From an optimization exercise on the open Yosys and OpenROAD flow, aimed at small area; shortcuts taken in it are not production practice.
RTL that was checked went through simulation tests only; none was proved equivalent to the original.
The series may have gaps, and a smaller design here may also do less where the tests do not look.
Function not checked in runs 4 to 9: the RTL went through the layout flow alone.
Power is estimated from default activity; no workload was simulated.

<file path="flow/config.mk">
export PLATFORM = sky130hd
export DESIGN_NAME = ALU
export DESIGN_NICKNAME = ALU
export VERILOG_FILES = /design/flow/design.v
export SDC_FILE = /design/flow/constraint.sdc
export NUM_CORES = 4
export LEC_CHECK = 0
export CAP_MARGIN = 20
export CORE_MARGIN = 2
export CORE_UTILIZATION = 40
export SLEW_MARGIN = 20
export SYNTH_HIERARCHICAL = 1
</file>
<file path="flow/constraint.sdc">
create_clock -name core_clock -period 6.0 [get_ports {clk}]
set_input_delay 1.2000 -clock core_clock [delete_from_list [all_inputs] [get_ports {clk}]]
set_output_delay 1.2000 -clock core_clock [all_outputs]
set_load 0.01 [all_outputs]
</file>
<file path="flow/design.v">
module ALU #(parameter w = 8) (
    clk, rst, CE, IN_valid, MODE, CMD, OPA, OPB, Cin,
    ERR, RES, OF, COUT, G, L, E);
    input clk;
    input rst;
    input CE;
    input [1:0] IN_valid;
    input MODE;
    input [3:0] CMD;
    input [7:0] OPA;
    input [7:0] OPB;
    input Cin;
    output reg ERR;
    output reg OF;
    output reg COUT;
    output reg G;
    output reg L;
    output reg E;
    output reg [16:0] RES;
wire sgn_in = (CMD[3:2] == 2'b11) | (CMD[1:0] == 2'b11);   
wire [7:0] ca = {OPA[7] ^ sgn_in, OPA[6:0]};
wire [7:0] cb = {OPB[7] ^ sgn_in, OPB[6:0]};
wire [1:0] cmp_code = (ca == cb) ? 2'b11 : (ca < cb) ? 2'b01 : 2'b10;
wire [2:0] rot_amt = CMD[0] ? (3'd0 - OPB[2:0]) : OPB[2:0];
reg need_a, need_b, bad;
reg rows_i, aq1_i, aq2_i, ci_i, swap;
reg [3:0] s_i;
reg [1:0] bsel;        
reg [7:0] bconst;
reg azero;
always @(*) begin
    need_a = 1'b1; need_b = 1'b1; bad = 1'b0;
    rows_i = 1'b0; aq1_i = 1'b0; aq2_i = 1'b0; ci_i = 1'b0;
    s_i = 4'b0000; swap = 1'b0; bsel = 2'd0; bconst = 8'h00; azero = 1'b0;
    if (MODE) begin
        case (CMD)
            4'b0000: begin rows_i = 1'b1; end
            4'b0001: begin rows_i = 1'b1; ci_i = 1'b1; s_i = 4'b1000; bsel = 2'd1; end
            4'b0010: begin rows_i = 1'b1; ci_i = Cin; end
            4'b0011: begin rows_i = 1'b1; ci_i = ~Cin; bsel = 2'd1;
                           s_i = {3'b100, Cin & (&OPB)}; end
            4'b0100: begin rows_i = 1'b1; ci_i = 1'b1; bsel = 2'd3; need_b = 1'b0; end
            4'b0101: begin rows_i = 1'b1; s_i = 4'b1000; bsel = 2'd2; bconst = 8'hFF;
                           need_b = 1'b0; end
            4'b0110: begin rows_i = 1'b1; ci_i = 1'b1; bsel = 2'd3; swap = 1'b1;
                           need_a = 1'b0; end
            4'b0111: begin rows_i = 1'b1; s_i = 4'b1000; bsel = 2'd2; bconst = 8'hFF;
                           swap = 1'b1; need_a = 1'b0; end
            4'b1000: begin rows_i = 1'b1; s_i = {2'b01, cmp_code}; bsel = 2'd3;
                           azero = 1'b1; end
            4'b1001: begin rows_i = 1'b1; aq1_i = 1'b1; ci_i = 1'b1; end
            4'b1010: begin aq2_i = 1'b1; end
            4'b1011: begin rows_i = 1'b1; s_i = {2'b01, cmp_code}; end
            4'b1100: begin rows_i = 1'b1; ci_i = 1'b1; s_i = {2'b01, cmp_code};
                           bsel = 2'd1; end
            default: bad = 1'b1;
        endcase
    end else begin
        case (CMD)
            4'b0000: s_i = 4'b1000;
            4'b0001: s_i = 4'b0111;
            4'b0010: s_i = 4'b1110;
            4'b0011: s_i = 4'b0001;
            4'b0100: s_i = 4'b0110;
            4'b0101: s_i = 4'b1001;
            4'b0110: begin s_i = 4'b0011; need_b = 1'b0; end
            4'b0111: begin s_i = 4'b0011; swap = 1'b1; need_a = 1'b0; end
            4'b1000: begin aq1_i = 1'b1; s_i = 4'b0001; bsel = 2'd2; bconst = 8'h80;
                           need_b = 1'b0; end
            4'b1001: begin aq1_i = 1'b1; s_i = 4'b0110; bsel = 2'd2; bconst = 8'h02;
                           need_b = 1'b0; end
            4'b1010: begin aq1_i = 1'b1; s_i = 4'b0001; bsel = 2'd2; bconst = 8'h80;
                           swap = 1'b1; need_a = 1'b0; end
            4'b1011: begin aq1_i = 1'b1; s_i = 4'b0110; bsel = 2'd2; bconst = 8'h02;
                           swap = 1'b1; need_a = 1'b0; end
            4'b1100, 4'b1101: begin
                           aq1_i = 1'b1; s_i = 4'b0011; bsel = 2'd2;
                           bconst = 8'd1 << rot_amt; bad = |OPB[7:4]; end
            default: bad = 1'b1;
        endcase
    end
end
wire err_in = bad | (need_a & ~IN_valid[0]) | (need_b & ~IN_valid[1]);
wire mul_in = MODE & (CMD == 4'b1001 || CMD == 4'b1010);
wire [7:0] a_in = (err_in | azero) ? 8'h00 : swap ? OPB : OPA;
wire [7:0] b_in = bsel == 2'd0 ? OPB : bsel == 2'd1 ? ~OPB :
                  bsel == 2'd2 ? bconst : 8'h00;
wire [7:0] code_in = err_in ? {2'b00, mul_in, 1'b0, mul_in, 3'b000} :
                     {rows_i, aq1_i, aq2_i, ci_i, s_i};
reg [7:0] A, B;
reg rows, aq1, aq2, ci;
reg [3:0] s;
always @(posedge clk) begin
    if (CE) begin
        A <= a_in;
        B <= b_in;
    end
end
always @(posedge clk or posedge rst) begin
    if (rst)
        {rows, aq1, aq2, ci, s} <= 8'h00;
    else if (CE)
        {rows, aq1, aq2, ci, s} <= code_in;
end
wire [8:0] Aq = ({9{aq1}} & {1'b0, A}) | ({9{aq2}} & {A, 1'b0});
wire [7:0] X = {8{rows}} & A;
wire [7:0] Y = {8{rows}} & B;
wire [7:0] pp [0:8];
genvar gi;
generate for (gi = 0; gi < 9; gi = gi + 1) begin : g_pp
    assign pp[gi] = {8{Aq[gi]}} & B;
end endgenerate
wire [16:0] P;
wire s1;
wire c2;
alu_ha us1 (pp[0][7], pp[1][6], s1, c2);
wire s3;
wire c4;
alu_ha us3 (pp[0][4], pp[1][3], s3, c4);
wire s5;
wire c6;
alu_fa us5 (pp[0][5], pp[1][4], pp[2][3], s5, c6);
wire s7;
wire c8;
alu_ha us7 (pp[3][2], pp[4][1], s7, c8);
wire s9;
wire c10;
alu_fa us9 (pp[0][6], pp[1][5], pp[2][4], s9, c10);
wire s11;
wire c12;
alu_fa us11 (pp[3][3], pp[4][2], pp[5][1], s11, c12);
wire s13;
wire c14;
alu_ha us13 (pp[6][0], X[6], s13, c14);
wire s15;
wire c16;
alu_fa us15 (pp[2][5], pp[3][4], pp[4][3], s15, c16);
wire s17;
wire c18;
alu_fa us17 (pp[5][2], pp[6][1], pp[7][0], s17, c18);
wire s19;
wire c20;
alu_fa us19 (X[7], Y[7], s1, s19, c20);
wire s21;
wire c22;
alu_fa us21 (pp[1][7], pp[2][6], pp[3][5], s21, c22);
wire s23;
wire c24;
alu_fa us23 (pp[4][4], pp[5][3], pp[6][2], s23, c24);
wire s25;
wire c26;
alu_fa us25 (pp[7][1], pp[8][0], c2, s25, c26);
wire s27;
wire c28;
alu_fa us27 (pp[2][7], pp[3][6], pp[4][5], s27, c28);
wire s29;
wire c30;
alu_fa us29 (pp[5][4], pp[6][3], pp[7][2], s29, c30);
wire s31;
wire c32;
alu_fa us31 (pp[3][7], pp[4][6], pp[5][5], s31, c32);
wire s33;
wire c34;
alu_ha us33 (pp[0][2], pp[1][1], s33, c34);
wire s35;
wire c36;
alu_fa us35 (pp[0][3], pp[1][2], pp[2][1], s35, c36);
wire s37;
wire c38;
alu_ha us37 (pp[3][0], X[3], s37, c38);
wire s39;
wire c40;
alu_fa us39 (pp[2][2], pp[3][1], pp[4][0], s39, c40);
wire s41;
wire c42;
alu_fa us41 (X[4], Y[4], s3, s41, c42);
wire s43;
wire c44;
alu_fa us43 (pp[5][0], X[5], Y[5], s43, c44);
wire s45;
wire c46;
alu_fa us45 (s5, s7, c4, s45, c46);
wire s47;
wire c48;
alu_fa us47 (Y[6], s9, s11, s47, c48);
wire s49;
wire c50;
alu_fa us49 (s13, c6, c8, s49, c50);
wire s51;
wire c52;
alu_fa us51 (s15, s17, s19, s51, c52);
wire s53;
wire c54;
alu_fa us53 (c10, c12, c14, s53, c54);
wire s55;
wire c56;
alu_fa us55 (s21, s23, s25, s55, c56);
wire s57;
wire c58;
alu_fa us57 (c16, c18, c20, s57, c58);
wire s59;
wire c60;
alu_fa us59 (pp[8][1], s27, s29, s59, c60);
wire s61;
wire c62;
alu_fa us61 (c22, c24, c26, s61, c62);
wire s63;
wire c64;
alu_fa us63 (pp[6][4], pp[7][3], pp[8][2], s63, c64);
wire s65;
wire c66;
alu_fa us65 (s31, c28, c30, s65, c66);
wire s67;
wire c68;
alu_fa us67 (pp[4][7], pp[5][6], pp[6][5], s67, c68);
wire s69;
wire c70;
alu_fa us69 (pp[7][4], pp[8][3], c32, s69, c70);
wire s71;
wire c72;
alu_fa us71 (pp[5][7], pp[6][6], pp[7][5], s71, c72);
wire s73;
wire c74;
alu_ha us73 (pp[0][0], X[0], s73, c74);
wire s75;
wire c76;
alu_fa us75 (pp[0][1], pp[1][0], X[1], s75, c76);
wire s77;
wire c78;
alu_fa us77 (pp[2][0], X[2], Y[2], s77, c78);
wire s79;
wire c80;
alu_fa us79 (Y[3], s35, s37, s79, c80);
wire s81;
wire c82;
alu_fa us81 (s39, s41, c36, s81, c82);
wire s83;
wire c84;
alu_fa us83 (s43, s45, c40, s83, c84);
wire s85;
wire c86;
alu_fa us85 (s47, s49, c44, s85, c86);
wire s87;
wire c88;
alu_fa us87 (s51, s53, c48, s87, c88);
wire s89;
wire c90;
alu_fa us89 (s55, s57, c52, s89, c90);
wire s91;
wire c92;
alu_fa us91 (s59, s61, c56, s91, c92);
wire s93;
wire c94;
alu_fa us93 (s63, s65, c60, s93, c94);
wire s95;
wire c96;
alu_fa us95 (s67, s69, c64, s95, c96);
wire s97;
wire c98;
alu_fa us97 (pp[8][4], s71, c68, s97, c98);
wire s99;
wire c100;
alu_fa us99 (pp[6][7], pp[7][6], pp[8][5], s99, c100);
wire s101;
wire c102;
alu_ha us101 (Y[0], ci, s101, c102);
wire s103;
wire c104;
alu_fa us103 (Y[1], s75, c74, s103, c104);
wire s105;
wire c106;
alu_fa us105 (s33, s77, c76, s105, c106);
wire s107;
wire c108;
alu_fa us107 (c34, s79, c78, s107, c108);
wire s109;
wire c110;
alu_fa us109 (c38, s81, c80, s109, c110);
wire s111;
wire c112;
alu_fa us111 (c42, s83, c82, s111, c112);
wire s113;
wire c114;
alu_fa us113 (c46, s85, c84, s113, c114);
wire s115;
wire c116;
alu_fa us115 (c50, s87, c86, s115, c116);
wire s117;
wire c118;
alu_fa us117 (c54, s89, c88, s117, c118);
wire s119;
wire c120;
alu_fa us119 (c58, s91, c90, s119, c120);
wire s121;
wire c122;
alu_fa us121 (c62, s93, c92, s121, c122);
wire s123;
wire c124;
alu_fa us123 (c66, s95, c94, s123, c124);
wire s125;
wire c126;
alu_fa us125 (c70, s97, c96, s125, c126);
wire s127;
wire c128;
alu_fa us127 (c72, s99, c98, s127, c128);
wire s129;
wire c130;
alu_fa us129 (pp[7][7], pp[8][6], c100, s129, c130);
wire [16:0] row0 = {1'b0, pp[8][7], s129, s127, s125, s123, s121, s119, s117, s115, s113, s111, s109, s107, s105, s103, s73};
wire [16:0] row1 = {1'b0, c130, c128, c126, c124, c122, c120, c118, c116, c114, c112, c110, c108, c106, c104, c102, s101};
wire [16:0] psum = row0 + row1;
assign P = {psum[16], psum[15], psum[14], psum[13], psum[12], psum[11], psum[10], psum[9], psum[8], psum[7], psum[6], psum[5], psum[4], psum[3], psum[2], psum[1], psum[0]};
wire arith = rows & ~aq1;
wire shrot = aq1 & ~rows;
wire lgc   = ~rows & ~aq1 & ~aq2;
wire mulop = aq2 | (rows & aq1);
wire lo_en = arith | (shrot & s[1]);
wire hi_en = shrot & s[0];
wire en8   = arith | (shrot & s[2]);
wire [3:0] tt = {4{lgc}} & s;
wire inv16 = lgc & s[0];
wire k8 = arith & (s[3] | (s[2] & (A[7] ^ B[7])));
wire U  = arith & (k8 ? ~P[8] : (s[2] & A[7]));
reg [7:0] lo;
integer i;
always @(*)
    for (i = 0; i < 8; i = i + 1)
        lo[i] = (lo_en & P[i]) | (hi_en & P[i+8]) | tt[{A[i], B[i]}];
wire r8 = (en8 & P[8]) ^ k8;
wire [16:0] R = {U | inv16, {7{U}}, r8, lo};
wire cout_n = arith & ~s[3] & ~s[2] & P[8];
wire of_n = arith & ((s[3] & ~s[0] & ~P[8]) |
                     (s[2] & (A[7] == B[7]) & (P[7] != A[7])));
wire cmp = arith & s[2];
wire e_n = cmp & s[1] & s[0];
wire l_n = cmp & ~s[1] & s[0];
wire g_n = cmp & s[1] & ~s[0];
wire err_n = (lgc & (s == 4'b0000)) | (aq2 & s[3]);
reg [16:0] RES_m;
always @(posedge clk or posedge rst) begin
    if (rst) begin
        RES <= 0; RES_m <= 0;
        COUT <= 0; OF <= 0; G <= 0; L <= 0; E <= 0; ERR <= 0;
    end else if (CE) begin
        if (mulop) begin
            RES_m <= P;
            RES <= RES_m;
        end else
            RES <= R;
        COUT <= cout_n;
        OF <= of_n;
        G <= g_n;
        L <= l_n;
        E <= e_n;
        ERR <= err_n;
    end
end
endmodule
module alu_fa (a, b, c, s, co);
    input a, b, c;
    output s, co;
    assign s = a ^ b ^ c;
    assign co = (a & b) | (a & c) | (b & c);
endmodule
module alu_ha (a, b, s, co);
    input a, b;
    output s, co;
    assign s = a ^ b;
    assign co = a & b;
endmodule
</file>
<file path="flow/run.sh">
#!/bin/bash
# synth_recipe.tcl (not shown) runs the flow's synth.tcl, then flattens the netlist and writes it again
# the make line also repeats each setting of config.mk as NAME=value (left out here)
make -C /OpenROAD-flow-scripts/flow DESIGN_CONFIG=/design/flow/config.mk WORK_HOME=/design/flow/orfs CLKGATE_MAP_FILE= SYNTH_SCRIPT=/design/flow/synth_recipe.tcl finish
</file>
Figure 1. Wiring by layer (run 1).
Drawn at 4 px/um.
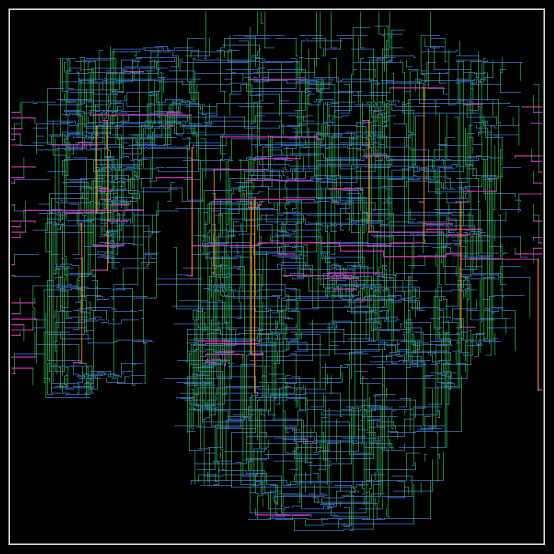
| layer | colour | wire length |
|---|---|---|
| M3 | magenta | 684 um |
| M2 | green | 8980 um |
| M4 | orange | 367 um |
| M1 | blue | 8040 um |
Post-Route WL: 18100 um
Vias: 5410

Figure 2. Met2 routing (run 1).
Drawn at 4 px/um. Cells faint in the background.
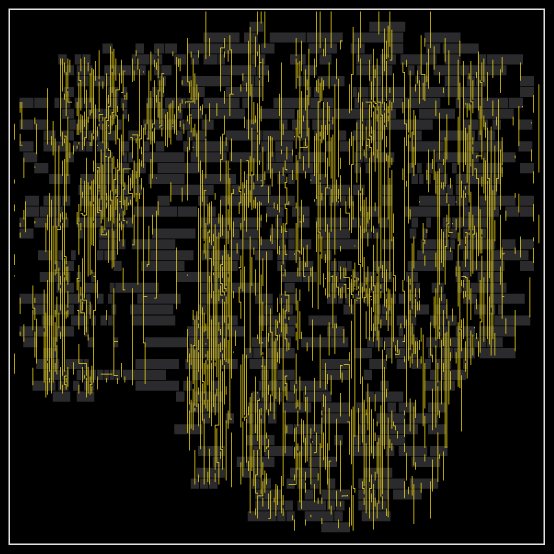
main direction: vertical
nets with wire on the layer: 709
wire length on this layer: 8980 um
longest straight run: 72.1 um
share of all routed wire: 50%
M2 GR Usage: 0.364

Figure 3. Placement view (run 1).
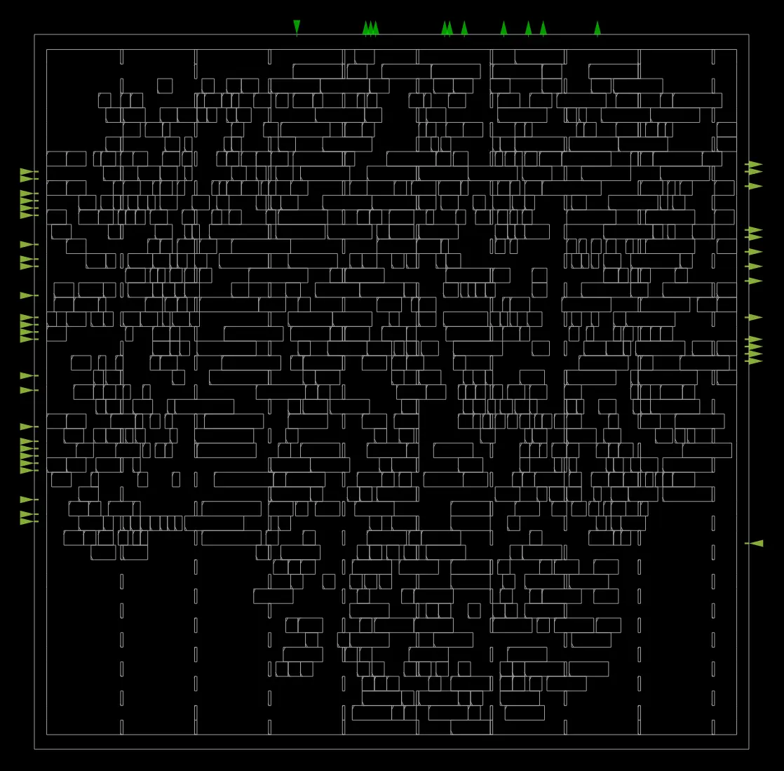
row cnt: 47
fraction of area in registers: 0.220
final core occ: 0.465
Tapcell Cnt: 220

==> flow_summary.yaml, run 1 <==
run_status:
  outcome: "timing/DRC/antenna clean"
global_routing:
  grt_max_degree: 49
  grt_antenna_before_repair: 0
  grt_pass1_wl_um: 29700
  gr-total-overflow: 0
  grt_use_total: 0.210
  grt_pass1_vias: 5615
logic_synthesis:
  netlist_area_sq_um: 6700
  yosysWarnings: 7
  ys_seq_area_frac: 0.251
  synth_cell_types: 73
  post-synth-top-area-cell: "dfrtp_1"
  async_reset_ff_frac: 0.750
  synth-edff-count: 16
  syn_area_per_cell_sq_um: 9.52
  synth_top_area_share: 0.179
  ys_seq_elements: 64
  ys_top_cells_by_area: "dfrtp_1, fa_1, edfxtp_1"
  ys.flop_type: "dfrtp_1"
  synthCells: 703
timing:
  clock.fmax_mhz: 179
  setup_viol: 0
  holdWs_ns: 0.484
  finalSetupTns_ns: 0
  worst_slew_pin_slew_ns: 1.00
  period_share: 0.931
  rsz0062_at_grt: "no"
  skew_ns: 0.00592
  slew_violations: 0
  fin_crit_ns: 5.59
  relSlewSlack: 0.328
setup_path:
  crit_family: "adder cells"
  end_kind: "register"
  path_depth: 13
  start_kind: "register"
  cpMaxStageDelayCell: "a22oi_1"
  cp.arrival_ns: 5.86
  cp_cell_sequence: "a22oi_1 -> nor2b_1 -> fa_1 -> fa_1 -> fa_1 -> fa_1 -> ha_1 -> o21ai_0 -> a22oi_1 -> nand3_1 -> mux2_4 -> o2111ai_1 -> o221a_2"
  reg2reg_depth: 13
  cp.buffers_inverters: 0
  reg2reg_to: "RES[8]"
  cp_max_fo: 20
  critical_path.max_stage_delay_ns: 0.76
  cp.required_ns: 6.27
  crit_top_cell: "fa_1"
  r2r-start: "aq2"
  critPathCapture: "RES[8]"
  cp-startpoint: "aq2"
  path_class: "reg -> reg"
  rrSetupSlack_ns: 0.41
clock_tree:
  clk_pin_slew_ns: 0.05
  cts_buffers: 9
  htreeDepth: 3
  cts_tree: "done"
  clockRootBuffer: "clkbuf_16"
  clockBufferDepth: 2
  cts_sinks: 64
  clkLatencyLatePin_ns: 0.33
place:
  gp_congestion: 0.899
  dpl.cell_count: 931
  numPortBuffers: 49
  dp_hpwl_um: 14100
  dp_slack_ns: 0.370
power_and_ir_drop:
  combPwrFrac: 0.410
  p_leak_nw: 3.30
  p_sw_mw: 0.744
  intPower_mw: 1.26
  p_total_mw: 2.01
  power_density_nw_per_um2: 262
  ir_worst_vdd_mv: 0.167
  pwr-share-seq: 0.308
  p_sw_frac: 0.370
  p_clk_frac: 0.282
final_layout:
  area_growth_pct: 14.3
  nNetsFinal: 842
  fin_cells: 947
  drive_above_1_share: 0.0908
  diodes: 0
floorplan:
  dieWidth_um: 133
  core-area_sq_um: 16500
  die_area_sq_um: 17800
  initial_core_util: 0.407
  die_height_um: 133
drt:
  post_drt_wl_per_cell_um: 19.1
worst_hold_path:
  hp-class: "reg -> reg"
flow_run:
  drv_cap: 0
-- run 1: routing by layer --
layer | track usage | vias to the layer above | share of wire
li1 | - | 2581 | -
met1 | 0.275 | 2648 | 0.44
met2 | 0.364 | 155 | 0.50
met3 | 0.0274 | 26 | 0.038
met4 | 0.0591 | 0 | 0.020
met5 | 0 | - | 0
-- run 1: worst register-to-register path, cell delays in order, from the launching register on --
cell and delay [ns]:
dfrtp_1 0.66, a22oi_1 0.77, nor2b_1 0.14, fa_1 0.56, fa_1 0.45, fa_1 0.59, fa_1 0.42, ha_1 0.52
o21ai_0 0.22, a22oi_1 0.48, nand3_1 0.14, mux2_4 0.28, o2111ai_1 0.10, o221a_2 0.20
-- run 1: layout make-up --
class | count | area, sq um
Clock buffer | 10 | 239
Clock inverter | 6 | 91.3
Fill cell | 1597 | 8810
Inverter | 17 | 65.1
Multi-Input combinational cell | 575 | 4770
Sequential cell | 64 | 1680
Tap cell | 220 | 275
Timing Repair Buffer | 55 | 531
-- run 1: state kept, by name, summed over array words and instances, names as in the netlist --
| signal | count |
|---|---|
| A | 8 |
| B | 8 |
| COUT | 1 |
| E | 1 |
| ERR | 1 |
| G | 1 |
| L | 1 |
| OF | 1 |
| RES | 17 |
| RES_m | 17 |
| aq1 | 1 |
| aq2 | 1 |
| ci | 1 |
| rows | 1 |
| s | 4 |
-- run 1: how the worst min path moves through the flow --
stage / endpoint / startpoint / slack [ns] / cells past startpoint
after global placement: RES_m[5] / RES_m[5] / 0.46 / 2
after CTS: RES_m[3] / RES_m[3] / 0.49 / 2
after floorplan: RES_m[5] / RES_m[5] / 0.44 / 2
after detailed placement: RES_m[3] / RES_m[3] / 0.47 / 2
after global routing: RES_m[3] / RES_m[3] / 0.51 / 2
final: RES_m[9] / RES_m[9] / 0.48 / 2
-- run 1: stage by stage --
step | utilization | instance area [sq um]
6_report | 0.465 | 7650
5_1_grt | 0.465 | 7650
4_1_cts | 0.464 | 7630
3_5_place_dp | 0.444 | 7300
3_3_place_gp | 0.444 | 7300
2_1_floorplan | - | 6700
-- run 1: repair_timing --
| action | in CTS | in global routing |
|---|---|---|
| buffers inserted | 0 | 0 |
| setup endpoints to repair | 0 | 3 |
| resized for setup | 0 | 4 |
| endpoints found under the hold margin | 0 | 0 |
-- run 1: modules after synthesis (local to each module, per instance) --
| module | area, sq um | cells inside | copies in the design | flops+latches |
|---|---|---|---|---|
| alu_ha | 12.5 | 1 | 8 | 0 |
| ALU | 5450 | 638 | 1 | 64 |
| alu_fa | 20.0 | 1 | 57 | 0 |
-- run 1: cells in the mapped netlist (10+ instances only) --
| cell type | count |
|---|---|
| edfxtp_1 | 16 |
| and2_1 | 19 |
| a21oi_1 | 59 |
| o21ai_0 | 29 |
| clkbuf_1 | 32 |
| fa_1 | 58 |
| a21o_1 | 11 |
| nor2_1 | 57 |
| nand2_1 | 32 |
| a22oi_1 | 10 |
| and3_1 | 18 |
| nor2b_1 | 65 |
| ha_1 | 35 |
| inv_1 | 16 |
| buf_2 | 10 |
| nand3_1 | 10 |
| xnor2_1 | 17 |
| o22ai_1 | 17 |
| dfrtp_1 | 48 |
-- run 1: cell usage in the layout, fill, tap and decap left out, drive strengths merged, types with 8 or more instances in the layout --
master	netlist	layout
o22ai	18	18
fa	58	58
ha	35	35
clkbuf	33	10
mux2	9	9
nor2b	66	66
xnor2	17	17
dfrtp	48	48
nand3	10	10
mux4	8	8
a22oi	11	11
edfxtp	16	16
a211oi	8	8
a21o	12	12
nor2	57	57
inv	16	16
and3	18	18
o21ai	31	31
and2	19	19
a21oi	59	59
nand2	33	33
clkdlybuf4s50	0	48
-- run 1: power by group through the flow --
| stage | Sequential (mW) | Clock, mW | Combinational (mW) |
|---|---|---|---|
| after CTS | 0.618 | 0.580 | 0.829 |
| after detailed placement | 0.625 | 0 | 0.828 |
| after global placement | 0.623 | 0 | 0.808 |
| after global routing | 0.631 | 0.598 | 0.916 |
| after floorplan | 0.588 | 0 | 0.597 |
| final | 0.619 | 0.565 | 0.823 |
-- run 1: kinds of logic (layout without fill, tap and decap cells) --
kind of cell             after synthesis  count (layout)  share of synthesized area
multiplexers                          20              20                     0.0471
adder cells (fa/ha/maj)               93              93                      0.239
buffers and inverters                 64              88                     0.0391
flip-flops                            64              64                      0.251
AO/OA/AOI/OAI                        203             203                      0.207
XOR/XNOR                              24              24                     0.0314
AND/OR/NAND/NOR                      235             235                      0.185
Figure 4. Cell area per tile (run 1).
Drawn at 3 px/um. The die is cut into 13 by 13 equal tiles; black is low, pale yellow is high, 0 to 100% covered.
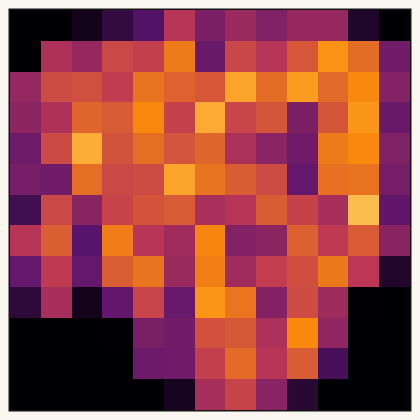

--- run 2 (diff from run 1) ---
--- a/flow/config.mk
+++ b/flow/config.mk
@@ -5,6 +5,7 @@
 export SDC_FILE = /design/flow/constraint.sdc
 export NUM_CORES = 4
 export LEC_CHECK = 0
+export ABC_AREA = 1
 export CAP_MARGIN = 20
 export CORE_MARGIN = 2
 export CORE_UTILIZATION = 40
Figure 5. Cell area per tile (run 2).
Drawn at 3 px/um. The die is cut into 14 by 14 equal tiles; black is low, pale yellow is high, 0 to 100% covered.
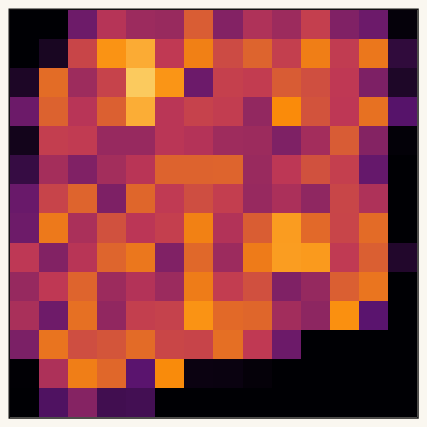
mean over tiles: 42%
nearly empty tiles: 16%
emptiest ninth of the die: south-east
tiles over 75% full: 5.1%
fullest tile: 89%

==> run 2 against run 1 <==
Net effect: highest routed layer unchanged; core utilization shrank 0.13 points; non-clock buffer count fell by 4; global-route usage up 1.4 points; combinational power up 15%; critical endpoint is now RES[11]; largest cell class unchanged; cell count rose by 33%.
==> flow_summary.yaml, run 2 <==
place:
  dpl-instance-area_sq_um: 7610
  gp_congestion: 0.931
  dp_slack_ns: 1.00
  dp_hpwl_um: 15200
  numPortBuffers: 49
clock_tree:
  cts_buffers: 9
  cts_sinks: 64
  clk_pin_slew_ns: 0.06
  clkLatencyLatePin_ns: 0.35
  cts_tree: "done"
  clockRootBuffer: "clkbuf_16"
  clockBufferDepth: 2
  holdBufCountCts: 0
  htreeDepth: 3
  cts_resized: 0
  cts_setup_buffers: 0
global_routing:
  grt_pass1_vias: 6317
  grt_max_degree: 49
  gr-total-overflow: 0
  grt_pass1_wl_um: 32000
  grt_antenna_before_repair: 0
  grt_use_total: 0.223
logic_synthesis:
  post-synth-top-area-cell: "dfrtp_1"
  synth_cell_types: 42
  synth-xor-area-share: 0.00379
  async_reset_ff_frac: 0.750
  synth_top_area_share: 0.173
  synth-edff-count: 16
  synthAdderAreaFrac: 0.230
  synth_compound_area_frac: 0.0961
  ys_top_cells_by_count: "nand2_1, inv_1, nor2_1"
  ys_seq_area_frac: 0.242
  netlist_area_sq_um: 6940
  syn_nets: 1112
  yosysMostFrequentCell: "nand2_1"
  synth_top_family_by_area: "simple AND/OR/NAND/NOR gates"
  ys.flop_type: "dfrtp_1"
  yosys.area_share.simple: 0.331
  ys_top_cells_by_area: "dfrtp_1, fa_1, nand2_1"
  yosysWarnings: 7
  syn_area_per_cell_sq_um: 7.00
  ys_seq_elements: 64
  synthCells: 992
  synthMuxAreaShare: 0.00144
drt:
  drc_errors: 0
  drt_first_iter_violations: 456
  firstDrtPassIters: 7
  vias_per_cell: 5.08
  post_drt_wl_per_cell_um: 15.4
  vias: 6385
  ant_nets: 0
  wirelength_um: 19300
floorplan:
  die_height_um: 136
  die_area_sq_um: 18400
  ios: 50
  initial_core_util: 0.406
  num_rows: 48
  dieWidth_um: 136
  core-area_sq_um: 17100
power_and_ir_drop:
  power_density_nw_per_um2: 266
  p_leak_nw: 4.22
  p_total_mw: 2.11
  ir_worst_vdd_mv: 0.157
setup_path:
  cp_max_fo: 13
  cp.required_ns: 6.22
  path_class: "reg -> reg"
  cp.arrival_ns: 5.23
  end_kind: "register"
  start_kind: "register"
final_layout:
  design_area_sq_um: 7940
  most-common-layout-cells: "nand2_1, inv_1, nor2_1, nand3_1, fa_1"
  drive_above_1_share: 0.0465
  layout_commonest_cell: "nand2_1"
  nNetsFinal: 1147
  diodes: 0
  area_growth_pct: 14.3
  top_regs: "RES (17), RES_m (17)"
timing:
  relSlewSlack: 0.449
  setup_viol: 0
  slew_violations: 0
  clock.fmax_mhz: 199
  worst_slew_pin_slew_ns: 0.826
  finalHoldViolCount: 0
  rsz0062_at_grt: "no"
  finalSetupTns_ns: 0
  period_share: 0.836
  fin_crit_ns: 5.01
  layout_setup_ws_ns: 0.987
  skew_ns: 0.0148
worst_hold_path:
  hp-class: "reg -> reg"
run_status:
  outcome: "timing/DRC/antenna clean"
flow_run:
  drv_cap: 0
Figure 6. Wiring by layer (run 2).
Drawn at 4 px/um.
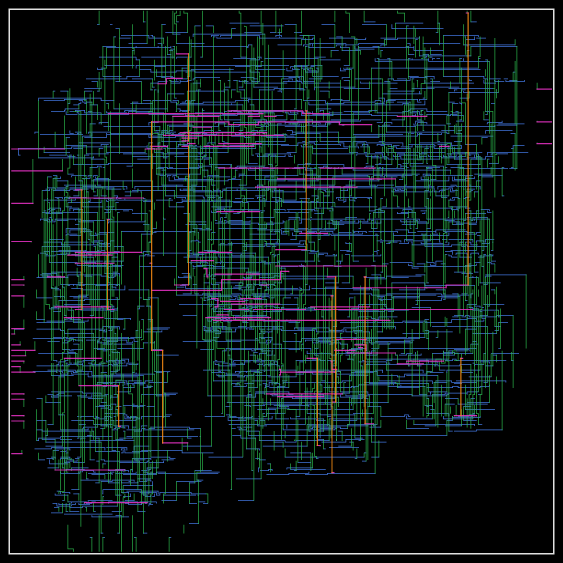
| layer | colour | wire length |
|---|---|---|
| M3 | magenta | 1020 um |
| M4 | orange | 450 um |
| M2 | green | 9300 um |
| M1 | blue | 8530 um |

-- run 2: cell types whose count changed after synthesis, sizes merged, moves of 16 or more --
cell   previous run  this run
o21ai            31        47
a21oi            59        34
inv              16       141
nand2            33       307
nand3            10        70
xnor2            17         1
nor2             57       138
and2             19         0
and3             18         0
nor2b            66         0
-- run 2: cells by family (layout without fill, tap and decap cells) --
kind of cell | after synthesis | after routing
simple gates | 550 | 550
buf+inv | 170 | 210
compound gates | 111 | 111
fa+ha+maj | 93 | 93
flops | 64 | 64
xor+xnor | 3 | 3
mux | 1 | 1
-- run 2: final timing paths --
kind | cells past startpoint | slack, ns | end | from
max in group asynchronous | 2 | 4.20 | RES_m[7] | rst
hold reg to reg | 2 | 0.48 | RES[1] | RES[1]
hold / removal | 2 | 0.48 | RES[1] | RES[1]
setup reg to reg | 19 | 0.99 | RES[11] | aq1
setup / recovery | 19 | 0.99 | RES[11] | aq1
min in group asynchronous | 2 | 1.31 | RES[6] | rst
-- run 2: per-stage QoR --
stage,std cells,hold slack (ns),util
floorplan,992,0.450,-
global placement,1241,0.466,0.444
detailed placement,1241,0.465,0.444
CTS,1257,0.482,0.464
global route,1257,0.502,0.464
finish,1257,0.477,0.464
-- run 2: layout make-up --
| type | instances | area, sq um |
|---|---|---|
| inverters | 143 | 538 |
| clock buffers | 9 | 225 |
| clock inverters | 7 | 101 |
| well taps | 225 | 282 |
| multi-input cells | 758 | 4600 |
| flip-flops and latches | 64 | 1680 |
| fillers | 1778 | 9180 |
| repair buffers | 51 | 505 |
-- run 2: worst max-delay path, cell delays in order, from the launching register on --
cell and delay (ns):
dfrtp_1 0.39, inv_1 0.32, o21ai_0 0.16, inv_1 0.22
nor2_1 0.07, ha_1 0.30, fa_1 0.51, fa_1 0.46
fa_1 0.59, fa_1 0.43, ha_1 0.37, nand2_1 0.09
nor2_1 0.14, nand2_1 0.09, nand2_1 0.11, nand2_1 0.10
nand3b_1 0.14, nand2_1 0.07, nand3_1 0.24, nand2_1 0.11
-- run 2: power by group --
part           internal (mW)  leakage (nW)  switching [mW]
logic                  0.352          3.28           0.596
clock network          0.368         0.161           0.210
registers              0.533         0.781          0.0505
total                   1.25          4.22           0.857
-- run 2: Yosys stat by module, one instance, submodules excluded --
module  flops+latches  cell area, sq um
alu_fa              0              20.0
ALU                64              5700
alu_ha              0              12.5
-- run 2: metal layers --
layer,routed length [um],up-vias,GRT usage
met5,0,-,0
met1,8530,2966,0.293
li1,-,3199,-
met2,9300,190,0.381
met3,1020,30,0.0314
met4,450,0,0.0723
Figure 7. Placement view (run 2).
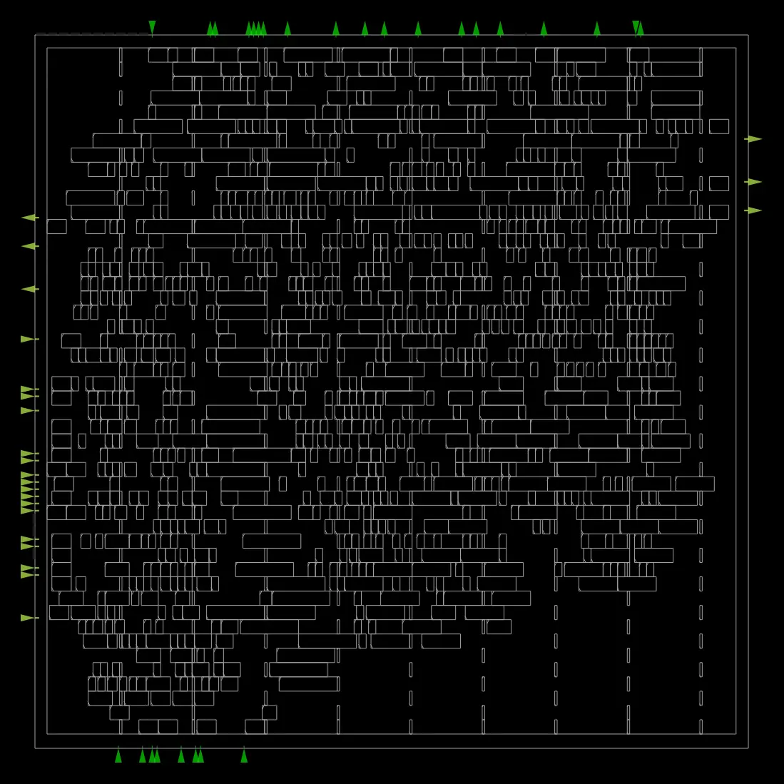

--- run 3 (diff from run 2) ---
--- a/flow/config.mk
+++ b/flow/config.mk
@@ -5,9 +5,9 @@
 export SDC_FILE = /design/flow/constraint.sdc
 export NUM_CORES = 4
 export LEC_CHECK = 0
-export ABC_AREA = 1
 export CAP_MARGIN = 20
 export CORE_MARGIN = 2
-export CORE_UTILIZATION = 40
+export CORE_UTILIZATION = 60
+export CTS_BUF_LIST = sky130_fd_sc_hd__clkbuf_4
 export SLEW_MARGIN = 20
 export SYNTH_HIERARCHICAL = 1
Figure 8. Placement view (run 3).
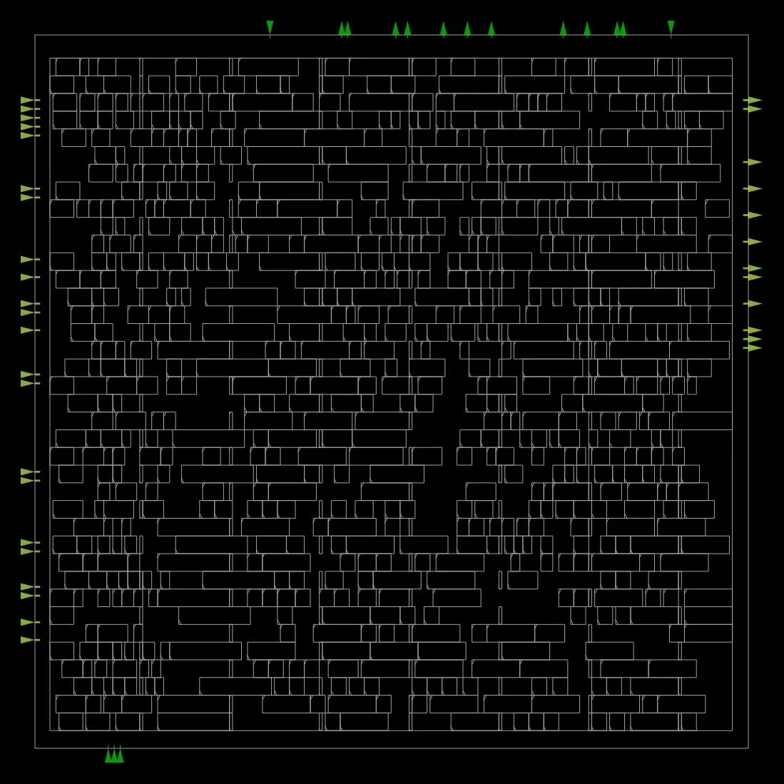
row cnt: 38
Core Box Area: 10800 sq um
FILL cells: 896
fraction of area in registers: 0.230
Tapcell Cnt: 140

==> run 3 against run 2 <==
Net effect: largest power group unchanged; area after synthesis down 3.6%; combinational power down 13%; power down 18%; cell count down 31%; critical endpoint is now RES[8]; die area down 35%; still clean; sequential power up 6.2%; hold slack better by 0.016 ns; non-clock buffer count up 2; register-to-register slack worse by 0.72 ns; clock-buffer cell count unchanged.
==> flow_summary.yaml, run 3 <==
power_and_ir_drop:
  pwr-share-seq: 0.358
  p_sw_frac: 0.416
  ir_worst_vdd_mv: 0.132
  power_density_nw_per_um2: 236
  p_sw_mw: 0.720
  p_clk_frac: 0.168
  p_leak_nw: 3.20
  intPower_mw: 1.01
worst_hold_path:
  hp-class: "reg -> reg"
clock_tree:
  htreeDepth: 3
  clk_pin_slew_ns: 0.11
  cts_buffers: 9
  cts_setup_buffers: 0
  cts_resized: 0
  cts_sinks: 64
  clkLatencyLatePin_ns: 0.43
  holdBufCountCts: 0
  clockBufferDepth: 2
  cts_tree: "done"
final_layout:
  seq_area_sq_um: 1680
  area_growth_pct: 9.42
  design_area_sq_um: 7330
  drive_above_1_share: 0.0814
  top_regs: "RES (17), RES_m (17)"
  most-common-layout-cells: "nor2b_1, a21oi_1, fa_1, nor2_1"
  nNetsFinal: 840
  multi_input_area_sq_um: 4750
  diodes: 0
  layout_commonest_cell: "nor2b_1"
drt:
  ant_nets: 0
  vias: 5537
  post_drt_wl_per_cell_um: 19.9
  vias_per_cell: 6.40
  drt_first_iter_violations: 440
global_routing:
  grt_max_degree: 49
  grt_use_total: 0.307
  grt_pass1_vias: 5579
  grt_pass1_wl_um: 28200
  gr-total-overflow: 0
setup_path:
  path_class: "reg -> reg"
  start_kind: "register"
  cp_max_fo: 20
  end_kind: "register"
  cp.arrival_ns: 6.10
  cp.required_ns: 6.37
logic_synthesis:
  ys_top_cells_by_area: "dfrtp_1, fa_1, edfxtp_1"
  post-synth-top-area-cell: "dfrtp_1"
  ys_seq_elements: 64
  ys_seq_area_frac: 0.251
  synth_compound_area_frac: 0.207
  synth_top_area_share: 0.179
  yosysWarnings: 7
  syn_area_per_cell_sq_um: 9.52
  synth_top_family_by_area: "adder cells"
  yosys.area_share.simple: 0.185
  synthAdderAreaFrac: 0.239
  synthCells: 703
  synth-edff-count: 16
  async_reset_ff_frac: 0.750
  ys_top_cells_by_count: "nor2b_1, a21oi_1, fa_1"
  synth-xor-area-share: 0.0314
floorplan:
  die_area_sq_um: 12000
  initial_core_util: 0.618
  die_height_um: 110
  dieWidth_um: 110
timing:
  fin_crit_ns: 5.73
  setup_viol: 0
  slew_violations: 0
  finalSetupTns_ns: 0
  skew_ns: 0.0162
  rsz0062_at_grt: "no"
  period_share: 0.955
  clock.fmax_mhz: 174
run_status:
  outcome: "timing/DRC/antenna clean"
place:
  numPortBuffers: 49
  dpl-instance-area_sq_um: 7190
flow_run:
  drv_cap: 0
Figure 9. Clock wires, drivers and flops (run 3).
Drawn at 3 px/um.
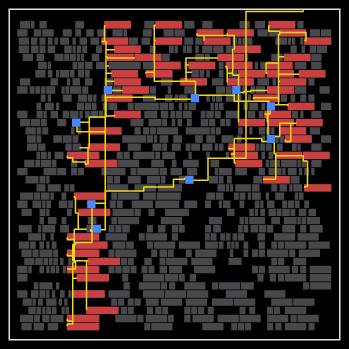
[clock-net drivers] blue | count: 9
[flip-flops] red | count: 64
[clock wires] yellow | length: 782 um
flops lie: widely spread
routed clock nets: 10

## run 3: power groups by stage
stage	logic [mW]	clock network [mW]	registers [mW]
final	0.821	0.290	0.619
after global routing	0.907	0.318	0.629
after CTS	0.816	0.297	0.617
after detailed placement	0.814	0	0.627
after global placement	0.795	0	0.622
after floorplan	0.597	0	0.588
## run 3: path summary, 6_finish.rpt
path / start / end / slack [ns] / depth (start not counted)
max: aq2 / RES[8] / 0.27 / 13
min in group asynchronous: rst / RES[0] / 1.30 / 2
min reg2reg: RES_m[3] / RES_m[3] / 0.49 / 2
min: RES_m[3] / RES_m[3] / 0.49 / 2
max reg2reg: aq2 / RES[8] / 0.27 / 13
max in group asynchronous: rst / RES_m[3] / 4.13 / 2
## run 3: worst max-delay path, cell delays in order, from the launching register on
cell	delay, ns
dfrtp_1	0.65
a22oi_1	0.82
nor2b_1	0.16
fa_1	0.60
fa_1	0.45
fa_1	0.58
fa_1	0.43
ha_1	0.52
o21ai_0	0.26
a22oi_1	0.48
nand3_1	0.14
mux2_4	0.29
o2111ai_1	0.10
o221a_2	0.20
## run 3: per-module statistics from Yosys, one instance, submodules excluded
module / copies in the design / cells / flip-flops and latches
alu_ha: 8 / 1 / 0
alu_fa: 57 / 1 / 0
ALU: 1 / 638 / 64
## run 3: metal layers
| metal | routed length, um | global-route usage |
|---|---|---|
| met1 | 7330 | 0.398 |
| met2 | 8500 | 0.519 |
| met3 | 889 | 0.0516 |
| met4 | 500 | 0.116 |
| met5 | 0 | 0 |
## run 3: per-stage QoR
step / setup WS, ns / util / hold slack [ns] / cells
floorplan: 1.10 / - / 0.445 / 703
global placement: 0.517 / 0.663 / 0.466 / 849
detailed placement: 0.404 / 0.663 / 0.472 / 849
CTS: 0.394 / 0.676 / 0.497 / 865
global route: 0.0898 / 0.676 / 0.524 / 865
finish: 0.268 / 0.676 / 0.493 / 865
## run 3: layout make-up
class | count | share of cell area
inverter | 17 | 0.00871
sequential | 64 | 0.230
clock inverter | 7 | 0.00956
multi-input combinational | 575 | 0.649
timing repair buffer | 53 | 0.0704
tap | 140 | 0.0239
clock buffer | 9 | 0.00922
## run 3: cell families after synthesis
family,after synthesis
XOR/XNOR,24
AO/OA/AOI/OAI,203
multiplexers,20
flip-flops,64
AND/OR/NAND/NOR,235
adder cells (fa/ha/maj),93
buffers and inverters,64
Figure 10. Met2 routing (run 3).
Drawn at 6 px/um. Cells faint in the background.
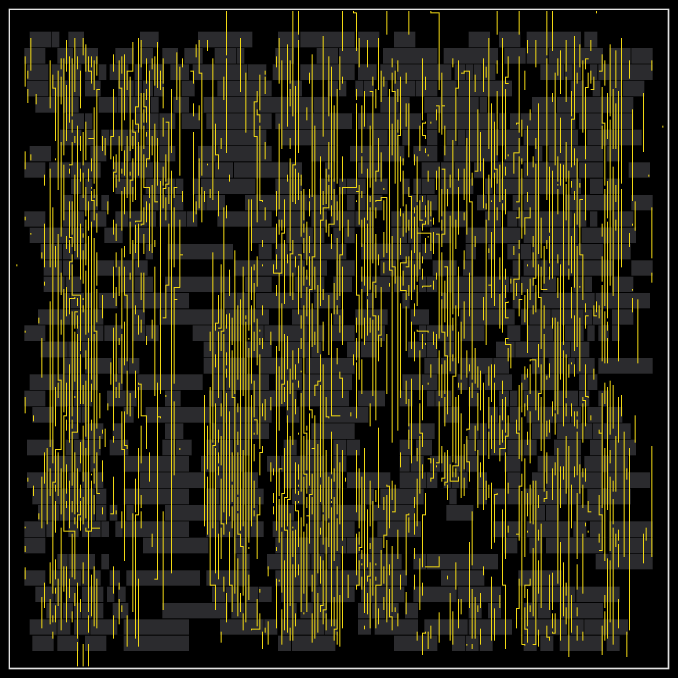

--- run 4 (diff from run 3) ---
--- a/flow/design.v
+++ b/flow/design.v
@@ -306,10 +306,124 @@
 wire s129;
 wire c130;
 alu_fa us129 (pp[7][7], pp[8][6], c100, s129, c130);
-wire [16:0] row0 = {1'b0, pp[8][7], s129, s127, s125, s123, s121, s119, s117, s115, s113, s111, s109, s107, s105, s103, s73};
-wire [16:0] row1 = {1'b0, c130, c128, c126, c124, c122, c120, c118, c116, c114, c112, c110, c108, c106, c104, c102, s101};
-wire [16:0] psum = row0 + row1;
-assign P = {psum[16], psum[15], psum[14], psum[13], psum[12], psum[11], psum[10], psum[9], psum[8], psum[7], psum[6], psum[5], psum[4], psum[3], psum[2], psum[1], psum[0]};
+wire s131;
+wire c132;
+alu_ha us131 (s73, s101, s131, c132);
+wire s133;
+wire c134;
+wire p135;
+wire g136;
+alu_ha up135 (s103, c102, p135, g136);
+alu_aoi uc134 (p135, c132, g136, c134);
+alu_xr us133 (p135, c132, s133);
+wire s137;
+wire c138;
+wire p139;
+wire g140;
+alu_xn up139 (s105, c104, p139);
+alu_nd ug140 (s105, c104, g140);
+alu_oai uc138 (p139, c134, g140, c138);
+alu_xr us137 (p139, c134, s137);
+wire s141;
+wire c142;
+wire p143;
+wire g144;
+alu_ha up143 (s107, c106, p143, g144);
+alu_aoi uc142 (p143, c138, g144, c142);
+alu_xr us141 (p143, c138, s141);
+wire s145;
+wire c146;
+wire p147;
+wire g148;
+alu_xn up147 (s109, c108, p147);
+alu_nd ug148 (s109, c108, g148);
+alu_oai uc146 (p147, c142, g148, c146);
+alu_xr us145 (p147, c142, s145);
+wire s149;
+wire c150;
+wire p151;
+wire g152;
+alu_ha up151 (s111, c110, p151, g152);
+alu_aoi uc150 (p151, c146, g152, c150);
+alu_xr us149 (p151, c146, s149);
+wire s153;
+wire c154;
+wire p155;
+wire g156;
+alu_xn up155 (s113, c112, p155);
+alu_nd ug156 (s113, c112, g156);
+alu_oai uc154 (p155, c150, g156, c154);
+alu_xr us153 (p155, c150, s153);
+wire s157;
+wire c158;
+wire p159;
+wire g160;
+alu_ha up159 (s115, c114, p159, g160);
+alu_aoi uc158 (p159, c154, g160, c158);
+alu_xr us157 (p159, c154, s157);
+wire s161;
+wire c162;
+wire p163;
+wire g164;
+alu_xn up163 (s117, c116, p163);
+alu_nd ug164 (s117, c116, g164);
+alu_oai uc162 (p163, c158, g164, c162);
+alu_xr us161 (p163, c158, s161);
+wire s165;
+wire c166;
+wire p167;
+wire g168;
+alu_ha up167 (s119, c118, p167, g168);
+alu_aoi uc166 (p167, c162, g168, c166);
+alu_xr us165 (p167, c162, s165);
+wire s169;
+wire c170;
+wire p171;
+wire g172;
+alu_xn up171 (s121, c120, p171);
+alu_nd ug172 (s121, c120, g172);
+alu_oai uc170 (p171, c166, g172, c170);
+alu_xr us169 (p171, c166, s169);
+wire s173;
+wire c174;
+wire p175;
+wire g176;
+alu_ha up175 (s123, c122, p175, g176);
+alu_aoi uc174 (p175, c170, g176, c174);
+alu_xr us173 (p175, c170, s173);
+wire s177;
+wire c178;
+wire p179;
+wire g180;
+alu_xn up179 (s125, c124, p179);
+alu_nd ug180 (s125, c124, g180);
+alu_oai uc178 (p179, c174, g180, c178);
+alu_xr us177 (p179, c174, s177);
+wire s181;
+wire c182;
+wire p183;
+wire g184;
+alu_ha up183 (s127, c126, p183, g184);
+alu_aoi uc182 (p183, c178, g184, c182);
+alu_xr us181 (p183, c178, s181);
+wire s185;
+wire c186;
+wire p187;
+wire g188;
+alu_xn up187 (s129, c128, p187);
+alu_nd ug188 (s129, c128, g188);
+alu_oai uc186 (p187, c182, g188, c186);
+alu_xr us185 (p187, c182, s185);
+wire s189;
+wire c190;
+wire p191;
+wire g192;
+alu_ha up191 (pp[8][7], c130, p191, g192);
+alu_aoi uc190 (p191, c186, g192, c190);
+alu_xr us189 (p191, c186, s189);
+wire s193;
+assign s193 = ~c190;
+assign P = {s193, s189, s185, s181, s177, s173, s169, s165, s161, s157, s153, s149, s145, s141, s137, s133, s131};
 wire arith = rows & ~aq1;
 wire shrot = aq1 & ~rows;
 wire lgc   = ~rows & ~aq1 & ~aq2;
@@ -368,3 +482,33 @@
     assign s = a ^ b;
     assign co = a & b;
 endmodule
+module alu_nd (a, b, y);
+    input a, b;
+    output y;
+    assign y = ~(a & b);
+endmodule
+module alu_xn (a, b, y);
+    input a, b;
+    output y;
+    assign y = ~(a ^ b);
+endmodule
+module alu_xr (a, b, y);
+    input a, b;
+    output y;
+    assign y = a ^ b;
+endmodule
+module alu_anb (a, bn, y);
+    input a, bn;
+    output y;
+    assign y = a & ~bn;
+endmodule
+module alu_aoi (p, c, g, y);
+    input p, c, g;
+    output y;
+    assign y = ~((p & c) | g);
+endmodule
+module alu_oai (pn, cn, gn, y);
+    input pn, cn, gn;
+    output y;
+    assign y = ~((pn | cn) & gn);
+endmodule
--- a/flow/config.mk
+++ b/flow/config.mk
@@ -8,6 +8,6 @@
 export CAP_MARGIN = 20
 export CORE_MARGIN = 2
 export CORE_UTILIZATION = 60
-export CTS_BUF_LIST = sky130_fd_sc_hd__clkbuf_4
+export CTS_BUF_LIST = sky130_fd_sc_hd__clkbuf_4 sky130_fd_sc_hd__clkbuf_8
 export SLEW_MARGIN = 20
 export SYNTH_HIERARCHICAL = 1
Figure 11. Met2 routing (run 4).
Drawn at 6 px/um. Cells faint in the background.
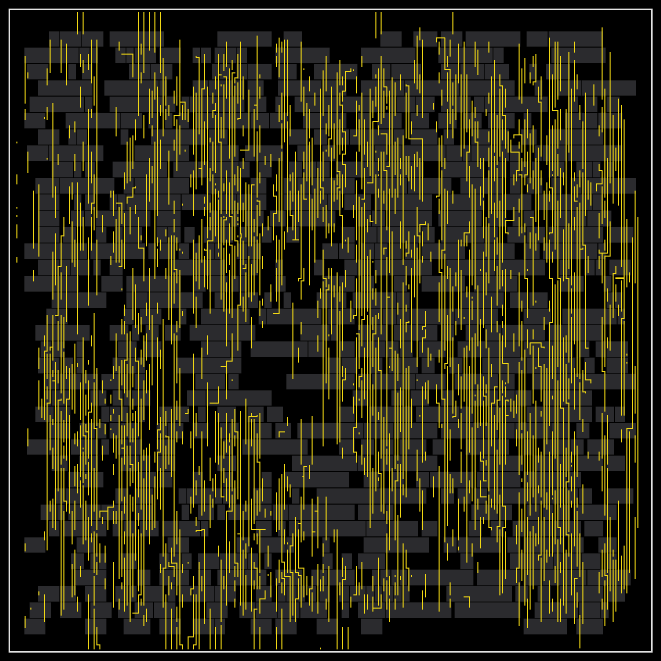
wire length on this layer: 8550 um
longest straight run: 51.7 um
main direction: vertical
Post-Route WL: 17400 um
M2 GR Usage: 0.528
Vias: 5304

Figure 12. Clock wires, drivers and flops (run 4).
Drawn at 4 px/um.
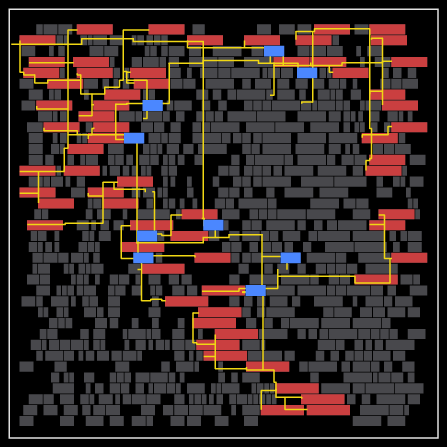
[flip-flops] red | count: 64
[clock-net drivers] blue | count: 9
[clock wires] yellow | length: 961 um
routed clock nets: 10
flops lie: widely spread
skew final: 0.0140 ns
worst skew pair latency: 0.35 ns
clk pwr: 0.364 mW

==> run 4 against run 3 <==
Net effect: flip-flop and latch count unchanged; fmax is essentially flat; sequential power down 3.7%; register-to-register slack barely moved; first-iteration DRC count decreased by 29%; cell count decreased by 1.6%; clock skew fell by 0.0022 ns; global-route usage is 1.6 points higher; area after synthesis is 5.2% lower; synthesized cell count fell by 4.7%; combinational power decreased by 38%; core utilization grew 2.8 points; critical endpoint is now RES[7]; highest routed layer unchanged.
==> flow_summary.yaml, run 4 <==
run_status:
  outcome: "timing/DRC/antenna clean"
floorplan:
  num_rows: 37
  core-area_sq_um: 10300
  die_area_sq_um: 11400
  initial_core_util: 0.617
  dieWidth_um: 107
  ios: 50
  die_height_um: 107
global_routing:
  grt_max_degree: 52
  grt_pass1_vias: 5415
  grt_antenna_before_repair: 0
  grt_pass1_wl_um: 28200
  grt_use_total: 0.323
  gr-total-overflow: 0
logic_synthesis:
  yosysWarnings: 7
  synth-edff-count: 16
  synth_cell_types: 58
  ys_seq_elements: 64
  ys_top_cells_by_area: "dfrtp_1, fa_1, edfxtp_1"
  post-synth-top-area-cell: "dfrtp_1"
  async_reset_ff_frac: 0.750
  ys_seq_area_frac: 0.265
  netlist_area_sq_um: 6340
  yosysMostFrequentCell: "nor2b_1"
  syn_nets: 780
  ys.flop_type: "dfrtp_1"
  synth_top_area_share: 0.189
  ys_top_cells_by_count: "nor2b_1, fa_1, nor2_1"
  syn_area_per_cell_sq_um: 9.47
  synthCells: 670
setup_path:
  cp_cell_sequence: "a22oi_2 -> buf_4 -> nor2b_1 -> ha_1 -> fa_1 -> fa_1 -> fa_1 -> fa_1 -> ha_1 -> a21oi_2 -> o21ai_1 -> a21oi_2 -> o21ai_2 -> a21oi_2 -> o21ai_2 -> a21oi_2 -> o21ai_2 -> xor2_1 -> a21oi_1 -> o21ai_0 -> a21o_1 -> o221ai_1 -> o21ai_0"
  reg2reg_depth: 23
  cp_max_fo: 7
  reg2reg_to: "RES[7]"
  rrSetupSlack_ns: 0.27
  r2r-start: "A[0]"
  cp.arrival_ns: 5.95
  cpMaxStageDelayCell: "fa_1"
  cp.required_ns: 6.21
  path_class: "reg -> reg"
  end_kind: "register"
  critical_path.max_stage_delay_ns: 0.57
  start_kind: "register"
drt:
  post_drt_wl_per_cell_um: 20.5
  ant_nets: 0
  drc_errors: 0
  drt_first_iter_violations: 312
  firstDrtPassIters: 5
  vias_per_cell: 6.23
final_layout:
  design_area_sq_um: 7230
  top_regs: "RES (17), RES_m (17)"
  diodes: 0
  layout_commonest_cell: "nor2b_1"
  final_util: 0.704
  nNetsFinal: 820
  area_growth_pct: 14.0
  most-common-layout-cells: "nor2b_1, nor2_1, fa_1, a21oi_1, clkdlybuf4s50_1"
  drive_above_1_share: 0.123
power_and_ir_drop:
  power_density_nw_per_um2: 203
  p_leak_nw: 3.19
  p_total_mw: 1.47
  ir_worst_vdd_mv: 0.128
timing:
  clock.fmax_mhz: 174
  period_share: 0.956
  finalHoldViolCount: 0
  relSlewSlack: 0.342
  layout_setup_ws_ns: 0.266
  setup_viol: 0
  worst_slew_pin_slew_ns: 0.987
  fin_crit_ns: 5.73
  slew_violations: 0
clock_tree:
  htreeDepth: 3
  holdBufCountCts: 0
  clockRootBuffer: "clkbuf_8"
  cts_sinks: 64
  cts_tree: "done"
  cts_buffers: 9
  clockBufferDepth: 2
  clk_pin_slew_ns: 0.08
worst_hold_path:
  min_from: "RES_m[16]"
  hold_path_depth: 2
  holdPathEnd: "RES_m[16]"
  hp-class: "reg -> reg"
place:
  dpl-instance-area_sq_um: 6970
  dp_hpwl_um: 13200
  gp_congestion: 0.973
  dp_slack_ns: 0.0844
  numPortBuffers: 49
flow_run:
  drv_cap: 0
==> run 4: power by group <==
part	total [mW]	internal, mW	switching (mW)
sequential	0.596	0.524	0.0720
combinational	0.509	0.238	0.272
clock	0.364	0.176	0.188
==> run 4: kinds of logic after synthesis <==
kind of cell    synth area share
compound gates             0.173
xor+xnor                  0.0359
fa+ha+maj                  0.231
buf+inv                   0.0440
flops                      0.265
mux                       0.0617
simple gates               0.190
==> run 4: layer usage <==
layer  up-vias  routed length, um  GRT usage
met4         0                467      0.107
met5         -                  0          0
met3        38               1060     0.0620
li1       2445                  -          -
met2       193               8550      0.528
met1      2628               7340      0.437
==> run 4: per-stage QoR <==
stage / std cells / TNS, ns / hold slack, ns
3_3_place_gp: 831 / 0 / 0.466
3_5_place_dp: 831 / 0 / 0.486
4_1_cts: 847 / 0 / 0.512
5_1_grt: 851 / -0.0455 / 0.533
6_report: 851 / 0 / 0.512
2_1_floorplan: 670 / 0 / 0.450
==> run 4: how the worst max path moves through the flow <==
stage / end / cells past startpoint / startpoint / slack (ns)
2_1_floorplan: RES[7] / 24 / aq1 / 0.31
3_3_place_gp: RES[7] / 25 / aq1 / 0.20
3_5_place_dp: RES[7] / 23 / aq1 / 0.08
4_1_cts: RES[7] / 25 / aq1 / 0.04
5_1_grt: RES[7] / 23 / A[0] / -0.05
6_report: RES[7] / 23 / A[0] / 0.27
==> run 4: what timing repair did <==
action                     4_1_cts  5_1_grt
setup endpoints to repair        0        2
hold endpoints to repair         0        0
gates resized for setup          0        9
setup buffers                    0        4
==> run 4: per-module statistics from Yosys, one instance, submodules excluded <==
module	flip-flops and latches	copies in the design
ALU	64	1
alu_aoi	0	8
alu_fa	0	57
alu_ha	0	17
alu_nd	0	7
alu_oai	0	7
alu_xn	0	7
alu_xr	0	15
==> run 4: worst max-delay path: cells and delay by family (launching register included) <==
| kind | cells | cell delay [ns] |
|---|---|---|
| xor gates and xnor gates | 1 | 0.19 |
| buffers and inverters | 1 | 0.19 |
| AOI/OAI and AO/OA | 14 | 2.10 |
| and+or+nand+nor | 1 | 0.06 |
| adders and majority gates | 6 | 2.56 |
| DFF | 1 | 0.50 |
==> run 4: cell type report <==
cell class | instances | area [sq um]
clock inverters | 5 | 38.8
multi-input cells | 538 | 4430
clock buffers | 11 | 151
well taps | 136 | 170
fillers | 828 | 3050
inverters | 23 | 87.6
flip-flops and latches | 64 | 1680
repair buffers | 74 | 673
Figure 13. Placement view (run 4).
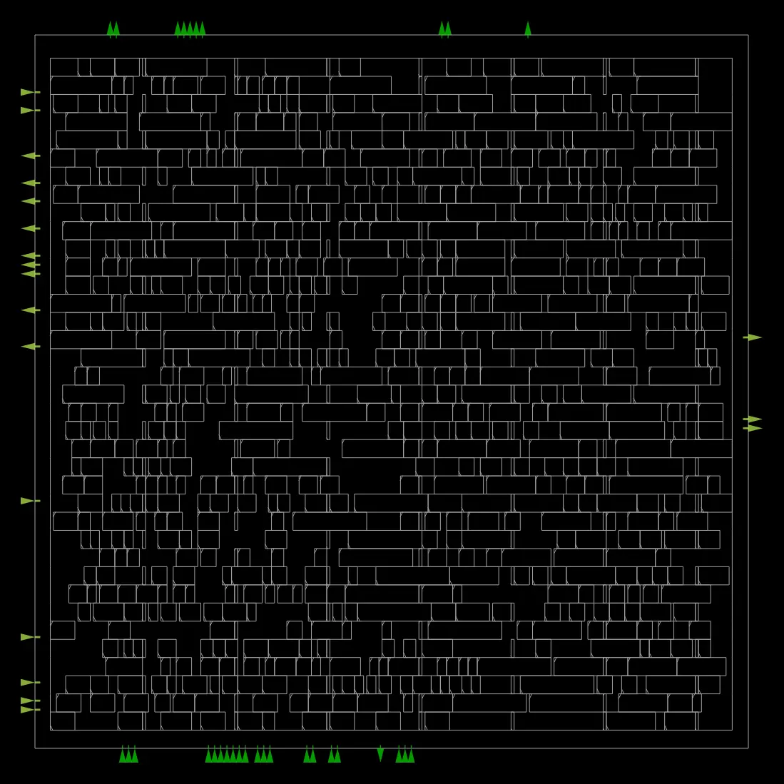

--- run 5 (diff from run 4) ---
--- a/flow/config.mk
+++ b/flow/config.mk
@@ -9,5 +9,6 @@
 export CORE_MARGIN = 2
 export CORE_UTILIZATION = 60
 export CTS_BUF_LIST = sky130_fd_sc_hd__clkbuf_4 sky130_fd_sc_hd__clkbuf_8
+export GPL_TIMING_DRIVEN = 0
 export SLEW_MARGIN = 20
 export SYNTH_HIERARCHICAL = 1
Figure 14. Placement view (run 5).
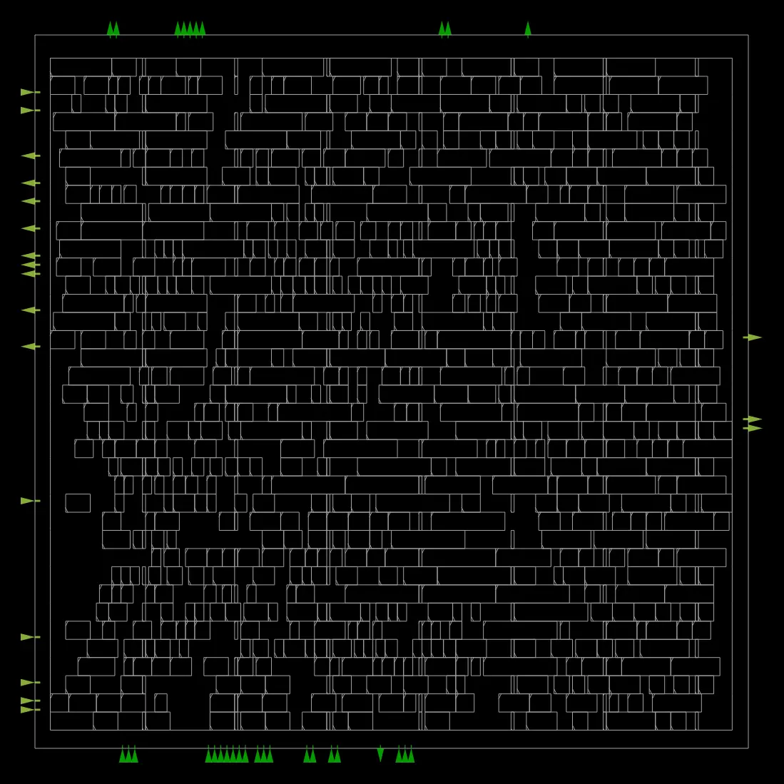
post-route insts no fill: 887
FILL cells: 793
seq_cells: 64

Figure 15. Wiring by layer (run 5).
Drawn at 6 px/um.
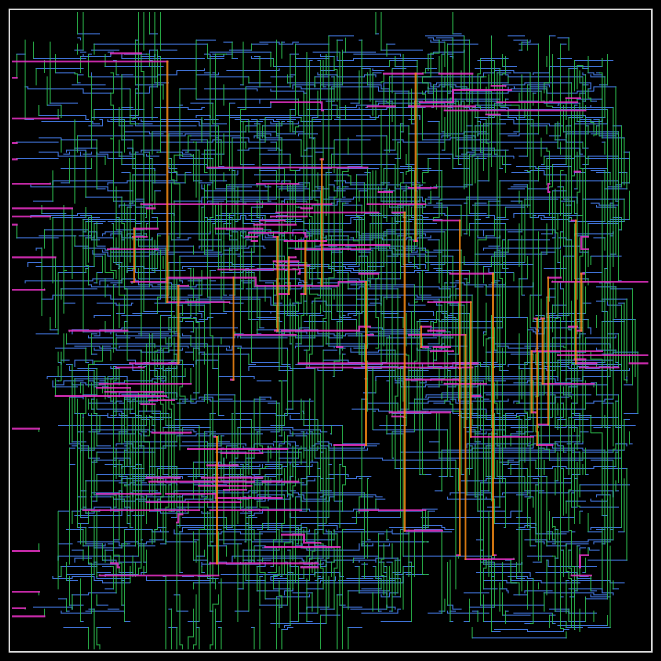
| layer | colour | wire length |
|---|---|---|
| M2 | green | 8600 um |
| M1 | blue | 7380 um |
| M4 | orange | 526 um |
| M3 | magenta | 1060 um |

==> run 5 against run 4 <==
Net effect: core utilization rose by 2.3 points; setup slack got worse by 0.084 ns; highest routed layer unchanged; die area did not move; non-clock buffer count rose by 36; register-to-register slack got worse by 0.08 ns; clock power rose by 5%; power rose by 2.3%; flip-flop and latch count did not move; sequential power barely moved; first-iteration DRC count rose by 54%; final area rose by 3.2%; fmax fell by 1.4%.
==> flow_summary.yaml, run 5 <==
run_status:
  outcome: "timing/DRC/antenna clean"
setup_path:
  end_kind: "register"
  r2r-start: "aq1"
  reg2reg_to: "RES[7]"
  cp_max_fo: 7
  cp-startpoint: "aq1"
  reg2reg_depth: 23
  critPathCapture: "RES[7]"
  rrSetupSlack_ns: 0.18
  start_kind: "register"
  path_class: "reg -> reg"
  cp.required_ns: 6.22
  cp.arrival_ns: 6.03
global_routing:
  grt_use_total: 0.327
  gr-total-overflow: 0
  grt_pass1_vias: 5675
  grt_antenna_before_repair: 0
  grt_max_degree: 33
  grt_pass1_wl_um: 29200
final_layout:
  layout_commonest_cell: "nor2b_1"
  nNetsFinal: 856
  diodes: 0
  final_util: 0.726
  top_regs: "RES (17), RES_m (17)"
  area_growth_pct: 17.6
  drive_above_1_share: 0.141
  most-common-layout-cells: "nor2b_1, nor2_1, fa_1, a21oi_1, clkdlybuf4s50_1"
floorplan:
  core-area_sq_um: 10300
  die_height_um: 107
  die_area_sq_um: 11400
  dieWidth_um: 107
  num_rows: 37
  ios: 50
  initial_core_util: 0.617
logic_synthesis:
  syn_nets: 780
  synth_cell_types: 58
  ys_top_cells_by_area: "dfrtp_1, fa_1, edfxtp_1"
  post-synth-top-area-cell: "dfrtp_1"
  ys_top_cells_by_count: "nor2b_1, fa_1, nor2_1"
  yosysMostFrequentCell: "nor2b_1"
  ys.flop_type: "dfrtp_1"
  async_reset_ff_frac: 0.750
  ys_seq_area_frac: 0.265
  synth_top_area_share: 0.189
  syn_area_per_cell_sq_um: 9.47
  synth-edff-count: 16
  netlist_area_sq_um: 6340
  yosysWarnings: 7
  ys_seq_elements: 64
  synthCells: 670
drt:
  vias_per_cell: 6.28
  ant_nets: 0
  wirelength_um: 17600
  post_drt_wl_per_cell_um: 19.8
  drt_first_iter_violations: 479
  vias: 5573
  firstDrtPassIters: 5
  drc_errors: 0
clock_tree:
  clockBufferDepth: 2
  htreeDepth: 3
  holdBufCountCts: 0
  cts_sinks: 64
  clkLatencyLatePin_ns: 0.36
  clk_pin_slew_ns: 0.07
  cts_buffers: 9
  clockRootBuffer: "clkbuf_8"
  cts_tree: "done"
power_and_ir_drop:
  p_leak_nw: 3.27
  power_density_nw_per_um2: 201
  ir_worst_vdd_mv: 0.187
  p_total_mw: 1.50
timing:
  worst_slew_pin_slew_ns: 0.828
  layout_setup_ws_ns: 0.182
  finalHoldViolCount: 0
  setup_viol: 0
  slew_violations: 0
  clock.fmax_mhz: 172
  relSlewSlack: 0.448
  finalSetupTns_ns: 0
  period_share: 0.970
  fin_crit_ns: 5.82
  skew_ns: 0.0165
flow_run:
  drv_cap: 0
place:
  gp_congestion: 0.975
  numPortBuffers: 47
  dp_hpwl_um: 13200
  dp_slack_ns: -0.686
  dpl.cell_count: 854
worst_hold_path:
  hp-class: "reg -> reg"
run 5: cell counts after synthesis:
Identical to the previous run, type by type.
run 5: cell families (layout without fill, tap and decap cells):
group | count (synthesis) | count (layout) | synth area share
buffers and inverters | 68 | 149 | 0.0440
multiplexers | 27 | 27 | 0.0617
adder cells (fa/ha/maj) | 83 | 83 | 0.231
flip-flops | 64 | 64 | 0.265
AO/OA/AOI/OAI | 170 | 170 | 0.173
AND/OR/NAND/NOR | 232 | 232 | 0.190
XOR/XNOR | 26 | 26 | 0.0359
run 5: worst min-delay path by stage:
stage / depth (start not counted) / end / startpoint / slack, ns
after detailed placement: 2 / RES_m[16] / RES_m[16] / 0.48
after global placement: 2 / RES_m[16] / RES_m[16] / 0.48
after global routing: 1 / RES_m[5] / RES_m[5] / 0.53
after CTS: 2 / RES_m[16] / RES_m[16] / 0.50
final: 2 / RES_m[16] / RES_m[16] / 0.51
after floorplan: 2 / RES_m[16] / RES_m[16] / 0.45
run 5: worst max-delay path, cell delays in order (launching register included):
cell and delay [ns]:
dfrtp_2 0.48, a22oi_2 0.28, buf_4 0.18, nor2b_1 0.05, ha_1 0.29, fa_1 0.47, fa_1 0.53, fa_1 0.57
fa_1 0.47, ha_4 0.28, a21oi_2 0.17, o21ai_2 0.11, a21oi_2 0.20, o21ai_2 0.11, a21oi_2 0.21, o21ai_2 0.11
a21oi_2 0.19, o21ai_2 0.11, xor2_2 0.17, a21oi_1 0.13, o21ai_0 0.12, a21o_1 0.19, o221ai_2 0.15, o21ai_0 0.12
run 5: layout make-up:
cell class,instances,area (sq um),area share
multi-input cells,538,4470,0.599
flip-flops and latches,64,1680,0.226
repair buffers,75,693,0.0929
well taps,136,170,0.0228
plain buffers,35,159,0.0213
clock buffers,10,138,0.0184
inverters,23,86.3,0.0116
clock inverters,6,66.3,0.00888
run 5: per-stage QoR:
stage	cell area (sq um)	hold WS (ns)
finish	7460	0.505
global route	7460	0.526
CTS	7340	0.500
detailed placement	7010	0.482
global placement	6990	0.475
floorplan	6340	0.450
run 5: metal layers:
layer	GRT usage	vias to the layer above	wire (um)
met5	0	-	0
met1	0.440	2756	7380
met3	0.0462	47	1060
met2	0.544	252	8600
li1	-	2518	-
met4	0.121	0	525
run 5: power by group:
part           leakage, nW  switching (mW)  internal, mW
logic                 2.40           0.283         0.245
clock network        0.103           0.178         0.205
registers            0.774          0.0684         0.525
total                 3.27           0.529         0.974
run 5: timing repair:
| action | in CTS | in global routing |
|---|---|---|
| gates resized for setup | 12 | 10 |
| endpoints found under the setup margin | 15 | 1 |
| pin swaps | 4 | 15 |
| buffers inserted | 14 | 13 |
run 5: Yosys stat by module, one instance, submodules excluded:
module   flops+latches  area, sq um  cells inside  copies in the design
alu_oai              0         5.00             1                     7
alu_nd               0         3.75             1                     7
alu_xr               0         8.76             1                    15
alu_fa               0         20.0             1                    57
ALU                 64         4670           552                     1
alu_aoi              0         8.76             1                     8
alu_ha               0         12.5             1                    17
alu_xn               0         8.76             1                     7
Figure 16. Clock wires, drivers and flops (run 5).
Drawn at 4 px/um.
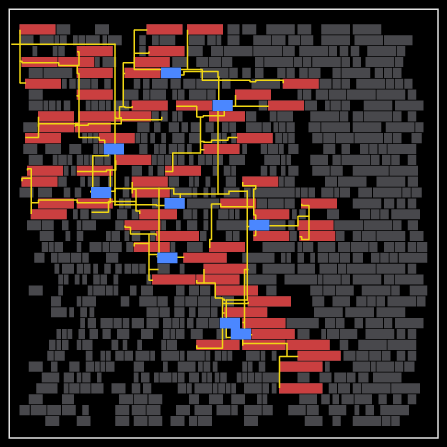

--- run 6 (diff from run 5) ---
==> flow/config.mk (replaced) <==
export PLATFORM = sky130hd
export DESIGN_NAME = ALU
export DESIGN_NICKNAME = ALU
export VERILOG_FILES = /design/flow/design.v
export SDC_FILE = /design/flow/constraint.sdc
export NUM_CORES = 4
export LEC_CHECK = 0
export CAP_MARGIN = 0
export CORE_MARGIN = 2
export CORE_UTILIZATION = 70
export CTS_BUF_LIST = sky130_fd_sc_hd__clkbuf_4 sky130_fd_sc_hd__clkbuf_8
export SLEW_MARGIN = 0
export SYNTH_HIERARCHICAL = 1
Figure 17. Clock wires, drivers and flops (run 6).
Drawn at 4 px/um.
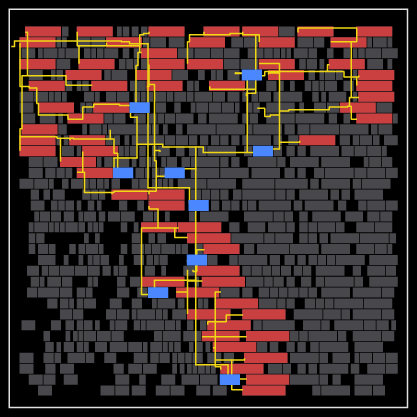
[flip-flops] red | count: 64
[clock-net drivers] blue | count: 9
[clock wires] yellow | length: 875 um
flops lie: widely spread
routed clock nets: 10

Figure 18. The clock tree on the layout (run 6).
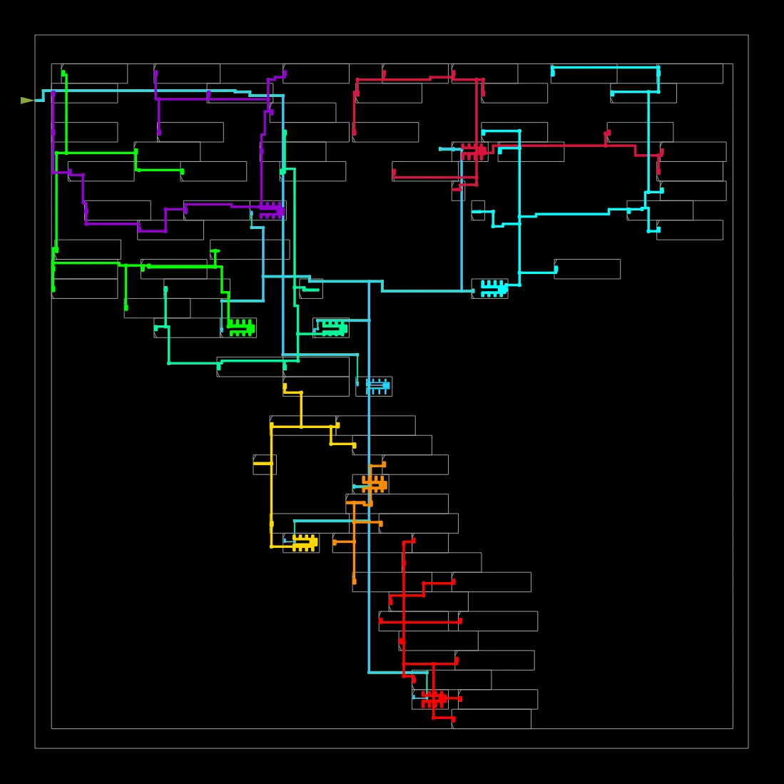
Root Buffer: clkbuf_8
Clock Sink Count: 64

==> run 6 against run 5 <==
Net effect: sequential share of layout area grew 0.76 points; clock skew grew 0.0031 ns; final area shrank 3.3%; clock-buffer cell count is the same; flip-flop and latch count is the same; global-route usage grew 5.3 points; wire length grew 1.3%; die area shrank 14%; core utilization grew 9.7 points; fmax grew 1.4%.
==> flow_summary.yaml, run 6 <==
run_status:
  outcome: "timing/DRC/antenna clean"
logic_synthesis:
  ys_top_cells_by_area: "dfrtp_1, fa_1, edfxtp_1"
  ys_seq_elements: 64
  yosysMostFrequentCell: "nor2b_1"
  synth_compound_area_frac: 0.173
  syn_nets: 780
  synth_cell_types: 58
  post-synth-top-area-cell: "dfrtp_1"
  synthMuxAreaShare: 0.0617
  yosys.area_share.simple: 0.190
  ys_top_cells_by_count: "nor2b_1, fa_1, nor2_1"
  synth_top_area_share: 0.189
  yosysWarnings: 7
  ys_seq_area_frac: 0.265
  ys.flop_type: "dfrtp_1"
  netlist_area_sq_um: 6340
  synth-edff-count: 16
  async_reset_ff_frac: 0.750
  synthCells: 670
  synthAdderAreaFrac: 0.231
  syn_area_per_cell_sq_um: 9.47
  synth_top_family_by_area: "adder cells"
  synth-xor-area-share: 0.0359
final_layout:
  top_regs: "RES (17), RES_m (17)"
  most-common-layout-cells: "nor2b_1, nor2_1, fa_1, a21oi_1, clkdlybuf4s50_1"
  drive_above_1_share: 0.126
  nNetsFinal: 821
  layout_commonest_cell: "nor2b_1"
  nFillCells: 539
  diodes: 0
  fin_cells: 824
  area_growth_pct: 13.7
  design_area_sq_um: 7220
global_routing:
  grt_antenna_before_repair: 0
  globalRouteMet2Util: 0.627
  grt-busiest-layer: "met2"
  gr-total-overflow: 0
  grt_max_degree: 49
  grt_use_total: 0.381
  gr-usage-met3: 0.0682
  grt_pass1_wl_um: 29200
  grt_pass1_vias: 5669
  grt.met1_usage: 0.491
drt:
  drt_first_iter_violations: 389
  vias: 5493
  vias_per_cell: 6.67
  ant_nets: 0
  drc_errors: 0
  post_drt_wl_per_cell_um: 21.6
  wirelength_um: 17800
  firstDrtPassIters: 5
floorplan:
  core-area_sq_um: 8760
  initial_core_util: 0.724
  die_area_sq_um: 9840
  dieWidth_um: 99.2
  num_rows: 34
  ios: 50
  die_height_um: 99.2
power_and_ir_drop:
  p_leak_nw: 3.20
  power_density_nw_per_um2: 208
  ir_worst_vdd_mv: 0.142
timing:
  rsz0062_at_grt: "no"
  finalHoldViolCount: 0
  worst_slew_pin_slew_ns: 1.16
  skew_ns: 0.0196
  slew_violations: 0
  holdWs_ns: 0.514
  fin_crit_ns: 5.73
  finalSetupTns_ns: 0
  relSlewSlack: 0.224
  layout_setup_ws_ns: 0.265
  setup_viol: 0
  period_share: 0.956
  clock.fmax_mhz: 174
place:
  dp_hpwl_um: 13200
  dpl.cell_count: 803
  dp_slack_ns: -0.00545
  numPortBuffers: 49
  gp_congestion: 0.915
  dpl-instance-area_sq_um: 6930
worst_hold_path:
  hp-class: "reg -> reg"
setup_path:
  path_class: "reg -> reg"
  cp.arrival_ns: 5.95
  cp.required_ns: 6.21
  start_kind: "register"
  end_kind: "register"
  cp_max_fo: 9
  rrSetupSlack_ns: 0.27
clock_tree:
  htreeDepth: 3
  cts_buffers: 9
  clockBufferDepth: 2
  holdBufCountCts: 0
  clkLatencyLatePin_ns: 0.36
  cts_tree: "done"
  clk_pin_slew_ns: 0.08
flow_run:
  drv_cap: 0
==> run 6: logic make-up (layout without fill, tap and decap cells) <==
| family | count (synthesis) | in the layout |
|---|---|---|
| AOI/OAI and AO/OA | 170 | 170 |
| xor gates and xnor gates | 26 | 26 |
| adders and majority gates | 83 | 83 |
| buffers and inverters | 68 | 114 |
| DFF | 64 | 64 |
| muxes | 27 | 27 |
| and+or+nand+nor | 232 | 232 |
==> run 6: worst paths after layout <==
path                               start       end  cells after the start
worst min register to register  RES_m[8]  RES_m[8]                      1
worst max-delay path                 aq1    RES[7]                     23
max in group asynchronous            rst       aq1                      2
worst max register to register       aq1    RES[7]                     23
worst min-delay path            RES_m[8]  RES_m[8]                      1
min in group asynchronous            rst   RES[14]                      2
==> run 6: through the flow <==
stage                     utilization  total power [mW]
after floorplan                     -             0.909
after global placement          0.791              1.07
after detailed placement        0.791              1.10
after CTS                       0.815              1.49
after global routing            0.824              1.58
final                           0.824              1.50
==> run 6: cell type report <==
cell class	count	area [sq um]	area share
multi-input combinational	538	4430	0.614
sequential	64	1680	0.233
timing repair buffer	75	681	0.0943
clock buffer	10	138	0.0191
tap	108	135	0.0187
inverter	23	86.3	0.0120
clock inverter	6	66.3	0.00919
==> run 6: layer usage <==
metal	share of wire	vias up
li1	-	2447
met1	0.39	2678
met2	0.49	287
met3	0.074	81
met4	0.050	0
met5	0	-
==> run 6: per-module statistics from Yosys, one instance, submodules excluded, a selection <==
| module | flip-flops and latches | area [sq um] | cells |
|---|---|---|---|
| ALU | 64 | 4670 | 552 |
| alu_fa | 0 | 20.0 | 1 |
| alu_nd | 0 | 3.75 | 1 |
| alu_ha | 0 | 12.5 | 1 |
| alu_xr | 0 | 8.76 | 1 |
| alu_aoi | 0 | 8.76 | 1 |
==> run 6: power breakdown <==
group	total, mW	switching, mW	internal [mW]
registers	0.594	0.0698	0.524
clock network	0.391	0.186	0.205
logic	0.519	0.282	0.237
total	1.50	0.538	0.966
==> run 6: timing repair <==
| action | in CTS | in global routing |
|---|---|---|
| buffers inserted | 0 | 5 |
| pin swaps | 0 | 4 |
| endpoints found under the setup margin | 1 | 2 |
| resized for setup | 2 | 9 |
| endpoints found under the hold margin | 0 | 0 |
==> run 6: worst max-delay path, stage by stage, from the launching register on <==
cell      delay, ns
dfrtp_2        0.49
a22oi_2        0.28
nor2b_1        0.10
fa_1           0.50
fa_1           0.60
fa_1           0.45
fa_1           0.49
ha_1           0.35
a21oi_2        0.08
o21ai_2        0.22
a21oi_2        0.10
o21ai_2        0.21
a21oi_2        0.10
o21ai_2        0.24
a21oi_2        0.11
o21ai_2        0.20
a21oi_2        0.09
o21ai_1        0.26
xor2_1         0.13
a21oi_1        0.13
o21ai_0        0.09
a21o_1         0.17
o221ai_1       0.12
o21ai_0        0.10
Figure 19. Cell area per tile (run 6).
Drawn at 4 px/um. The die is cut into 10 by 10 equal tiles; black is low, pale yellow is high, 0 to 100% covered.
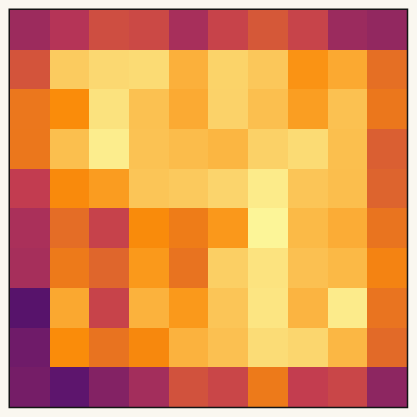

--- run 7 (diff from run 6) ---
--- a/flow/design.v
+++ b/flow/design.v
@@ -451,14 +451,19 @@
 wire g_n = cmp & s[1] & ~s[0];
 wire err_n = (lgc & (s == 4'b0000)) | (aq2 & s[3]);
 reg [16:0] RES_m;
+reg m_ok;
+always @(posedge clk) begin
+    if (CE & mulop)
+        RES_m <= P;
+end
 always @(posedge clk or posedge rst) begin
     if (rst) begin
-        RES <= 0; RES_m <= 0;
+        RES <= 0; m_ok <= 0;
         COUT <= 0; OF <= 0; G <= 0; L <= 0; E <= 0; ERR <= 0;
     end else if (CE) begin
         if (mulop) begin
-            RES_m <= P;
-            RES <= RES_m;
+            RES <= m_ok ? RES_m : 17'd0;
+            m_ok <= 1'b1;
         end else
             RES <= R;
         COUT <= cout_n;
==> flow/config.mk (replaced) <==
export PLATFORM = sky130hd
export DESIGN_NAME = ALU
export DESIGN_NICKNAME = ALU
export VERILOG_FILES = /design/flow/design.v
export SDC_FILE = /design/flow/constraint.sdc
export NUM_CORES = 4
export LEC_CHECK = 0
export CAP_MARGIN = 20
export CORE_MARGIN = 2
export CORE_UTILIZATION = 60
export CTS_BUF_LIST = sky130_fd_sc_hd__clkbuf_4 sky130_fd_sc_hd__clkbuf_8
export SLEW_MARGIN = 20
export SYNTH_HIERARCHICAL = 1
Figure 20. Cell area per tile (run 7).
Drawn at 3 px/um. The die is cut into 11 by 11 equal tiles; black is low, pale yellow is high, 0 to 100% covered.
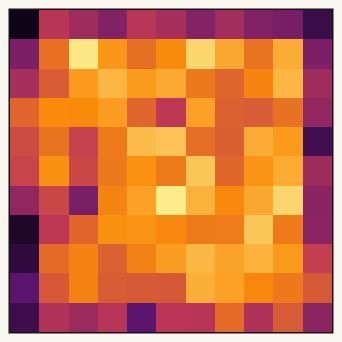
fullest tile: 96%
densest ninth of the die: centre
mean over tiles: 62%

==> run 7 against run 6 <==
Net effect: hold slack lost 0.023 ns; setup slack gained 0.069 ns; highest routed layer unchanged; sequential power shrank 3%; final area grew 0.73%; die area grew 17%; largest power group is now combinational cells; still clean; cell count shrank 1.1%; critical path type unchanged.
==> flow_summary.yaml, run 7 <==
run_status:
  outcome: "timing/DRC/antenna clean"
global_routing:
  grt_pass1_wl_um: 27400
  gr-usage-met3: 0.0430
  globalRouteMet2Util: 0.532
  grt_pass1_vias: 5151
  gr-total-overflow: 0
  grt_max_degree: 54
  grt.met1_usage: 0.420
  grt-busiest-layer: "met2"
  grt_antenna_before_repair: 0
timing:
  fin_crit_ns: 5.67
  slew_violations: 0
  clock.fmax_mhz: 176
  setup_viol: 0
  finalHoldViolCount: 0
  worst_slew_pin_slew_ns: 1.08
  finalSetupTns_ns: 0
  skew_ns: 0.0141
  layout_setup_ws_ns: 0.334
  period_share: 0.944
  relSlewSlack: 0.280
final_layout:
  most-common-layout-cells: "nor2b_1, fa_1, a21oi_1, clkdlybuf4s50_1, nand2_1"
  diodes: 0
  seq_area_sq_um: 1790
  drive_above_1_share: 0.124
  nFillCells: 787
  layout_commonest_cell: "nor2b_1"
  nNetsFinal: 784
  multi_input_area_sq_um: 4330
  area_growth_pct: 13.5
  top_regs: "RES (17), RES_m (17)"
logic_synthesis:
  ys_seq_elements: 65
  ys_top_cells_by_area: "fa_1, edfxtp_1, dfrtp_1"
  netlist_area_sq_um: 6410
  synth_cell_types: 69
  ys.flop_type: "edfxtp_1"
  async_reset_ff_frac: 0.492
  post-synth-top-area-cell: "fa_1"
  synth-edff-count: 33
  synthCells: 635
  yosysWarnings: 7
  ys_seq_area_frac: 0.280
  ys_top_cells_by_count: "nor2b_1, fa_1, a21oi_1"
  synth_top_area_share: 0.178
  yosysMostFrequentCell: "nor2b_1"
  syn_area_per_cell_sq_um: 10.1
  syn_nets: 745
clock_tree:
  cts_buffers: 9
  clockBufferDepth: 2
  clockRootBuffer: "clkbuf_8"
  cts_sinks: 65
  holdBufCountCts: 0
  clk_pin_slew_ns: 0.09
  clkLatencyLatePin_ns: 0.35
  cts_tree: "done"
  htreeDepth: 3
place:
  gp_congestion: 0.922
  dp_slack_ns: 0.184
  numPortBuffers: 49
  dp_hpwl_um: 13000
floorplan:
  die_height_um: 107
  core-area_sq_um: 10300
  die_area_sq_um: 11500
  ios: 50
  num_rows: 37
  initial_core_util: 0.621
  dieWidth_um: 107
setup_path:
  start_kind: "register"
  path_class: "reg -> reg"
  cp_max_fo: 7
  cp.buffers_inverters: 1
  critical_path.max_stage_delay_ns: 0.58
  cp.required_ns: 6.26
  crit_family: "adder cells"
  cp.arrival_ns: 5.92
  cp_cell_sequence: "a22oi_2 -> buf_4 -> nor2b_1 -> ha_1 -> fa_1 -> fa_1 -> fa_1 -> fa_1 -> ha_1 -> a21oi_2 -> o21ai_1 -> a21oi_2 -> o21ai_2 -> a21oi_2 -> o21ai_2 -> a21oi_2 -> o21ai_2 -> xor2_1 -> a21oi_1 -> o2111ai_1 -> a21oi_1 -> a211oi_1"
  end_kind: "register"
  cpMaxStageDelayCell: "fa_1"
power_and_ir_drop:
  p_total_mw: 1.67
  ir_worst_vdd_mv: 0.124
  power_density_nw_per_um2: 230
  p_leak_nw: 3.09
worst_hold_path:
  hp-class: "reg -> reg"
flow_run:
  drv_cap: 0
drt:
  firstDrtPassIters: 5
  drc_errors: 0
  vias_per_cell: 6.41
  ant_nets: 0
  drt_first_iter_violations: 376
Figure 21. Wiring by layer (run 7).
Drawn at 6 px/um.
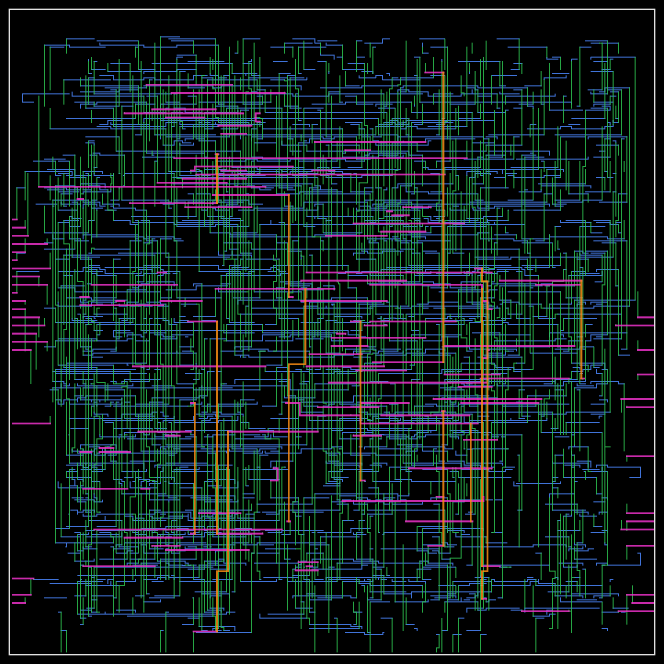
| layer | colour | wire length |
|---|---|---|
| M4 | orange | 392 um |
| M2 | green | 8510 um |
| M1 | blue | 7000 um |
| M3 | magenta | 1180 um |
Vias: 5222
Post-Route WL: 17100 um
overall routing resource usage: 0.312
wire per inst: 21.0 um

run 7: cell types whose count changed after synthesis, sizes merged, moves of 5 or more:
cell,before,now
nor2,57,33
mux2,17,1
a211oi,11,3
o211ai,2,7
dfrtp,48,32
o21a,10,0
o21ai,33,19
edfxtp,16,33
a221o,0,7
nand2b,3,8
a21oi,63,57
run 7: through the flow:
stage / util / instances / hold slack, ns / cell area (sq um)
floorplan: - / 635 / 0.458 / 6410
global placement: 0.681 / 798 / 0.464 / 7030
detailed placement: 0.681 / 798 / 0.474 / 7030
CTS: 0.701 / 814 / 0.492 / 7240
global route: 0.704 / 815 / 0.517 / 7270
finish: 0.704 / 815 / 0.491 / 7270
run 7: kinds of logic (layout without fill, tap and decap cells):
kind of cell / Yosys count / count (layout) / synth area share
muxes: 10 / 10 / 0.0314
buffers and inverters: 69 / 113 / 0.0479
and+or+nand+nor: 222 / 222 / 0.189
adders and majority gates: 83 / 83 / 0.229
AOI/OAI and AO/OA: 156 / 156 / 0.182
DFF: 65 / 65 / 0.280
xor gates and xnor gates: 30 / 30 / 0.0410
run 7: modules after synthesis, one instance, submodules excluded:
module | times used | cells inside | cell area (sq um)
alu_xn | 7 | 1 | 8.76
alu_oai | 7 | 1 | 5.00
alu_nd | 7 | 1 | 3.75
alu_xr | 15 | 1 | 8.76
alu_aoi | 8 | 1 | 8.76
ALU | 1 | 517 | 4730
alu_ha | 17 | 1 | 12.5
alu_fa | 57 | 1 | 20.0
run 7: what timing repair did:
item                       4_1_cts  5_1_grt
setup buffers                    0        1
setup endpoints to repair        0        1
gates resized for setup          0        6
run 7: layout make-up:
cell class / count / share of cell area
clock buffer: 9 / 0.0170
clock inverter: 7 / 0.0110
inverter: 20 / 0.0103
multi-input combinational: 501 / 0.596
sequential: 65 / 0.246
tap: 136 / 0.0234
timing repair buffer: 77 / 0.0957
run 7: layer usage:
layer	vias to the layer above	wire [um]
li1	2364	-
met1	2584	7000
met2	246	8510
met3	28	1180
met4	0	392
met5	-	0
run 7: report_power, final:
| part | internal, mW | total [mW] | switching, mW |
|---|---|---|---|
| combinational | 0.293 | 0.702 | 0.409 |
| clock | 0.199 | 0.392 | 0.192 |
| sequential | 0.531 | 0.577 | 0.0456 |
run 7: path summary, 6_finish.rpt:
kind                       from      end  slack, ns  cells after the start
setup / recovery           A[1]   RES[7]       0.33                     22
hold / removal                G        G       0.49                      2
setup reg to reg           A[1]   RES[7]       0.33                     22
hold reg to reg               G        G       0.49                      2
max in group asynchronous   rst     s[3]       4.44                      3
min in group asynchronous   rst  RES[16]       1.24                      3
run 7: worst reg2reg max path, cell delays in order, from the launching register on:
cell	delay, ns
edfxtp_1	0.45
a22oi_2	0.25
buf_4	0.19
nor2b_1	0.06
ha_1	0.29
fa_1	0.51
fa_1	0.45
fa_1	0.58
fa_1	0.44
ha_1	0.35
a21oi_2	0.19
o21ai_1	0.13
a21oi_2	0.23
o21ai_2	0.11
a21oi_2	0.21
o21ai_2	0.11
a21oi_2	0.19
o21ai_2	0.10
xor2_1	0.20
a21oi_1	0.09
o2111ai_1	0.21
a21oi_1	0.06
a211oi_1	0.18
Figure 22. The clock tree on the layout (run 7).
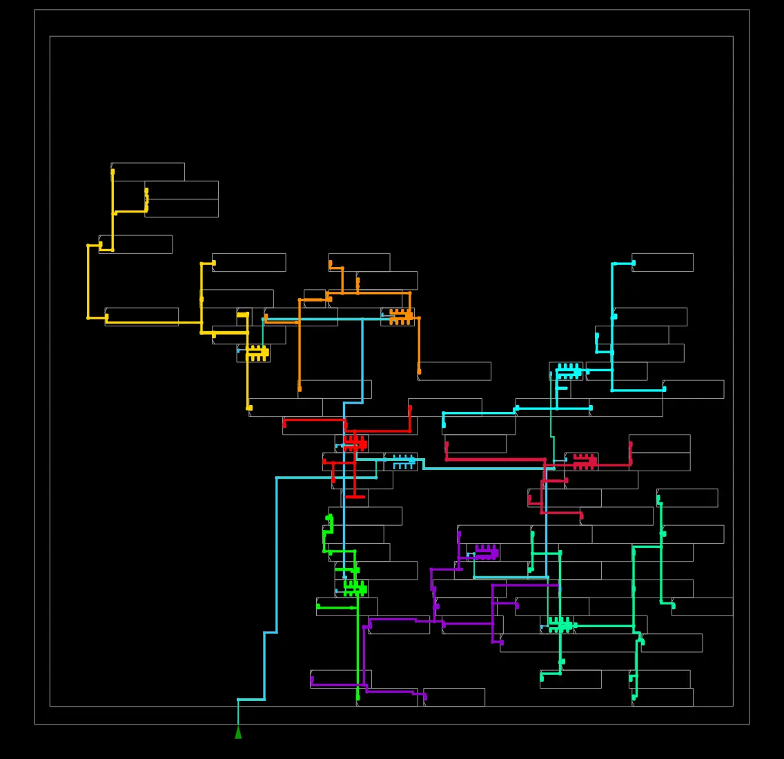

==> run 8: a larger rewrite; changed files in full <==
==> flow/design.v <==
module ALU #(parameter w = 8) (
    clk, rst, CE, IN_valid, MODE, CMD, OPA, OPB, Cin,
    ERR, RES, OF, COUT, G, L, E);
    input clk;
    input rst;
    input CE;
    input [1:0] IN_valid;
    input MODE;
    input [3:0] CMD;
    input [7:0] OPA;
    input [7:0] OPB;
    input Cin;
    output reg ERR;
    output reg OF;
    output reg COUT;
    output reg G;
    output reg L;
    output reg E;
    output reg [16:0] RES;
wire sgn_in = (CMD[3:2] == 2'b11) | (CMD[1:0] == 2'b11);   
wire [7:0] ca = {OPA[7] ^ sgn_in, OPA[6:0]};
wire [7:0] cb = {OPB[7] ^ sgn_in, OPB[6:0]};
wire [1:0] cmp_code = (ca == cb) ? 2'b11 : (ca < cb) ? 2'b01 : 2'b10;
wire [2:0] rot_amt = CMD[0] ? (3'd0 - OPB[2:0]) : OPB[2:0];
reg need_a, need_b, bad;
reg rows_i, aq1_i, aq2_i, ci_i, swap;
reg [3:0] s_i;
reg [1:0] bsel;        
reg [7:0] bconst;
reg azero;
always @(*) begin
    need_a = 1'b1; need_b = 1'b1; bad = 1'b0;
    rows_i = 1'b0; aq1_i = 1'b0; aq2_i = 1'b0; ci_i = 1'b0;
    s_i = 4'b0000; swap = 1'b0; bsel = 2'd0; bconst = 8'h00; azero = 1'b0;
    if (MODE) begin
        case (CMD)
            4'b0000: begin rows_i = 1'b1; end
            4'b0001: begin rows_i = 1'b1; ci_i = 1'b1; s_i = 4'b1000; bsel = 2'd1; end
            4'b0010: begin rows_i = 1'b1; ci_i = Cin; end
            4'b0011: begin rows_i = 1'b1; ci_i = ~Cin; bsel = 2'd1;
                           s_i = {3'b100, Cin & (&OPB)}; end
            4'b0100: begin rows_i = 1'b1; ci_i = 1'b1; bsel = 2'd3; need_b = 1'b0; end
            4'b0101: begin rows_i = 1'b1; s_i = 4'b1000; bsel = 2'd2; bconst = 8'hFF;
                           need_b = 1'b0; end
            4'b0110: begin rows_i = 1'b1; ci_i = 1'b1; bsel = 2'd3; swap = 1'b1;
                           need_a = 1'b0; end
            4'b0111: begin rows_i = 1'b1; s_i = 4'b1000; bsel = 2'd2; bconst = 8'hFF;
                           swap = 1'b1; need_a = 1'b0; end
            4'b1000: begin rows_i = 1'b1; s_i = {2'b01, cmp_code}; bsel = 2'd3;
                           azero = 1'b1; end
            4'b1001: begin rows_i = 1'b1; aq1_i = 1'b1; ci_i = 1'b1; end
            4'b1010: begin aq2_i = 1'b1; end
            4'b1011: begin rows_i = 1'b1; s_i = {2'b01, cmp_code}; end
            4'b1100: begin rows_i = 1'b1; ci_i = 1'b1; s_i = {2'b01, cmp_code};
                           bsel = 2'd1; end
            default: bad = 1'b1;
        endcase
    end else begin
        case (CMD)
            4'b0000: s_i = 4'b1000;
            4'b0001: s_i = 4'b0111;
            4'b0010: s_i = 4'b1110;
            4'b0011: s_i = 4'b0001;
            4'b0100: s_i = 4'b0110;
            4'b0101: s_i = 4'b1001;
            4'b0110: begin s_i = 4'b0011; need_b = 1'b0; end
            4'b0111: begin s_i = 4'b0011; swap = 1'b1; need_a = 1'b0; end
            4'b1000: begin aq1_i = 1'b1; s_i = 4'b0001; bsel = 2'd2; bconst = 8'h80;
                           need_b = 1'b0; end
            4'b1001: begin aq1_i = 1'b1; s_i = 4'b0110; bsel = 2'd2; bconst = 8'h02;
                           need_b = 1'b0; end
            4'b1010: begin aq1_i = 1'b1; s_i = 4'b0001; bsel = 2'd2; bconst = 8'h80;
                           swap = 1'b1; need_a = 1'b0; end
            4'b1011: begin aq1_i = 1'b1; s_i = 4'b0110; bsel = 2'd2; bconst = 8'h02;
                           swap = 1'b1; need_a = 1'b0; end
            4'b1100, 4'b1101: begin
                           aq1_i = 1'b1; s_i = 4'b0011; bsel = 2'd2;
                           bconst = 8'd1 << rot_amt; bad = |OPB[7:4]; end
            default: bad = 1'b1;
        endcase
    end
end
wire err_in = bad | (need_a & ~IN_valid[0]) | (need_b & ~IN_valid[1]);
wire mul_in = MODE & (CMD == 4'b1001 || CMD == 4'b1010);
wire [7:0] a_in = (err_in | azero) ? 8'h00 : swap ? OPB : OPA;
wire [7:0] b_in = bsel == 2'd0 ? OPB : bsel == 2'd1 ? ~OPB :
                  bsel == 2'd2 ? bconst : 8'h00;
wire [7:0] code_in = err_in ? {2'b00, mul_in, 1'b0, mul_in, 3'b000} :
                     {rows_i, aq1_i, aq2_i, ci_i, s_i};
reg [7:0] A, B;
reg rows, aq1, aq2, ci;
reg [3:0] s;
always @(posedge clk) begin
    if (CE) begin
        A <= a_in;
        B <= b_in;
    end
end
always @(posedge clk or posedge rst) begin
    if (rst)
        {rows, aq1, aq2, ci, s} <= 8'h00;
    else if (CE)
        {rows, aq1, aq2, ci, s} <= code_in;
end
wire [8:0] Aq = ({9{aq1}} & {1'b0, A}) | ({9{aq2}} & {A, 1'b0});
wire [7:0] X = {8{rows}} & A;
wire [7:0] Y = {8{rows}} & B;
wire [7:0] pp [0:8];
wire [7:0] ppn [0:8];
genvar gi;
generate for (gi = 0; gi < 9; gi = gi + 1) begin : g_pp
    assign pp[gi] = {8{Aq[gi]}} & B;
    assign ppn[gi] = ~({8{Aq[gi]}} & B);
end endgenerate
wire [7:0] Xn = ~X;
wire [7:0] Yn = ~Y;
wire cin = ~ci;
wire [16:0] P;
wire s1;
wire c2;
alu_xn us1 (ppn[0][7], ppn[1][6], s1);
alu_or uc2 (ppn[0][7], ppn[1][6], c2);
wire s3;
wire c4;
alu_xn us3 (ppn[0][4], ppn[1][3], s3);
alu_or uc4 (ppn[0][4], ppn[1][3], c4);
wire s5;
wire c6;
alu_fa us5 (ppn[0][5], ppn[1][4], ppn[2][3], s5, c6);
wire s7;
wire c8;
alu_xn us7 (ppn[3][2], ppn[4][1], s7);
alu_or uc8 (ppn[3][2], ppn[4][1], c8);
wire s9;
wire c10;
alu_fa us9 (ppn[0][6], ppn[1][5], ppn[2][4], s9, c10);
wire s11;
wire c12;
alu_fa us11 (ppn[3][3], ppn[4][2], ppn[5][1], s11, c12);
wire s13;
wire c14;
alu_xn us13 (ppn[6][0], Xn[6], s13);
alu_or uc14 (ppn[6][0], Xn[6], c14);
wire s15;
wire c16;
alu_fa us15 (ppn[2][5], ppn[3][4], ppn[4][3], s15, c16);
wire s17;
wire c18;
alu_fa us17 (ppn[5][2], ppn[6][1], ppn[7][0], s17, c18);
wire s19;
wire c20;
alu_fa us19 (Xn[7], Yn[7], s1, s19, c20);
wire s21;
wire c22;
alu_fa us21 (ppn[1][7], ppn[2][6], ppn[3][5], s21, c22);
wire s23;
wire c24;
alu_fa us23 (ppn[4][4], ppn[5][3], ppn[6][2], s23, c24);
wire s25;
wire c26;
alu_fa us25 (ppn[7][1], ppn[8][0], c2, s25, c26);
wire s27;
wire c28;
alu_fa us27 (ppn[2][7], ppn[3][6], ppn[4][5], s27, c28);
wire s29;
wire c30;
alu_fa us29 (ppn[5][4], ppn[6][3], ppn[7][2], s29, c30);
wire s31;
wire c32;
alu_fa us31 (ppn[3][7], ppn[4][6], ppn[5][5], s31, c32);
wire s33;
wire c34;
alu_xn us33 (ppn[0][2], ppn[1][1], s33);
alu_or uc34 (ppn[0][2], ppn[1][1], c34);
wire s35;
wire c36;
alu_fa us35 (ppn[0][3], ppn[1][2], ppn[2][1], s35, c36);
wire s37;
wire c38;
alu_xn us37 (ppn[3][0], Xn[3], s37);
alu_or uc38 (ppn[3][0], Xn[3], c38);
wire s39;
wire c40;
alu_fa us39 (ppn[2][2], ppn[3][1], ppn[4][0], s39, c40);
wire s41;
wire c42;
alu_fa us41 (Xn[4], Yn[4], s3, s41, c42);
wire s43;
wire c44;
alu_fa us43 (ppn[5][0], Xn[5], Yn[5], s43, c44);
wire s45;
wire c46;
alu_fa us45 (s5, s7, c4, s45, c46);
wire s47;
wire c48;
alu_fa us47 (Yn[6], s9, s11, s47, c48);
wire s49;
wire c50;
alu_fa us49 (s13, c6, c8, s49, c50);
wire s51;
wire c52;
alu_fa us51 (s15, s17, s19, s51, c52);
wire s53;
wire c54;
alu_fa us53 (c10, c12, c14, s53, c54);
wire s55;
wire c56;
alu_fa us55 (s21, s23, s25, s55, c56);
wire s57;
wire c58;
alu_fa us57 (c16, c18, c20, s57, c58);
wire s59;
wire c60;
alu_fa us59 (ppn[8][1], s27, s29, s59, c60);
wire s61;
wire c62;
alu_fa us61 (c22, c24, c26, s61, c62);
wire s63;
wire c64;
alu_fa us63 (ppn[6][4], ppn[7][3], ppn[8][2], s63, c64);
wire s65;
wire c66;
alu_fa us65 (s31, c28, c30, s65, c66);
wire s67;
wire c68;
alu_fa us67 (ppn[4][7], ppn[5][6], ppn[6][5], s67, c68);
wire s69;
wire c70;
alu_fa us69 (ppn[7][4], ppn[8][3], c32, s69, c70);
wire s71;
wire c72;
alu_fa us71 (ppn[5][7], ppn[6][6], ppn[7][5], s71, c72);
wire s73;
wire c74;
alu_xn us73 (ppn[0][0], Xn[0], s73);
alu_or uc74 (ppn[0][0], Xn[0], c74);
wire s75;
wire c76;
alu_fa us75 (ppn[0][1], ppn[1][0], Xn[1], s75, c76);
wire s77;
wire c78;
alu_fa us77 (ppn[2][0], Xn[2], Yn[2], s77, c78);
wire s79;
wire c80;
alu_fa us79 (Yn[3], s35, s37, s79, c80);
wire s81;
wire c82;
alu_fa us81 (s39, s41, c36, s81, c82);
wire s83;
wire c84;
alu_fa us83 (s43, s45, c40, s83, c84);
wire s85;
wire c86;
alu_fa us85 (s47, s49, c44, s85, c86);
wire s87;
wire c88;
alu_fa us87 (s51, s53, c48, s87, c88);
wire s89;
wire c90;
alu_fa us89 (s55, s57, c52, s89, c90);
wire s91;
wire c92;
alu_fa us91 (s59, s61, c56, s91, c92);
wire s93;
wire c94;
alu_fa us93 (s63, s65, c60, s93, c94);
wire s95;
wire c96;
alu_fa us95 (s67, s69, c64, s95, c96);
wire s97;
wire c98;
alu_fa us97 (ppn[8][4], s71, c68, s97, c98);
wire s99;
wire c100;
alu_fa us99 (ppn[6][7], ppn[7][6], ppn[8][5], s99, c100);
wire s101;
wire c102;
alu_xn us101 (Yn[0], cin, s101);
alu_or uc102 (Yn[0], cin, c102);
wire s103;
wire c104;
alu_fa us103 (Yn[1], s75, c74, s103, c104);
wire s105;
wire c106;
alu_fa us105 (s33, s77, c76, s105, c106);
wire s107;
wire c108;
alu_fa us107 (c34, s79, c78, s107, c108);
wire s109;
wire c110;
alu_fa us109 (c38, s81, c80, s109, c110);
wire s111;
wire c112;
alu_fa us111 (c42, s83, c82, s111, c112);
wire s113;
wire c114;
alu_fa us113 (c46, s85, c84, s113, c114);
wire s115;
wire c116;
alu_fa us115 (c50, s87, c86, s115, c116);
wire s117;
wire c118;
alu_fa us117 (c54, s89, c88, s117, c118);
wire s119;
wire c120;
alu_fa us119 (c58, s91, c90, s119, c120);
wire s121;
wire c122;
alu_fa us121 (c62, s93, c92, s121, c122);
wire s123;
wire c124;
alu_fa us123 (c66, s95, c94, s123, c124);
wire s125;
wire c126;
alu_fa us125 (c70, s97, c96, s125, c126);
wire s127;
wire c128;
alu_fa us127 (c72, s99, c98, s127, c128);
wire s129;
wire c130;
alu_fa us129 (ppn[7][7], ppn[8][6], c100, s129, c130);
wire s131;
wire g132;
alu_xr us131 (s73, s101, s131);
alu_nr ug132 (s73, s101, g132);
wire s133;
wire c134;
wire p135;
wire g136;
alu_xr up135 (s103, c102, p135);
alu_nr ug136 (s103, c102, g136);
alu_aoi uc134 (p135, g132, g136, c134);
alu_xr us133 (p135, g132, s133);
wire s137;
wire c138;
wire p139;
wire g140;
alu_xn up139 (s105, c104, p139);
alu_or ug140 (s105, c104, g140);
alu_oai uc138 (p139, c134, g140, c138);
alu_xr us137 (p139, c134, s137);
wire s141;
wire c142;
wire p143;
wire g144;
alu_xr up143 (s107, c106, p143);
alu_nr ug144 (s107, c106, g144);
alu_aoi uc142 (p143, c138, g144, c142);
alu_xr us141 (p143, c138, s141);
wire s145;
wire c146;
wire p147;
wire g148;
alu_xn up147 (s109, c108, p147);
alu_or ug148 (s109, c108, g148);
alu_oai uc146 (p147, c142, g148, c146);
alu_xr us145 (p147, c142, s145);
wire s149;
wire c150;
wire p151;
wire g152;
alu_xr up151 (s111, c110, p151);
alu_nr ug152 (s111, c110, g152);
alu_aoi uc150 (p151, c146, g152, c150);
alu_xr us149 (p151, c146, s149);
wire s153;
wire c154;
wire p155;
wire g156;
alu_xn up155 (s113, c112, p155);
alu_or ug156 (s113, c112, g156);
alu_oai uc154 (p155, c150, g156, c154);
alu_xr us153 (p155, c150, s153);
wire s157;
wire c158;
wire p159;
wire g160;
alu_xr up159 (s115, c114, p159);
alu_nr ug160 (s115, c114, g160);
alu_aoi uc158 (p159, c154, g160, c158);
alu_xr us157 (p159, c154, s157);
wire s161;
wire c162;
wire p163;
wire g164;
alu_xn up163 (s117, c116, p163);
alu_or ug164 (s117, c116, g164);
alu_oai uc162 (p163, c158, g164, c162);
alu_xr us161 (p163, c158, s161);
wire s165;
wire c166;
wire p167;
wire g168;
alu_xr up167 (s119, c118, p167);
alu_nr ug168 (s119, c118, g168);
alu_aoi uc166 (p167, c162, g168, c166);
alu_xr us165 (p167, c162, s165);
wire s169;
wire c170;
wire p171;
wire g172;
alu_xn up171 (s121, c120, p171);
alu_or ug172 (s121, c120, g172);
alu_oai uc170 (p171, c166, g172, c170);
alu_xr us169 (p171, c166, s169);
wire s173;
wire c174;
wire p175;
wire g176;
alu_xr up175 (s123, c122, p175);
alu_nr ug176 (s123, c122, g176);
alu_aoi uc174 (p175, c170, g176, c174);
alu_xr us173 (p175, c170, s173);
wire s177;
wire c178;
wire p179;
wire g180;
alu_xn up179 (s125, c124, p179);
alu_or ug180 (s125, c124, g180);
alu_oai uc178 (p179, c174, g180, c178);
alu_xr us177 (p179, c174, s177);
wire s181;
wire c182;
wire p183;
wire g184;
alu_xr up183 (s127, c126, p183);
alu_nr ug184 (s127, c126, g184);
alu_aoi uc182 (p183, c178, g184, c182);
alu_xr us181 (p183, c178, s181);
wire s185;
wire c186;
wire p187;
wire g188;
alu_xn up187 (s129, c128, p187);
alu_or ug188 (s129, c128, g188);
alu_oai uc186 (p187, c182, g188, c186);
alu_xr us185 (p187, c182, s185);
wire s189;
wire c190;
wire p191;
wire g192;
alu_xr up191 (ppn[8][7], c130, p191);
alu_nr ug192 (ppn[8][7], c130, g192);
alu_aoi uc190 (p191, c186, g192, c190);
alu_xr us189 (p191, c186, s189);
wire s193;
assign s193 = ~c190;
assign P = {s193, s189, s185, s181, s177, s173, s169, s165, s161, s157, s153, s149, s145, s141, s137, s133, s131};
wire arith = rows & ~aq1;
wire shrot = aq1 & ~rows;
wire lgc   = ~rows & ~aq1 & ~aq2;
wire mulop = aq2 | (rows & aq1);
wire lo_en = arith | (shrot & s[1]);
wire hi_en = shrot & s[0];
wire en8   = arith | (shrot & s[2]);
wire [3:0] tt = {4{lgc}} & s;
wire inv16 = lgc & s[0];
wire k8 = arith & (s[3] | (s[2] & (A[7] ^ B[7])));
wire U  = arith & (k8 ? ~P[8] : (s[2] & A[7]));
reg [7:0] lo;
integer i;
always @(*)
    for (i = 0; i < 8; i = i + 1)
        lo[i] = (lo_en & P[i]) | (hi_en & P[i+8]) | tt[{A[i], B[i]}];
wire r8 = (en8 & P[8]) ^ k8;
wire [16:0] R = {U | inv16, {7{U}}, r8, lo};
wire cout_n = arith & ~s[3] & ~s[2] & P[8];
wire of_n = arith & ((s[3] & ~s[0] & ~P[8]) |
                     (s[2] & (A[7] == B[7]) & (P[7] != A[7])));
wire cmp = arith & s[2];
wire e_n = cmp & s[1] & s[0];
wire l_n = cmp & ~s[1] & s[0];
wire g_n = cmp & s[1] & ~s[0];
wire err_n = (lgc & (s == 4'b0000)) | (aq2 & s[3]);
reg [16:0] RES_m;
always @(posedge clk or posedge rst) begin
    if (rst) begin
        RES <= 0; RES_m <= 0;
        COUT <= 0; OF <= 0; G <= 0; L <= 0; E <= 0; ERR <= 0;
    end else if (CE) begin
        if (mulop) begin
            RES_m <= P;
            RES <= RES_m;
        end else
            RES <= R;
        COUT <= cout_n;
        OF <= of_n;
        G <= g_n;
        L <= l_n;
        E <= e_n;
        ERR <= err_n;
    end
end
endmodule
module alu_fa (a, b, c, s, co);
    input a, b, c;
    output s, co;
    assign s = a ^ b ^ c;
    assign co = (a & b) | (a & c) | (b & c);
endmodule
module alu_ha (a, b, s, co);
    input a, b;
    output s, co;
    assign s = a ^ b;
    assign co = a & b;
endmodule
module alu_nd (a, b, y);
    input a, b;
    output y;
    assign y = ~(a & b);
endmodule
module alu_xn (a, b, y);
    input a, b;
    output y;
    assign y = ~(a ^ b);
endmodule
module alu_xr (a, b, y);
    input a, b;
    output y;
    assign y = a ^ b;
endmodule
module alu_anb (a, bn, y);
    input a, bn;
    output y;
    assign y = a & ~bn;
endmodule
module alu_nr (a, b, y);
    input a, b;
    output y;
    assign y = ~(a | b);
endmodule
module alu_or (a, b, y);
    input a, b;
    output y;
    assign y = a | b;
endmodule
module alu_onb (a, bn, y);
    input a, bn;
    output y;
    assign y = a | ~bn;
endmodule
module alu_aoi (p, c, g, y);
    input p, c, g;
    output y;
    assign y = ~((p & c) | g);
endmodule
module alu_oai (pn, cn, gn, y);
    input pn, cn, gn;
    output y;
    assign y = ~((pn | cn) & gn);
endmodule
==> flow/config.mk <==
export PLATFORM = sky130hd
export DESIGN_NAME = ALU
export DESIGN_NICKNAME = ALU
export VERILOG_FILES = /design/flow/design.v
export SDC_FILE = /design/flow/constraint.sdc
export NUM_CORES = 4
export LEC_CHECK = 0
export ABC_AREA = 1
export CAP_MARGIN = 20
export CORE_MARGIN = 2
export CORE_UTILIZATION = 60
export CTS_BUF_LIST = sky130_fd_sc_hd__clkbuf_4 sky130_fd_sc_hd__clkbuf_8
export SLEW_MARGIN = 20
export SYNTH_HIERARCHICAL = 1
Figure 23. The clock tree on the layout (run 8).
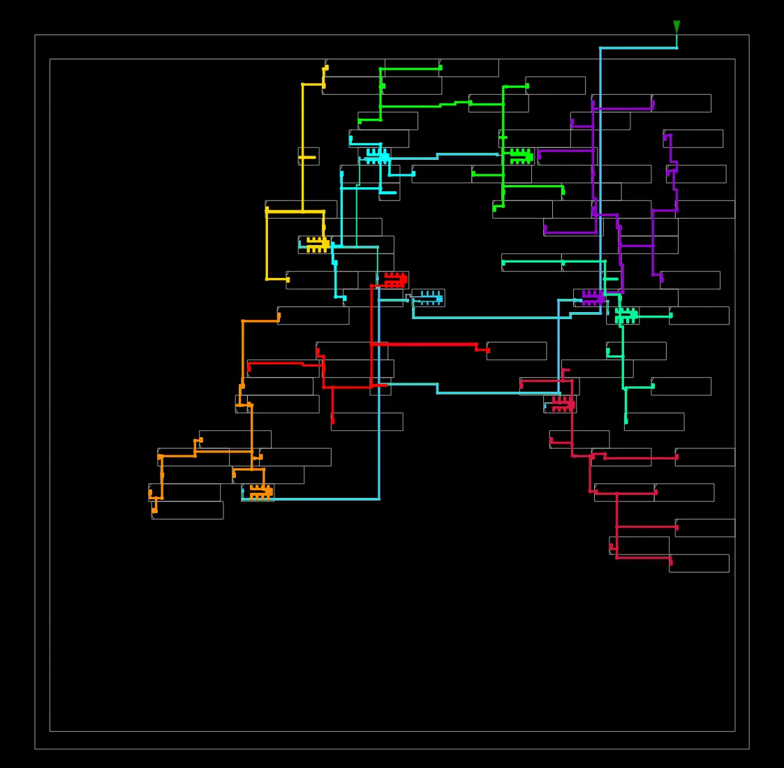
cts bufs inserted: 9
htree depth: 3

Figure 24. Clock wires, drivers and flops (run 8).
Drawn at 3 px/um.
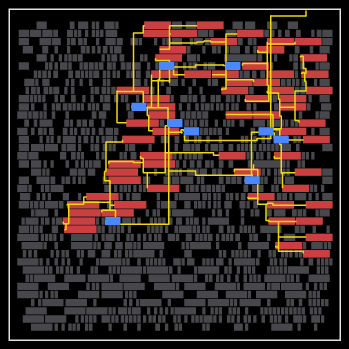
[clock wires] yellow | length: 851 um
[flip-flops] red | count: 64
[clock-net drivers] blue | count: 9
routed clock nets: 10

==> run 8 against run 7 <==
Net effect: hold slack got worse by 0.0071 ns; setup slack improved by 0.066 ns; combinational power fell by 17%; critical path type unchanged; fmax rose by 1.2%; final area rose by 5.7%; sequential power barely moved; clock power rose by 8.2%; critical path depth rose by 7; via count rose by 24%; clock skew rose by 0.00057 ns; area after synthesis rose by 4.8%; first-iteration DRC count rose by 30%.
==> flow_summary.yaml, run 8 <==
run_status:
  outcome: "timing/DRC/antenna clean"
setup_path:
  cp_max_fo: 10
  cp.required_ns: 6.24
  start_kind: "register"
  cp.arrival_ns: 5.84
  path_class: "reg -> reg"
  cpMaxStageDelayCell: "fa_1"
  end_kind: "register"
  cp.buffers_inverters: 5
  reg2reg_to: "RES[7]"
  rrSetupSlack_ns: 0.40
  crit_family: "adder cells"
  critical_path.max_stage_delay_ns: 0.61
  r2r-start: "aq1"
  reg2reg_depth: 29
logic_synthesis:
  ys_top_cells_by_area: "nand2_1, dfrtp_1, fa_1"
  synth_top_area_share: 0.218
  post-synth-top-area-cell: "nand2_1"
  ys_seq_elements: 64
  ys_top_cells_by_count: "nand2_1, inv_1, nand3_1"
  netlist_area_sq_um: 6720
  ys.flop_type: "dfrtp_1"
  synth_cell_types: 39
  yosysMostFrequentCell: "nand2_1"
  syn_nets: 1102
  synth-edff-count: 16
  syn_area_per_cell_sq_um: 6.66
  yosysWarnings: 7
  synthCells: 1009
  ys_seq_area_frac: 0.250
  async_reset_ff_frac: 0.750
floorplan:
  num_rows: 38
  dieWidth_um: 110
  core-area_sq_um: 10900
  die_height_um: 110
  initial_core_util: 0.617
  die_area_sq_um: 12100
  ios: 50
final_layout:
  top_regs: "RES (17), RES_m (17)"
  area_growth_pct: 14.4
  most-common-layout-cells: "nand2_1, inv_1, nand3_1, fa_1, nor2_1"
  nNetsFinal: 1152
  diodes: 0
  layout_commonest_cell: "nand2_1"
  fin_cells: 1204
  drive_above_1_share: 0.0761
  final_util: 0.706
drt:
  vias_per_cell: 5.37
  ant_nets: 0
  post_drt_wl_per_cell_um: 14.0
  drt_first_iter_violations: 487
  wirelength_um: 16800
  vias: 6460
  drc_errors: 0
  firstDrtPassIters: 7
timing:
  finalSetupTns_ns: 0
  rsz0062_at_grt: "no"
  worst_slew_pin_slew_ns: 0.921
  finalHoldViolCount: 0
  slew_violations: 0
  period_share: 0.933
  relSlewSlack: 0.384
  clock.fmax_mhz: 179
  setup_viol: 0
  holdWs_ns: 0.484
  fin_crit_ns: 5.60
  skew_ns: 0.0147
place:
  dp_hpwl_um: 13500
  numPortBuffers: 49
  gp_congestion: 0.962
  dpl.cell_count: 1186
worst_hold_path:
  hp-class: "reg -> reg"
  min_from: "RES[0]"
  holdPathEnd: "RES[0]"
  hold_path_depth: 2
global_routing:
  grt-busiest-layer: "met2"
  grt_use_total: 0.301
  grt_pass1_vias: 5933
  grt_max_degree: 49
  gr-usage-met3: 0.0480
  grt_antenna_before_repair: 0
  grt_pass1_wl_um: 28300
  gr-total-overflow: 0
  globalRouteMet2Util: 0.500
  grt.met1_usage: 0.413
clock_tree:
  clockBufferDepth: 2
  cts_tree: "done"
  holdBufCountCts: 0
  clk_pin_slew_ns: 0.09
  clockRootBuffer: "clkbuf_8"
  clkLatencyLatePin_ns: 0.36
power_and_ir_drop:
  p_leak_nw: 3.94
  power_density_nw_per_um2: 206
  ir_worst_vdd_mv: 0.161
flow_run:
  drv_cap: 0
## run 8: cell types whose count changed in the layout (fill, tap and decap cells not counted), moves of 18 or more
cell	previous run	this run
xor2_1	21	1
inv_1	19	178
nand2_1	46	390
nor2b_1	63	0
a21oi_1	48	24
and3_1	19	1
o21ai_0	11	53
nand3_1	12	60
nor2_1	33	55
## run 8: stage by stage
| stage | total power [mW] | setup WS [ns] | instance area (sq um) |
|---|---|---|---|
| after floorplan | 0.966 | 0.433 | 6720 |
| after detailed placement | 1.16 | 0.0623 | 7380 |
| after global routing | 1.70 | 0.0216 | 7680 |
| after CTS | 1.58 | 0.0292 | 7610 |
| after global placement | 1.15 | 0.297 | 7380 |
| final | 1.59 | 0.400 | 7680 |
## run 8: routing by layer
layer / wire [um] / share of wire
met3: 1270 / 0.075
met5: 0 / 0
met1: 7360 / 0.44
met2: 7890 / 0.47
met4: 320 / 0.019
## run 8: worst register-to-register path, delay by kind of cell (launching register included)
kind	cells	cell delay, ns
and+or+nand+nor	9	0.66
AOI/OAI and AO/OA	11	1.82
adders and majority gates	4	2.12
buffers and inverters	5	0.47
DFF	1	0.41
## run 8: layout make-up
type	count	area, sq um
flip-flops and latches	64	1680
multi-input cells	730	4270
clock buffers	9	124
clock inverters	7	100
well taps	140	175
inverters	186	699
fillers	972	3200
repair buffers	68	633
## run 8: logic make-up (layout without fill, tap and decap cells)
kind of cell	after synthesis	after routing	share of synthesized area
muxes	7	7	0.0117
and+or+nand+nor	535	535	0.324
xor gates and xnor gates	1	1	0.00130
DFF	64	64	0.250
buffers and inverters	215	270	0.123
adders and majority gates	66	66	0.187
AOI/OAI and AO/OA	121	121	0.104
## run 8: worst max path at each step
stage | end | depth (start not counted) | from
after floorplan | RES[7] | 30 | aq1
after global placement | RES[7] | 29 | aq1
after detailed placement | RES[7] | 33 | aq2
after CTS | RES[7] | 33 | aq2
after global routing | RES[6] | 28 | aq1
final | RES[7] | 29 | aq1
## run 8: modules after synthesis (local to each module, per instance), excerpt
module / cell area [sq um] / flip-flops and latches
alu_nr: 3.75 / 0
alu_fa: 20.0 / 0
alu_aoi: 8.76 / 0
alu_or: 11.3 / 0
alu_xn: 18.8 / 0
alu_xr: 18.8 / 0
## run 8: repair_timing
action                                  4_1_cts  5_1_grt
gates resized for setup                       0       13
endpoints found under the setup margin        0        6
setup buffers                                 0        2
## run 8: power by group
| group | internal, mW | switching [mW] |
|---|---|---|
| clock | 0.238 | 0.185 |
| sequential | 0.520 | 0.0593 |
| combinational | 0.224 | 0.360 |
| total | 0.982 | 0.604 |
Figure 25. Wiring by layer (run 8).
Drawn at 4 px/um.
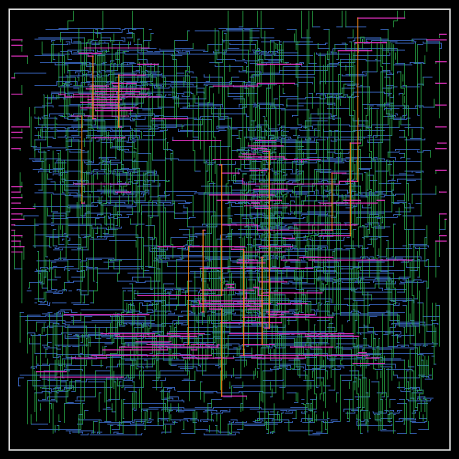

--- run 9 (diff from run 8) ---
--- a/flow/config.mk
+++ b/flow/config.mk
@@ -5,7 +5,6 @@
 export SDC_FILE = /design/flow/constraint.sdc
 export NUM_CORES = 4
 export LEC_CHECK = 0
-export ABC_AREA = 1
 export CAP_MARGIN = 20
 export CORE_MARGIN = 2
 export CORE_UTILIZATION = 60
Figure 26. Wiring by layer (run 9).
Drawn at 6 px/um.
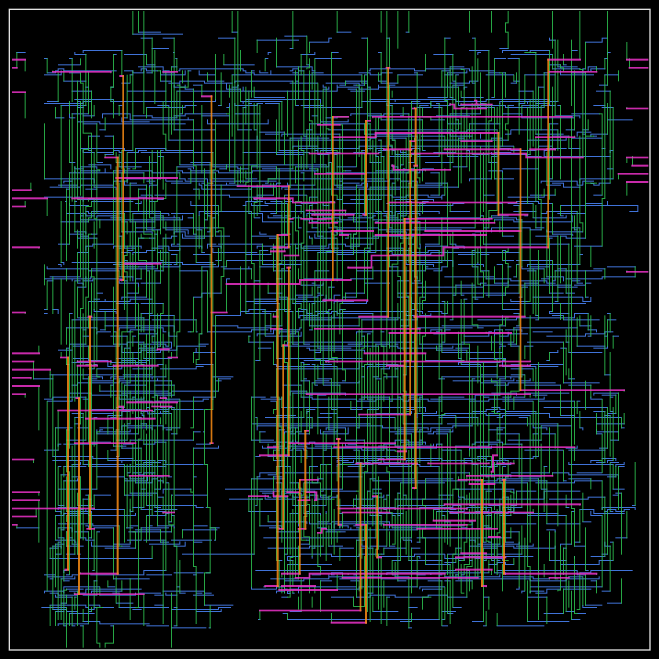
| layer | colour | wire length |
|---|---|---|
| M4 | orange | 843 um |
| M1 | blue | 6490 um |
| M3 | magenta | 1220 um |
| M2 | green | 8060 um |
overall routing resource usage: 0.313
Post-Route WL: 16600 um

Figure 27. Met2 routing (run 9).
Drawn at 6 px/um. Cells faint in the background.
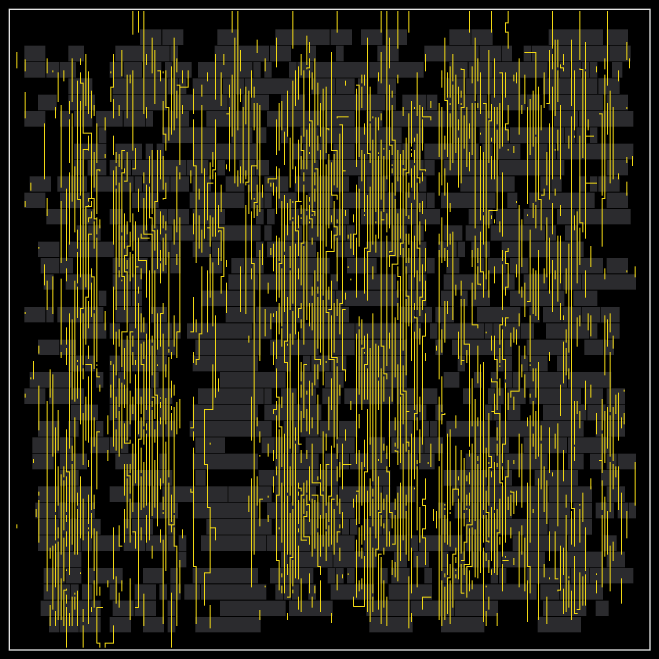
longest straight run: 65.3 um
share of all routed wire: 49%
main direction: vertical
nets with wire on the layer: 687
M2 GR Usage: 0.500
Vias: 5288

==> run 9 against run 8 <==
Net effect: critical path depth down 7; clock power up 6.4%; wire length down 1.3%; clock skew down 0.0040 ns.
==> flow_summary.yaml, run 9 <==
floorplan:
  num_rows: 37
  die_area_sq_um: 11300
  die_height_um: 107
  initial_core_util: 0.614
  ios: 50
drt:
  post_drt_wl_per_cell_um: 19.9
  ant_nets: 0
  drc_errors: 0
  firstDrtPassIters: 7
  drt_first_iter_violations: 435
  vias_per_cell: 6.33
clock_tree:
  cts_tree: "done"
  clockBufferDepth: 2
  holdBufCountCts: 0
  cts_buffers: 9
  htreeDepth: 3
  clockRootBuffer: "clkbuf_8"
  clkLatencyLatePin_ns: 0.35
place:
  dp_slack_ns: 0.372
  gp_congestion: 0.952
  numPortBuffers: 49
  dp_hpwl_um: 12700
  dpl.cell_count: 820
timing:
  worst_slew_pin_slew_ns: 0.833
  setup_viol: 0
  relSlewSlack: 0.443
  skew_ns: 0.0106
  finalSetupTns_ns: 0
  layout_setup_ws_ns: 0.382
  clock.fmax_mhz: 178
  rsz0062_at_grt: "no"
  finalHoldViolCount: 0
  period_share: 0.936
  slew_violations: 0
logic_synthesis:
  syn_nets: 757
  synthCells: 664
  yosysWarnings: 7
  post-synth-top-area-cell: "dfrtp_1"
  ys_seq_elements: 64
  async_reset_ff_frac: 0.750
  synth_cell_types: 72
  ys.flop_type: "dfrtp_1"
  synth_top_area_share: 0.190
  yosysMostFrequentCell: "nand2_1"
  ys_top_cells_by_area: "dfrtp_1, fa_1, edfxtp_1"
  ys_top_cells_by_count: "nand2_1, fa_1, dfrtp_1"
  yosys.area_share.simple: 0.166
  netlist_area_sq_um: 6310
  syn_area_per_cell_sq_um: 9.50
  synth-edff-count: 16
  synthAdderAreaFrac: 0.199
  synthMuxAreaShare: 0.0843
  synth_compound_area_frac: 0.177
final_layout:
  layout_commonest_cell: "nand2_1"
  fin_cells: 836
  drive_above_1_share: 0.111
  diodes: 0
  top_regs: "RES (17), RES_m (17)"
  final_util: 0.693
  nNetsFinal: 788
  area_growth_pct: 12.9
setup_path:
  cpMaxStageDelayCell: "fa_1"
  path_class: "reg -> reg"
  critical_path.max_stage_delay_ns: 0.57
  reg2reg_depth: 22
  r2r-start: "A[1]"
  reg2reg_to: "RES[7]"
  cp-startpoint: "A[1]"
  crit_family: "compound AO/OA/AOI/OAI gates"
  rrSetupSlack_ns: 0.38
  cp.required_ns: 6.24
  cp_max_fo: 4
flow_run:
  drv_cap: 0
run_status:
  outcome: "timing/DRC/antenna clean"
power_and_ir_drop:
  power_density_nw_per_um2: 254
  p_leak_nw: 2.49
global_routing:
  gr-total-overflow: 0
  grt.met1_usage: 0.418
  grt_pass1_vias: 5338
  grt_pass1_wl_um: 27200
worst_hold_path:
  hp-class: "reg -> reg"
-- run 9: cell count changes in the layout (fill, tap and decap cells not counted), sizes merged, moves of 21 or more --
cell | before | now
nand2 | 393 | 122
o21ai | 63 | 31
nor2 | 65 | 44
nand3 | 62 | 8
inv | 185 | 21
xor2 | 1 | 27
-- run 9: worst min-delay path by stage --
| stage | startpoint | to | slack, ns | cells past startpoint |
|---|---|---|---|---|
| CTS | RES_m[7] | RES_m[7] | 0.49 | 1 |
| finish | RES_m[7] | RES_m[7] | 0.49 | 1 |
| global route | RES_m[1] | RES_m[1] | 0.51 | 1 |
| detailed placement | RES_m[6] | RES_m[6] | 0.48 | 1 |
| floorplan | RES_m[16] | RES_m[16] | 0.44 | 2 |
| global placement | RES_m[16] | RES_m[16] | 0.47 | 2 |
-- run 9: metrics by stage --
| step | hold slack [ns] | power [mW] | cell area, sq um |
|---|---|---|---|
| detailed placement | 0.476 | 1.36 | 6880 |
| global route | 0.506 | 1.91 | 7120 |
| global placement | 0.467 | 1.33 | 6880 |
| CTS | 0.492 | 1.81 | 7120 |
| finish | 0.488 | 1.81 | 7120 |
| floorplan | 0.442 | 1.09 | 6310 |
-- run 9: power breakdown --
part / internal, mW / total (mW) / switching (mW)
Combinational: 0.324 / 0.757 / 0.433
Sequential: 0.530 / 0.604 / 0.0744
Clock: 0.277 / 0.451 / 0.175
Total: 1.13 / 1.81 / 0.682
-- run 9: metal layers --
| layer | routed length (um) | up-vias |
|---|---|---|
| met3 | 1220 | 65 |
| met4 | 843 | 0 |
| met2 | 8060 | 280 |
| li1 | - | 2385 |
| met1 | 6490 | 2558 |
| met5 | 0 | - |
-- run 9: what timing repair did --
action                                  4_1_cts  5_1_grt
setup buffers                                 0        0
resized for setup                             0        1
endpoints found under the setup margin        0        2
-- run 9: kinds of logic (layout without fill, tap and decap cells) --
logic type	count (synthesis)	in the layout
AND/OR/NAND/NOR	227	227
AO/OA/AOI/OAI	155	155
buffers and inverters	67	103
adder cells (fa/ha/maj)	66	66
flip-flops	64	64
XOR/XNOR	44	44
multiplexers	41	41
-- run 9: worst register-to-register path, delay by kind of cell, from the launching register on --
| kind | cells | cell delay, ns |
|---|---|---|
| simple gates | 2 | 0.16 |
| fa+ha+maj | 4 | 2.01 |
| compound gates | 14 | 2.44 |
| flops | 1 | 0.50 |
| xor+xnor | 2 | 0.39 |
-- run 9: area by class of cell --
cell class | instances | area [sq um]
Sequential cell | 64 | 1680
Tap cell | 136 | 170
Multi-Input combinational cell | 533 | 4330
Clock buffer | 9 | 124
Inverter | 21 | 80.1
Fill cell | 831 | 3150
Clock inverter | 7 | 119
Timing Repair Buffer | 66 | 613
-- run 9: per-module statistics from Yosys (local to each module, per instance) --
module	cell area (sq um)	cells	times used
alu_or	6.26	1	15
alu_oai	5.00	1	7
ALU	4590	529	1
alu_nr	3.75	1	9
alu_aoi	8.76	1	8
alu_xr	8.76	1	24
alu_xn	8.76	1	15
alu_fa	20.0	1	57

-- what the ideal ports hide --
No port has a modelled driver above. Below, the same layouts with a new extraction and two added sets of constraints. Step 1 assumes that a clkbuf_16 drives the clock port and a buf_2 every other input. Step 2 moves the port delays by t, midway between the first and last clock arrival at a register: inputs arrive t later, outputs are due t later. That takes back most of the time a late clock gives input paths. Three values: ideal, step 1, step 2; two values: the first two.
run | t, ns | slack for setup (ns) | worst setup path at the end | latest minus earliest clock arrival (ns)
run 1 | 0.363 | 0.415 / 0.415 / 0.415 | register to register | 0.006 / 0.006
run 2 | 0.383 | 0.987 / 0.987 / 0.987 | register to register | 0.015 / 0.014
run 3 | 0.450 | 0.268 / 0.268 / 0.268 | register to register | 0.016 / 0.016
run 4 | 0.379 | 0.266 / 0.266 / 0.266 | register to register | 0.014 / 0.014
run 5 | 0.379 | 0.182 / 0.182 / 0.182 | register to register | 0.016 / 0.017
run 6 | 0.385 | 0.265 / 0.265 / 0.265 | register to register | 0.020 / 0.019
run 7 | 0.376 | 0.334 / 0.334 / 0.334 | register to register | 0.014 / 0.014
run 8 | 0.383 | 0.400 / 0.400 / 0.400 | register to register | 0.015 / 0.015
run 9 | 0.381 | 0.382 / 0.382 / 0.382 | register to register | 0.012 / 0.011
After both steps setup and hold are still met in every run listed.
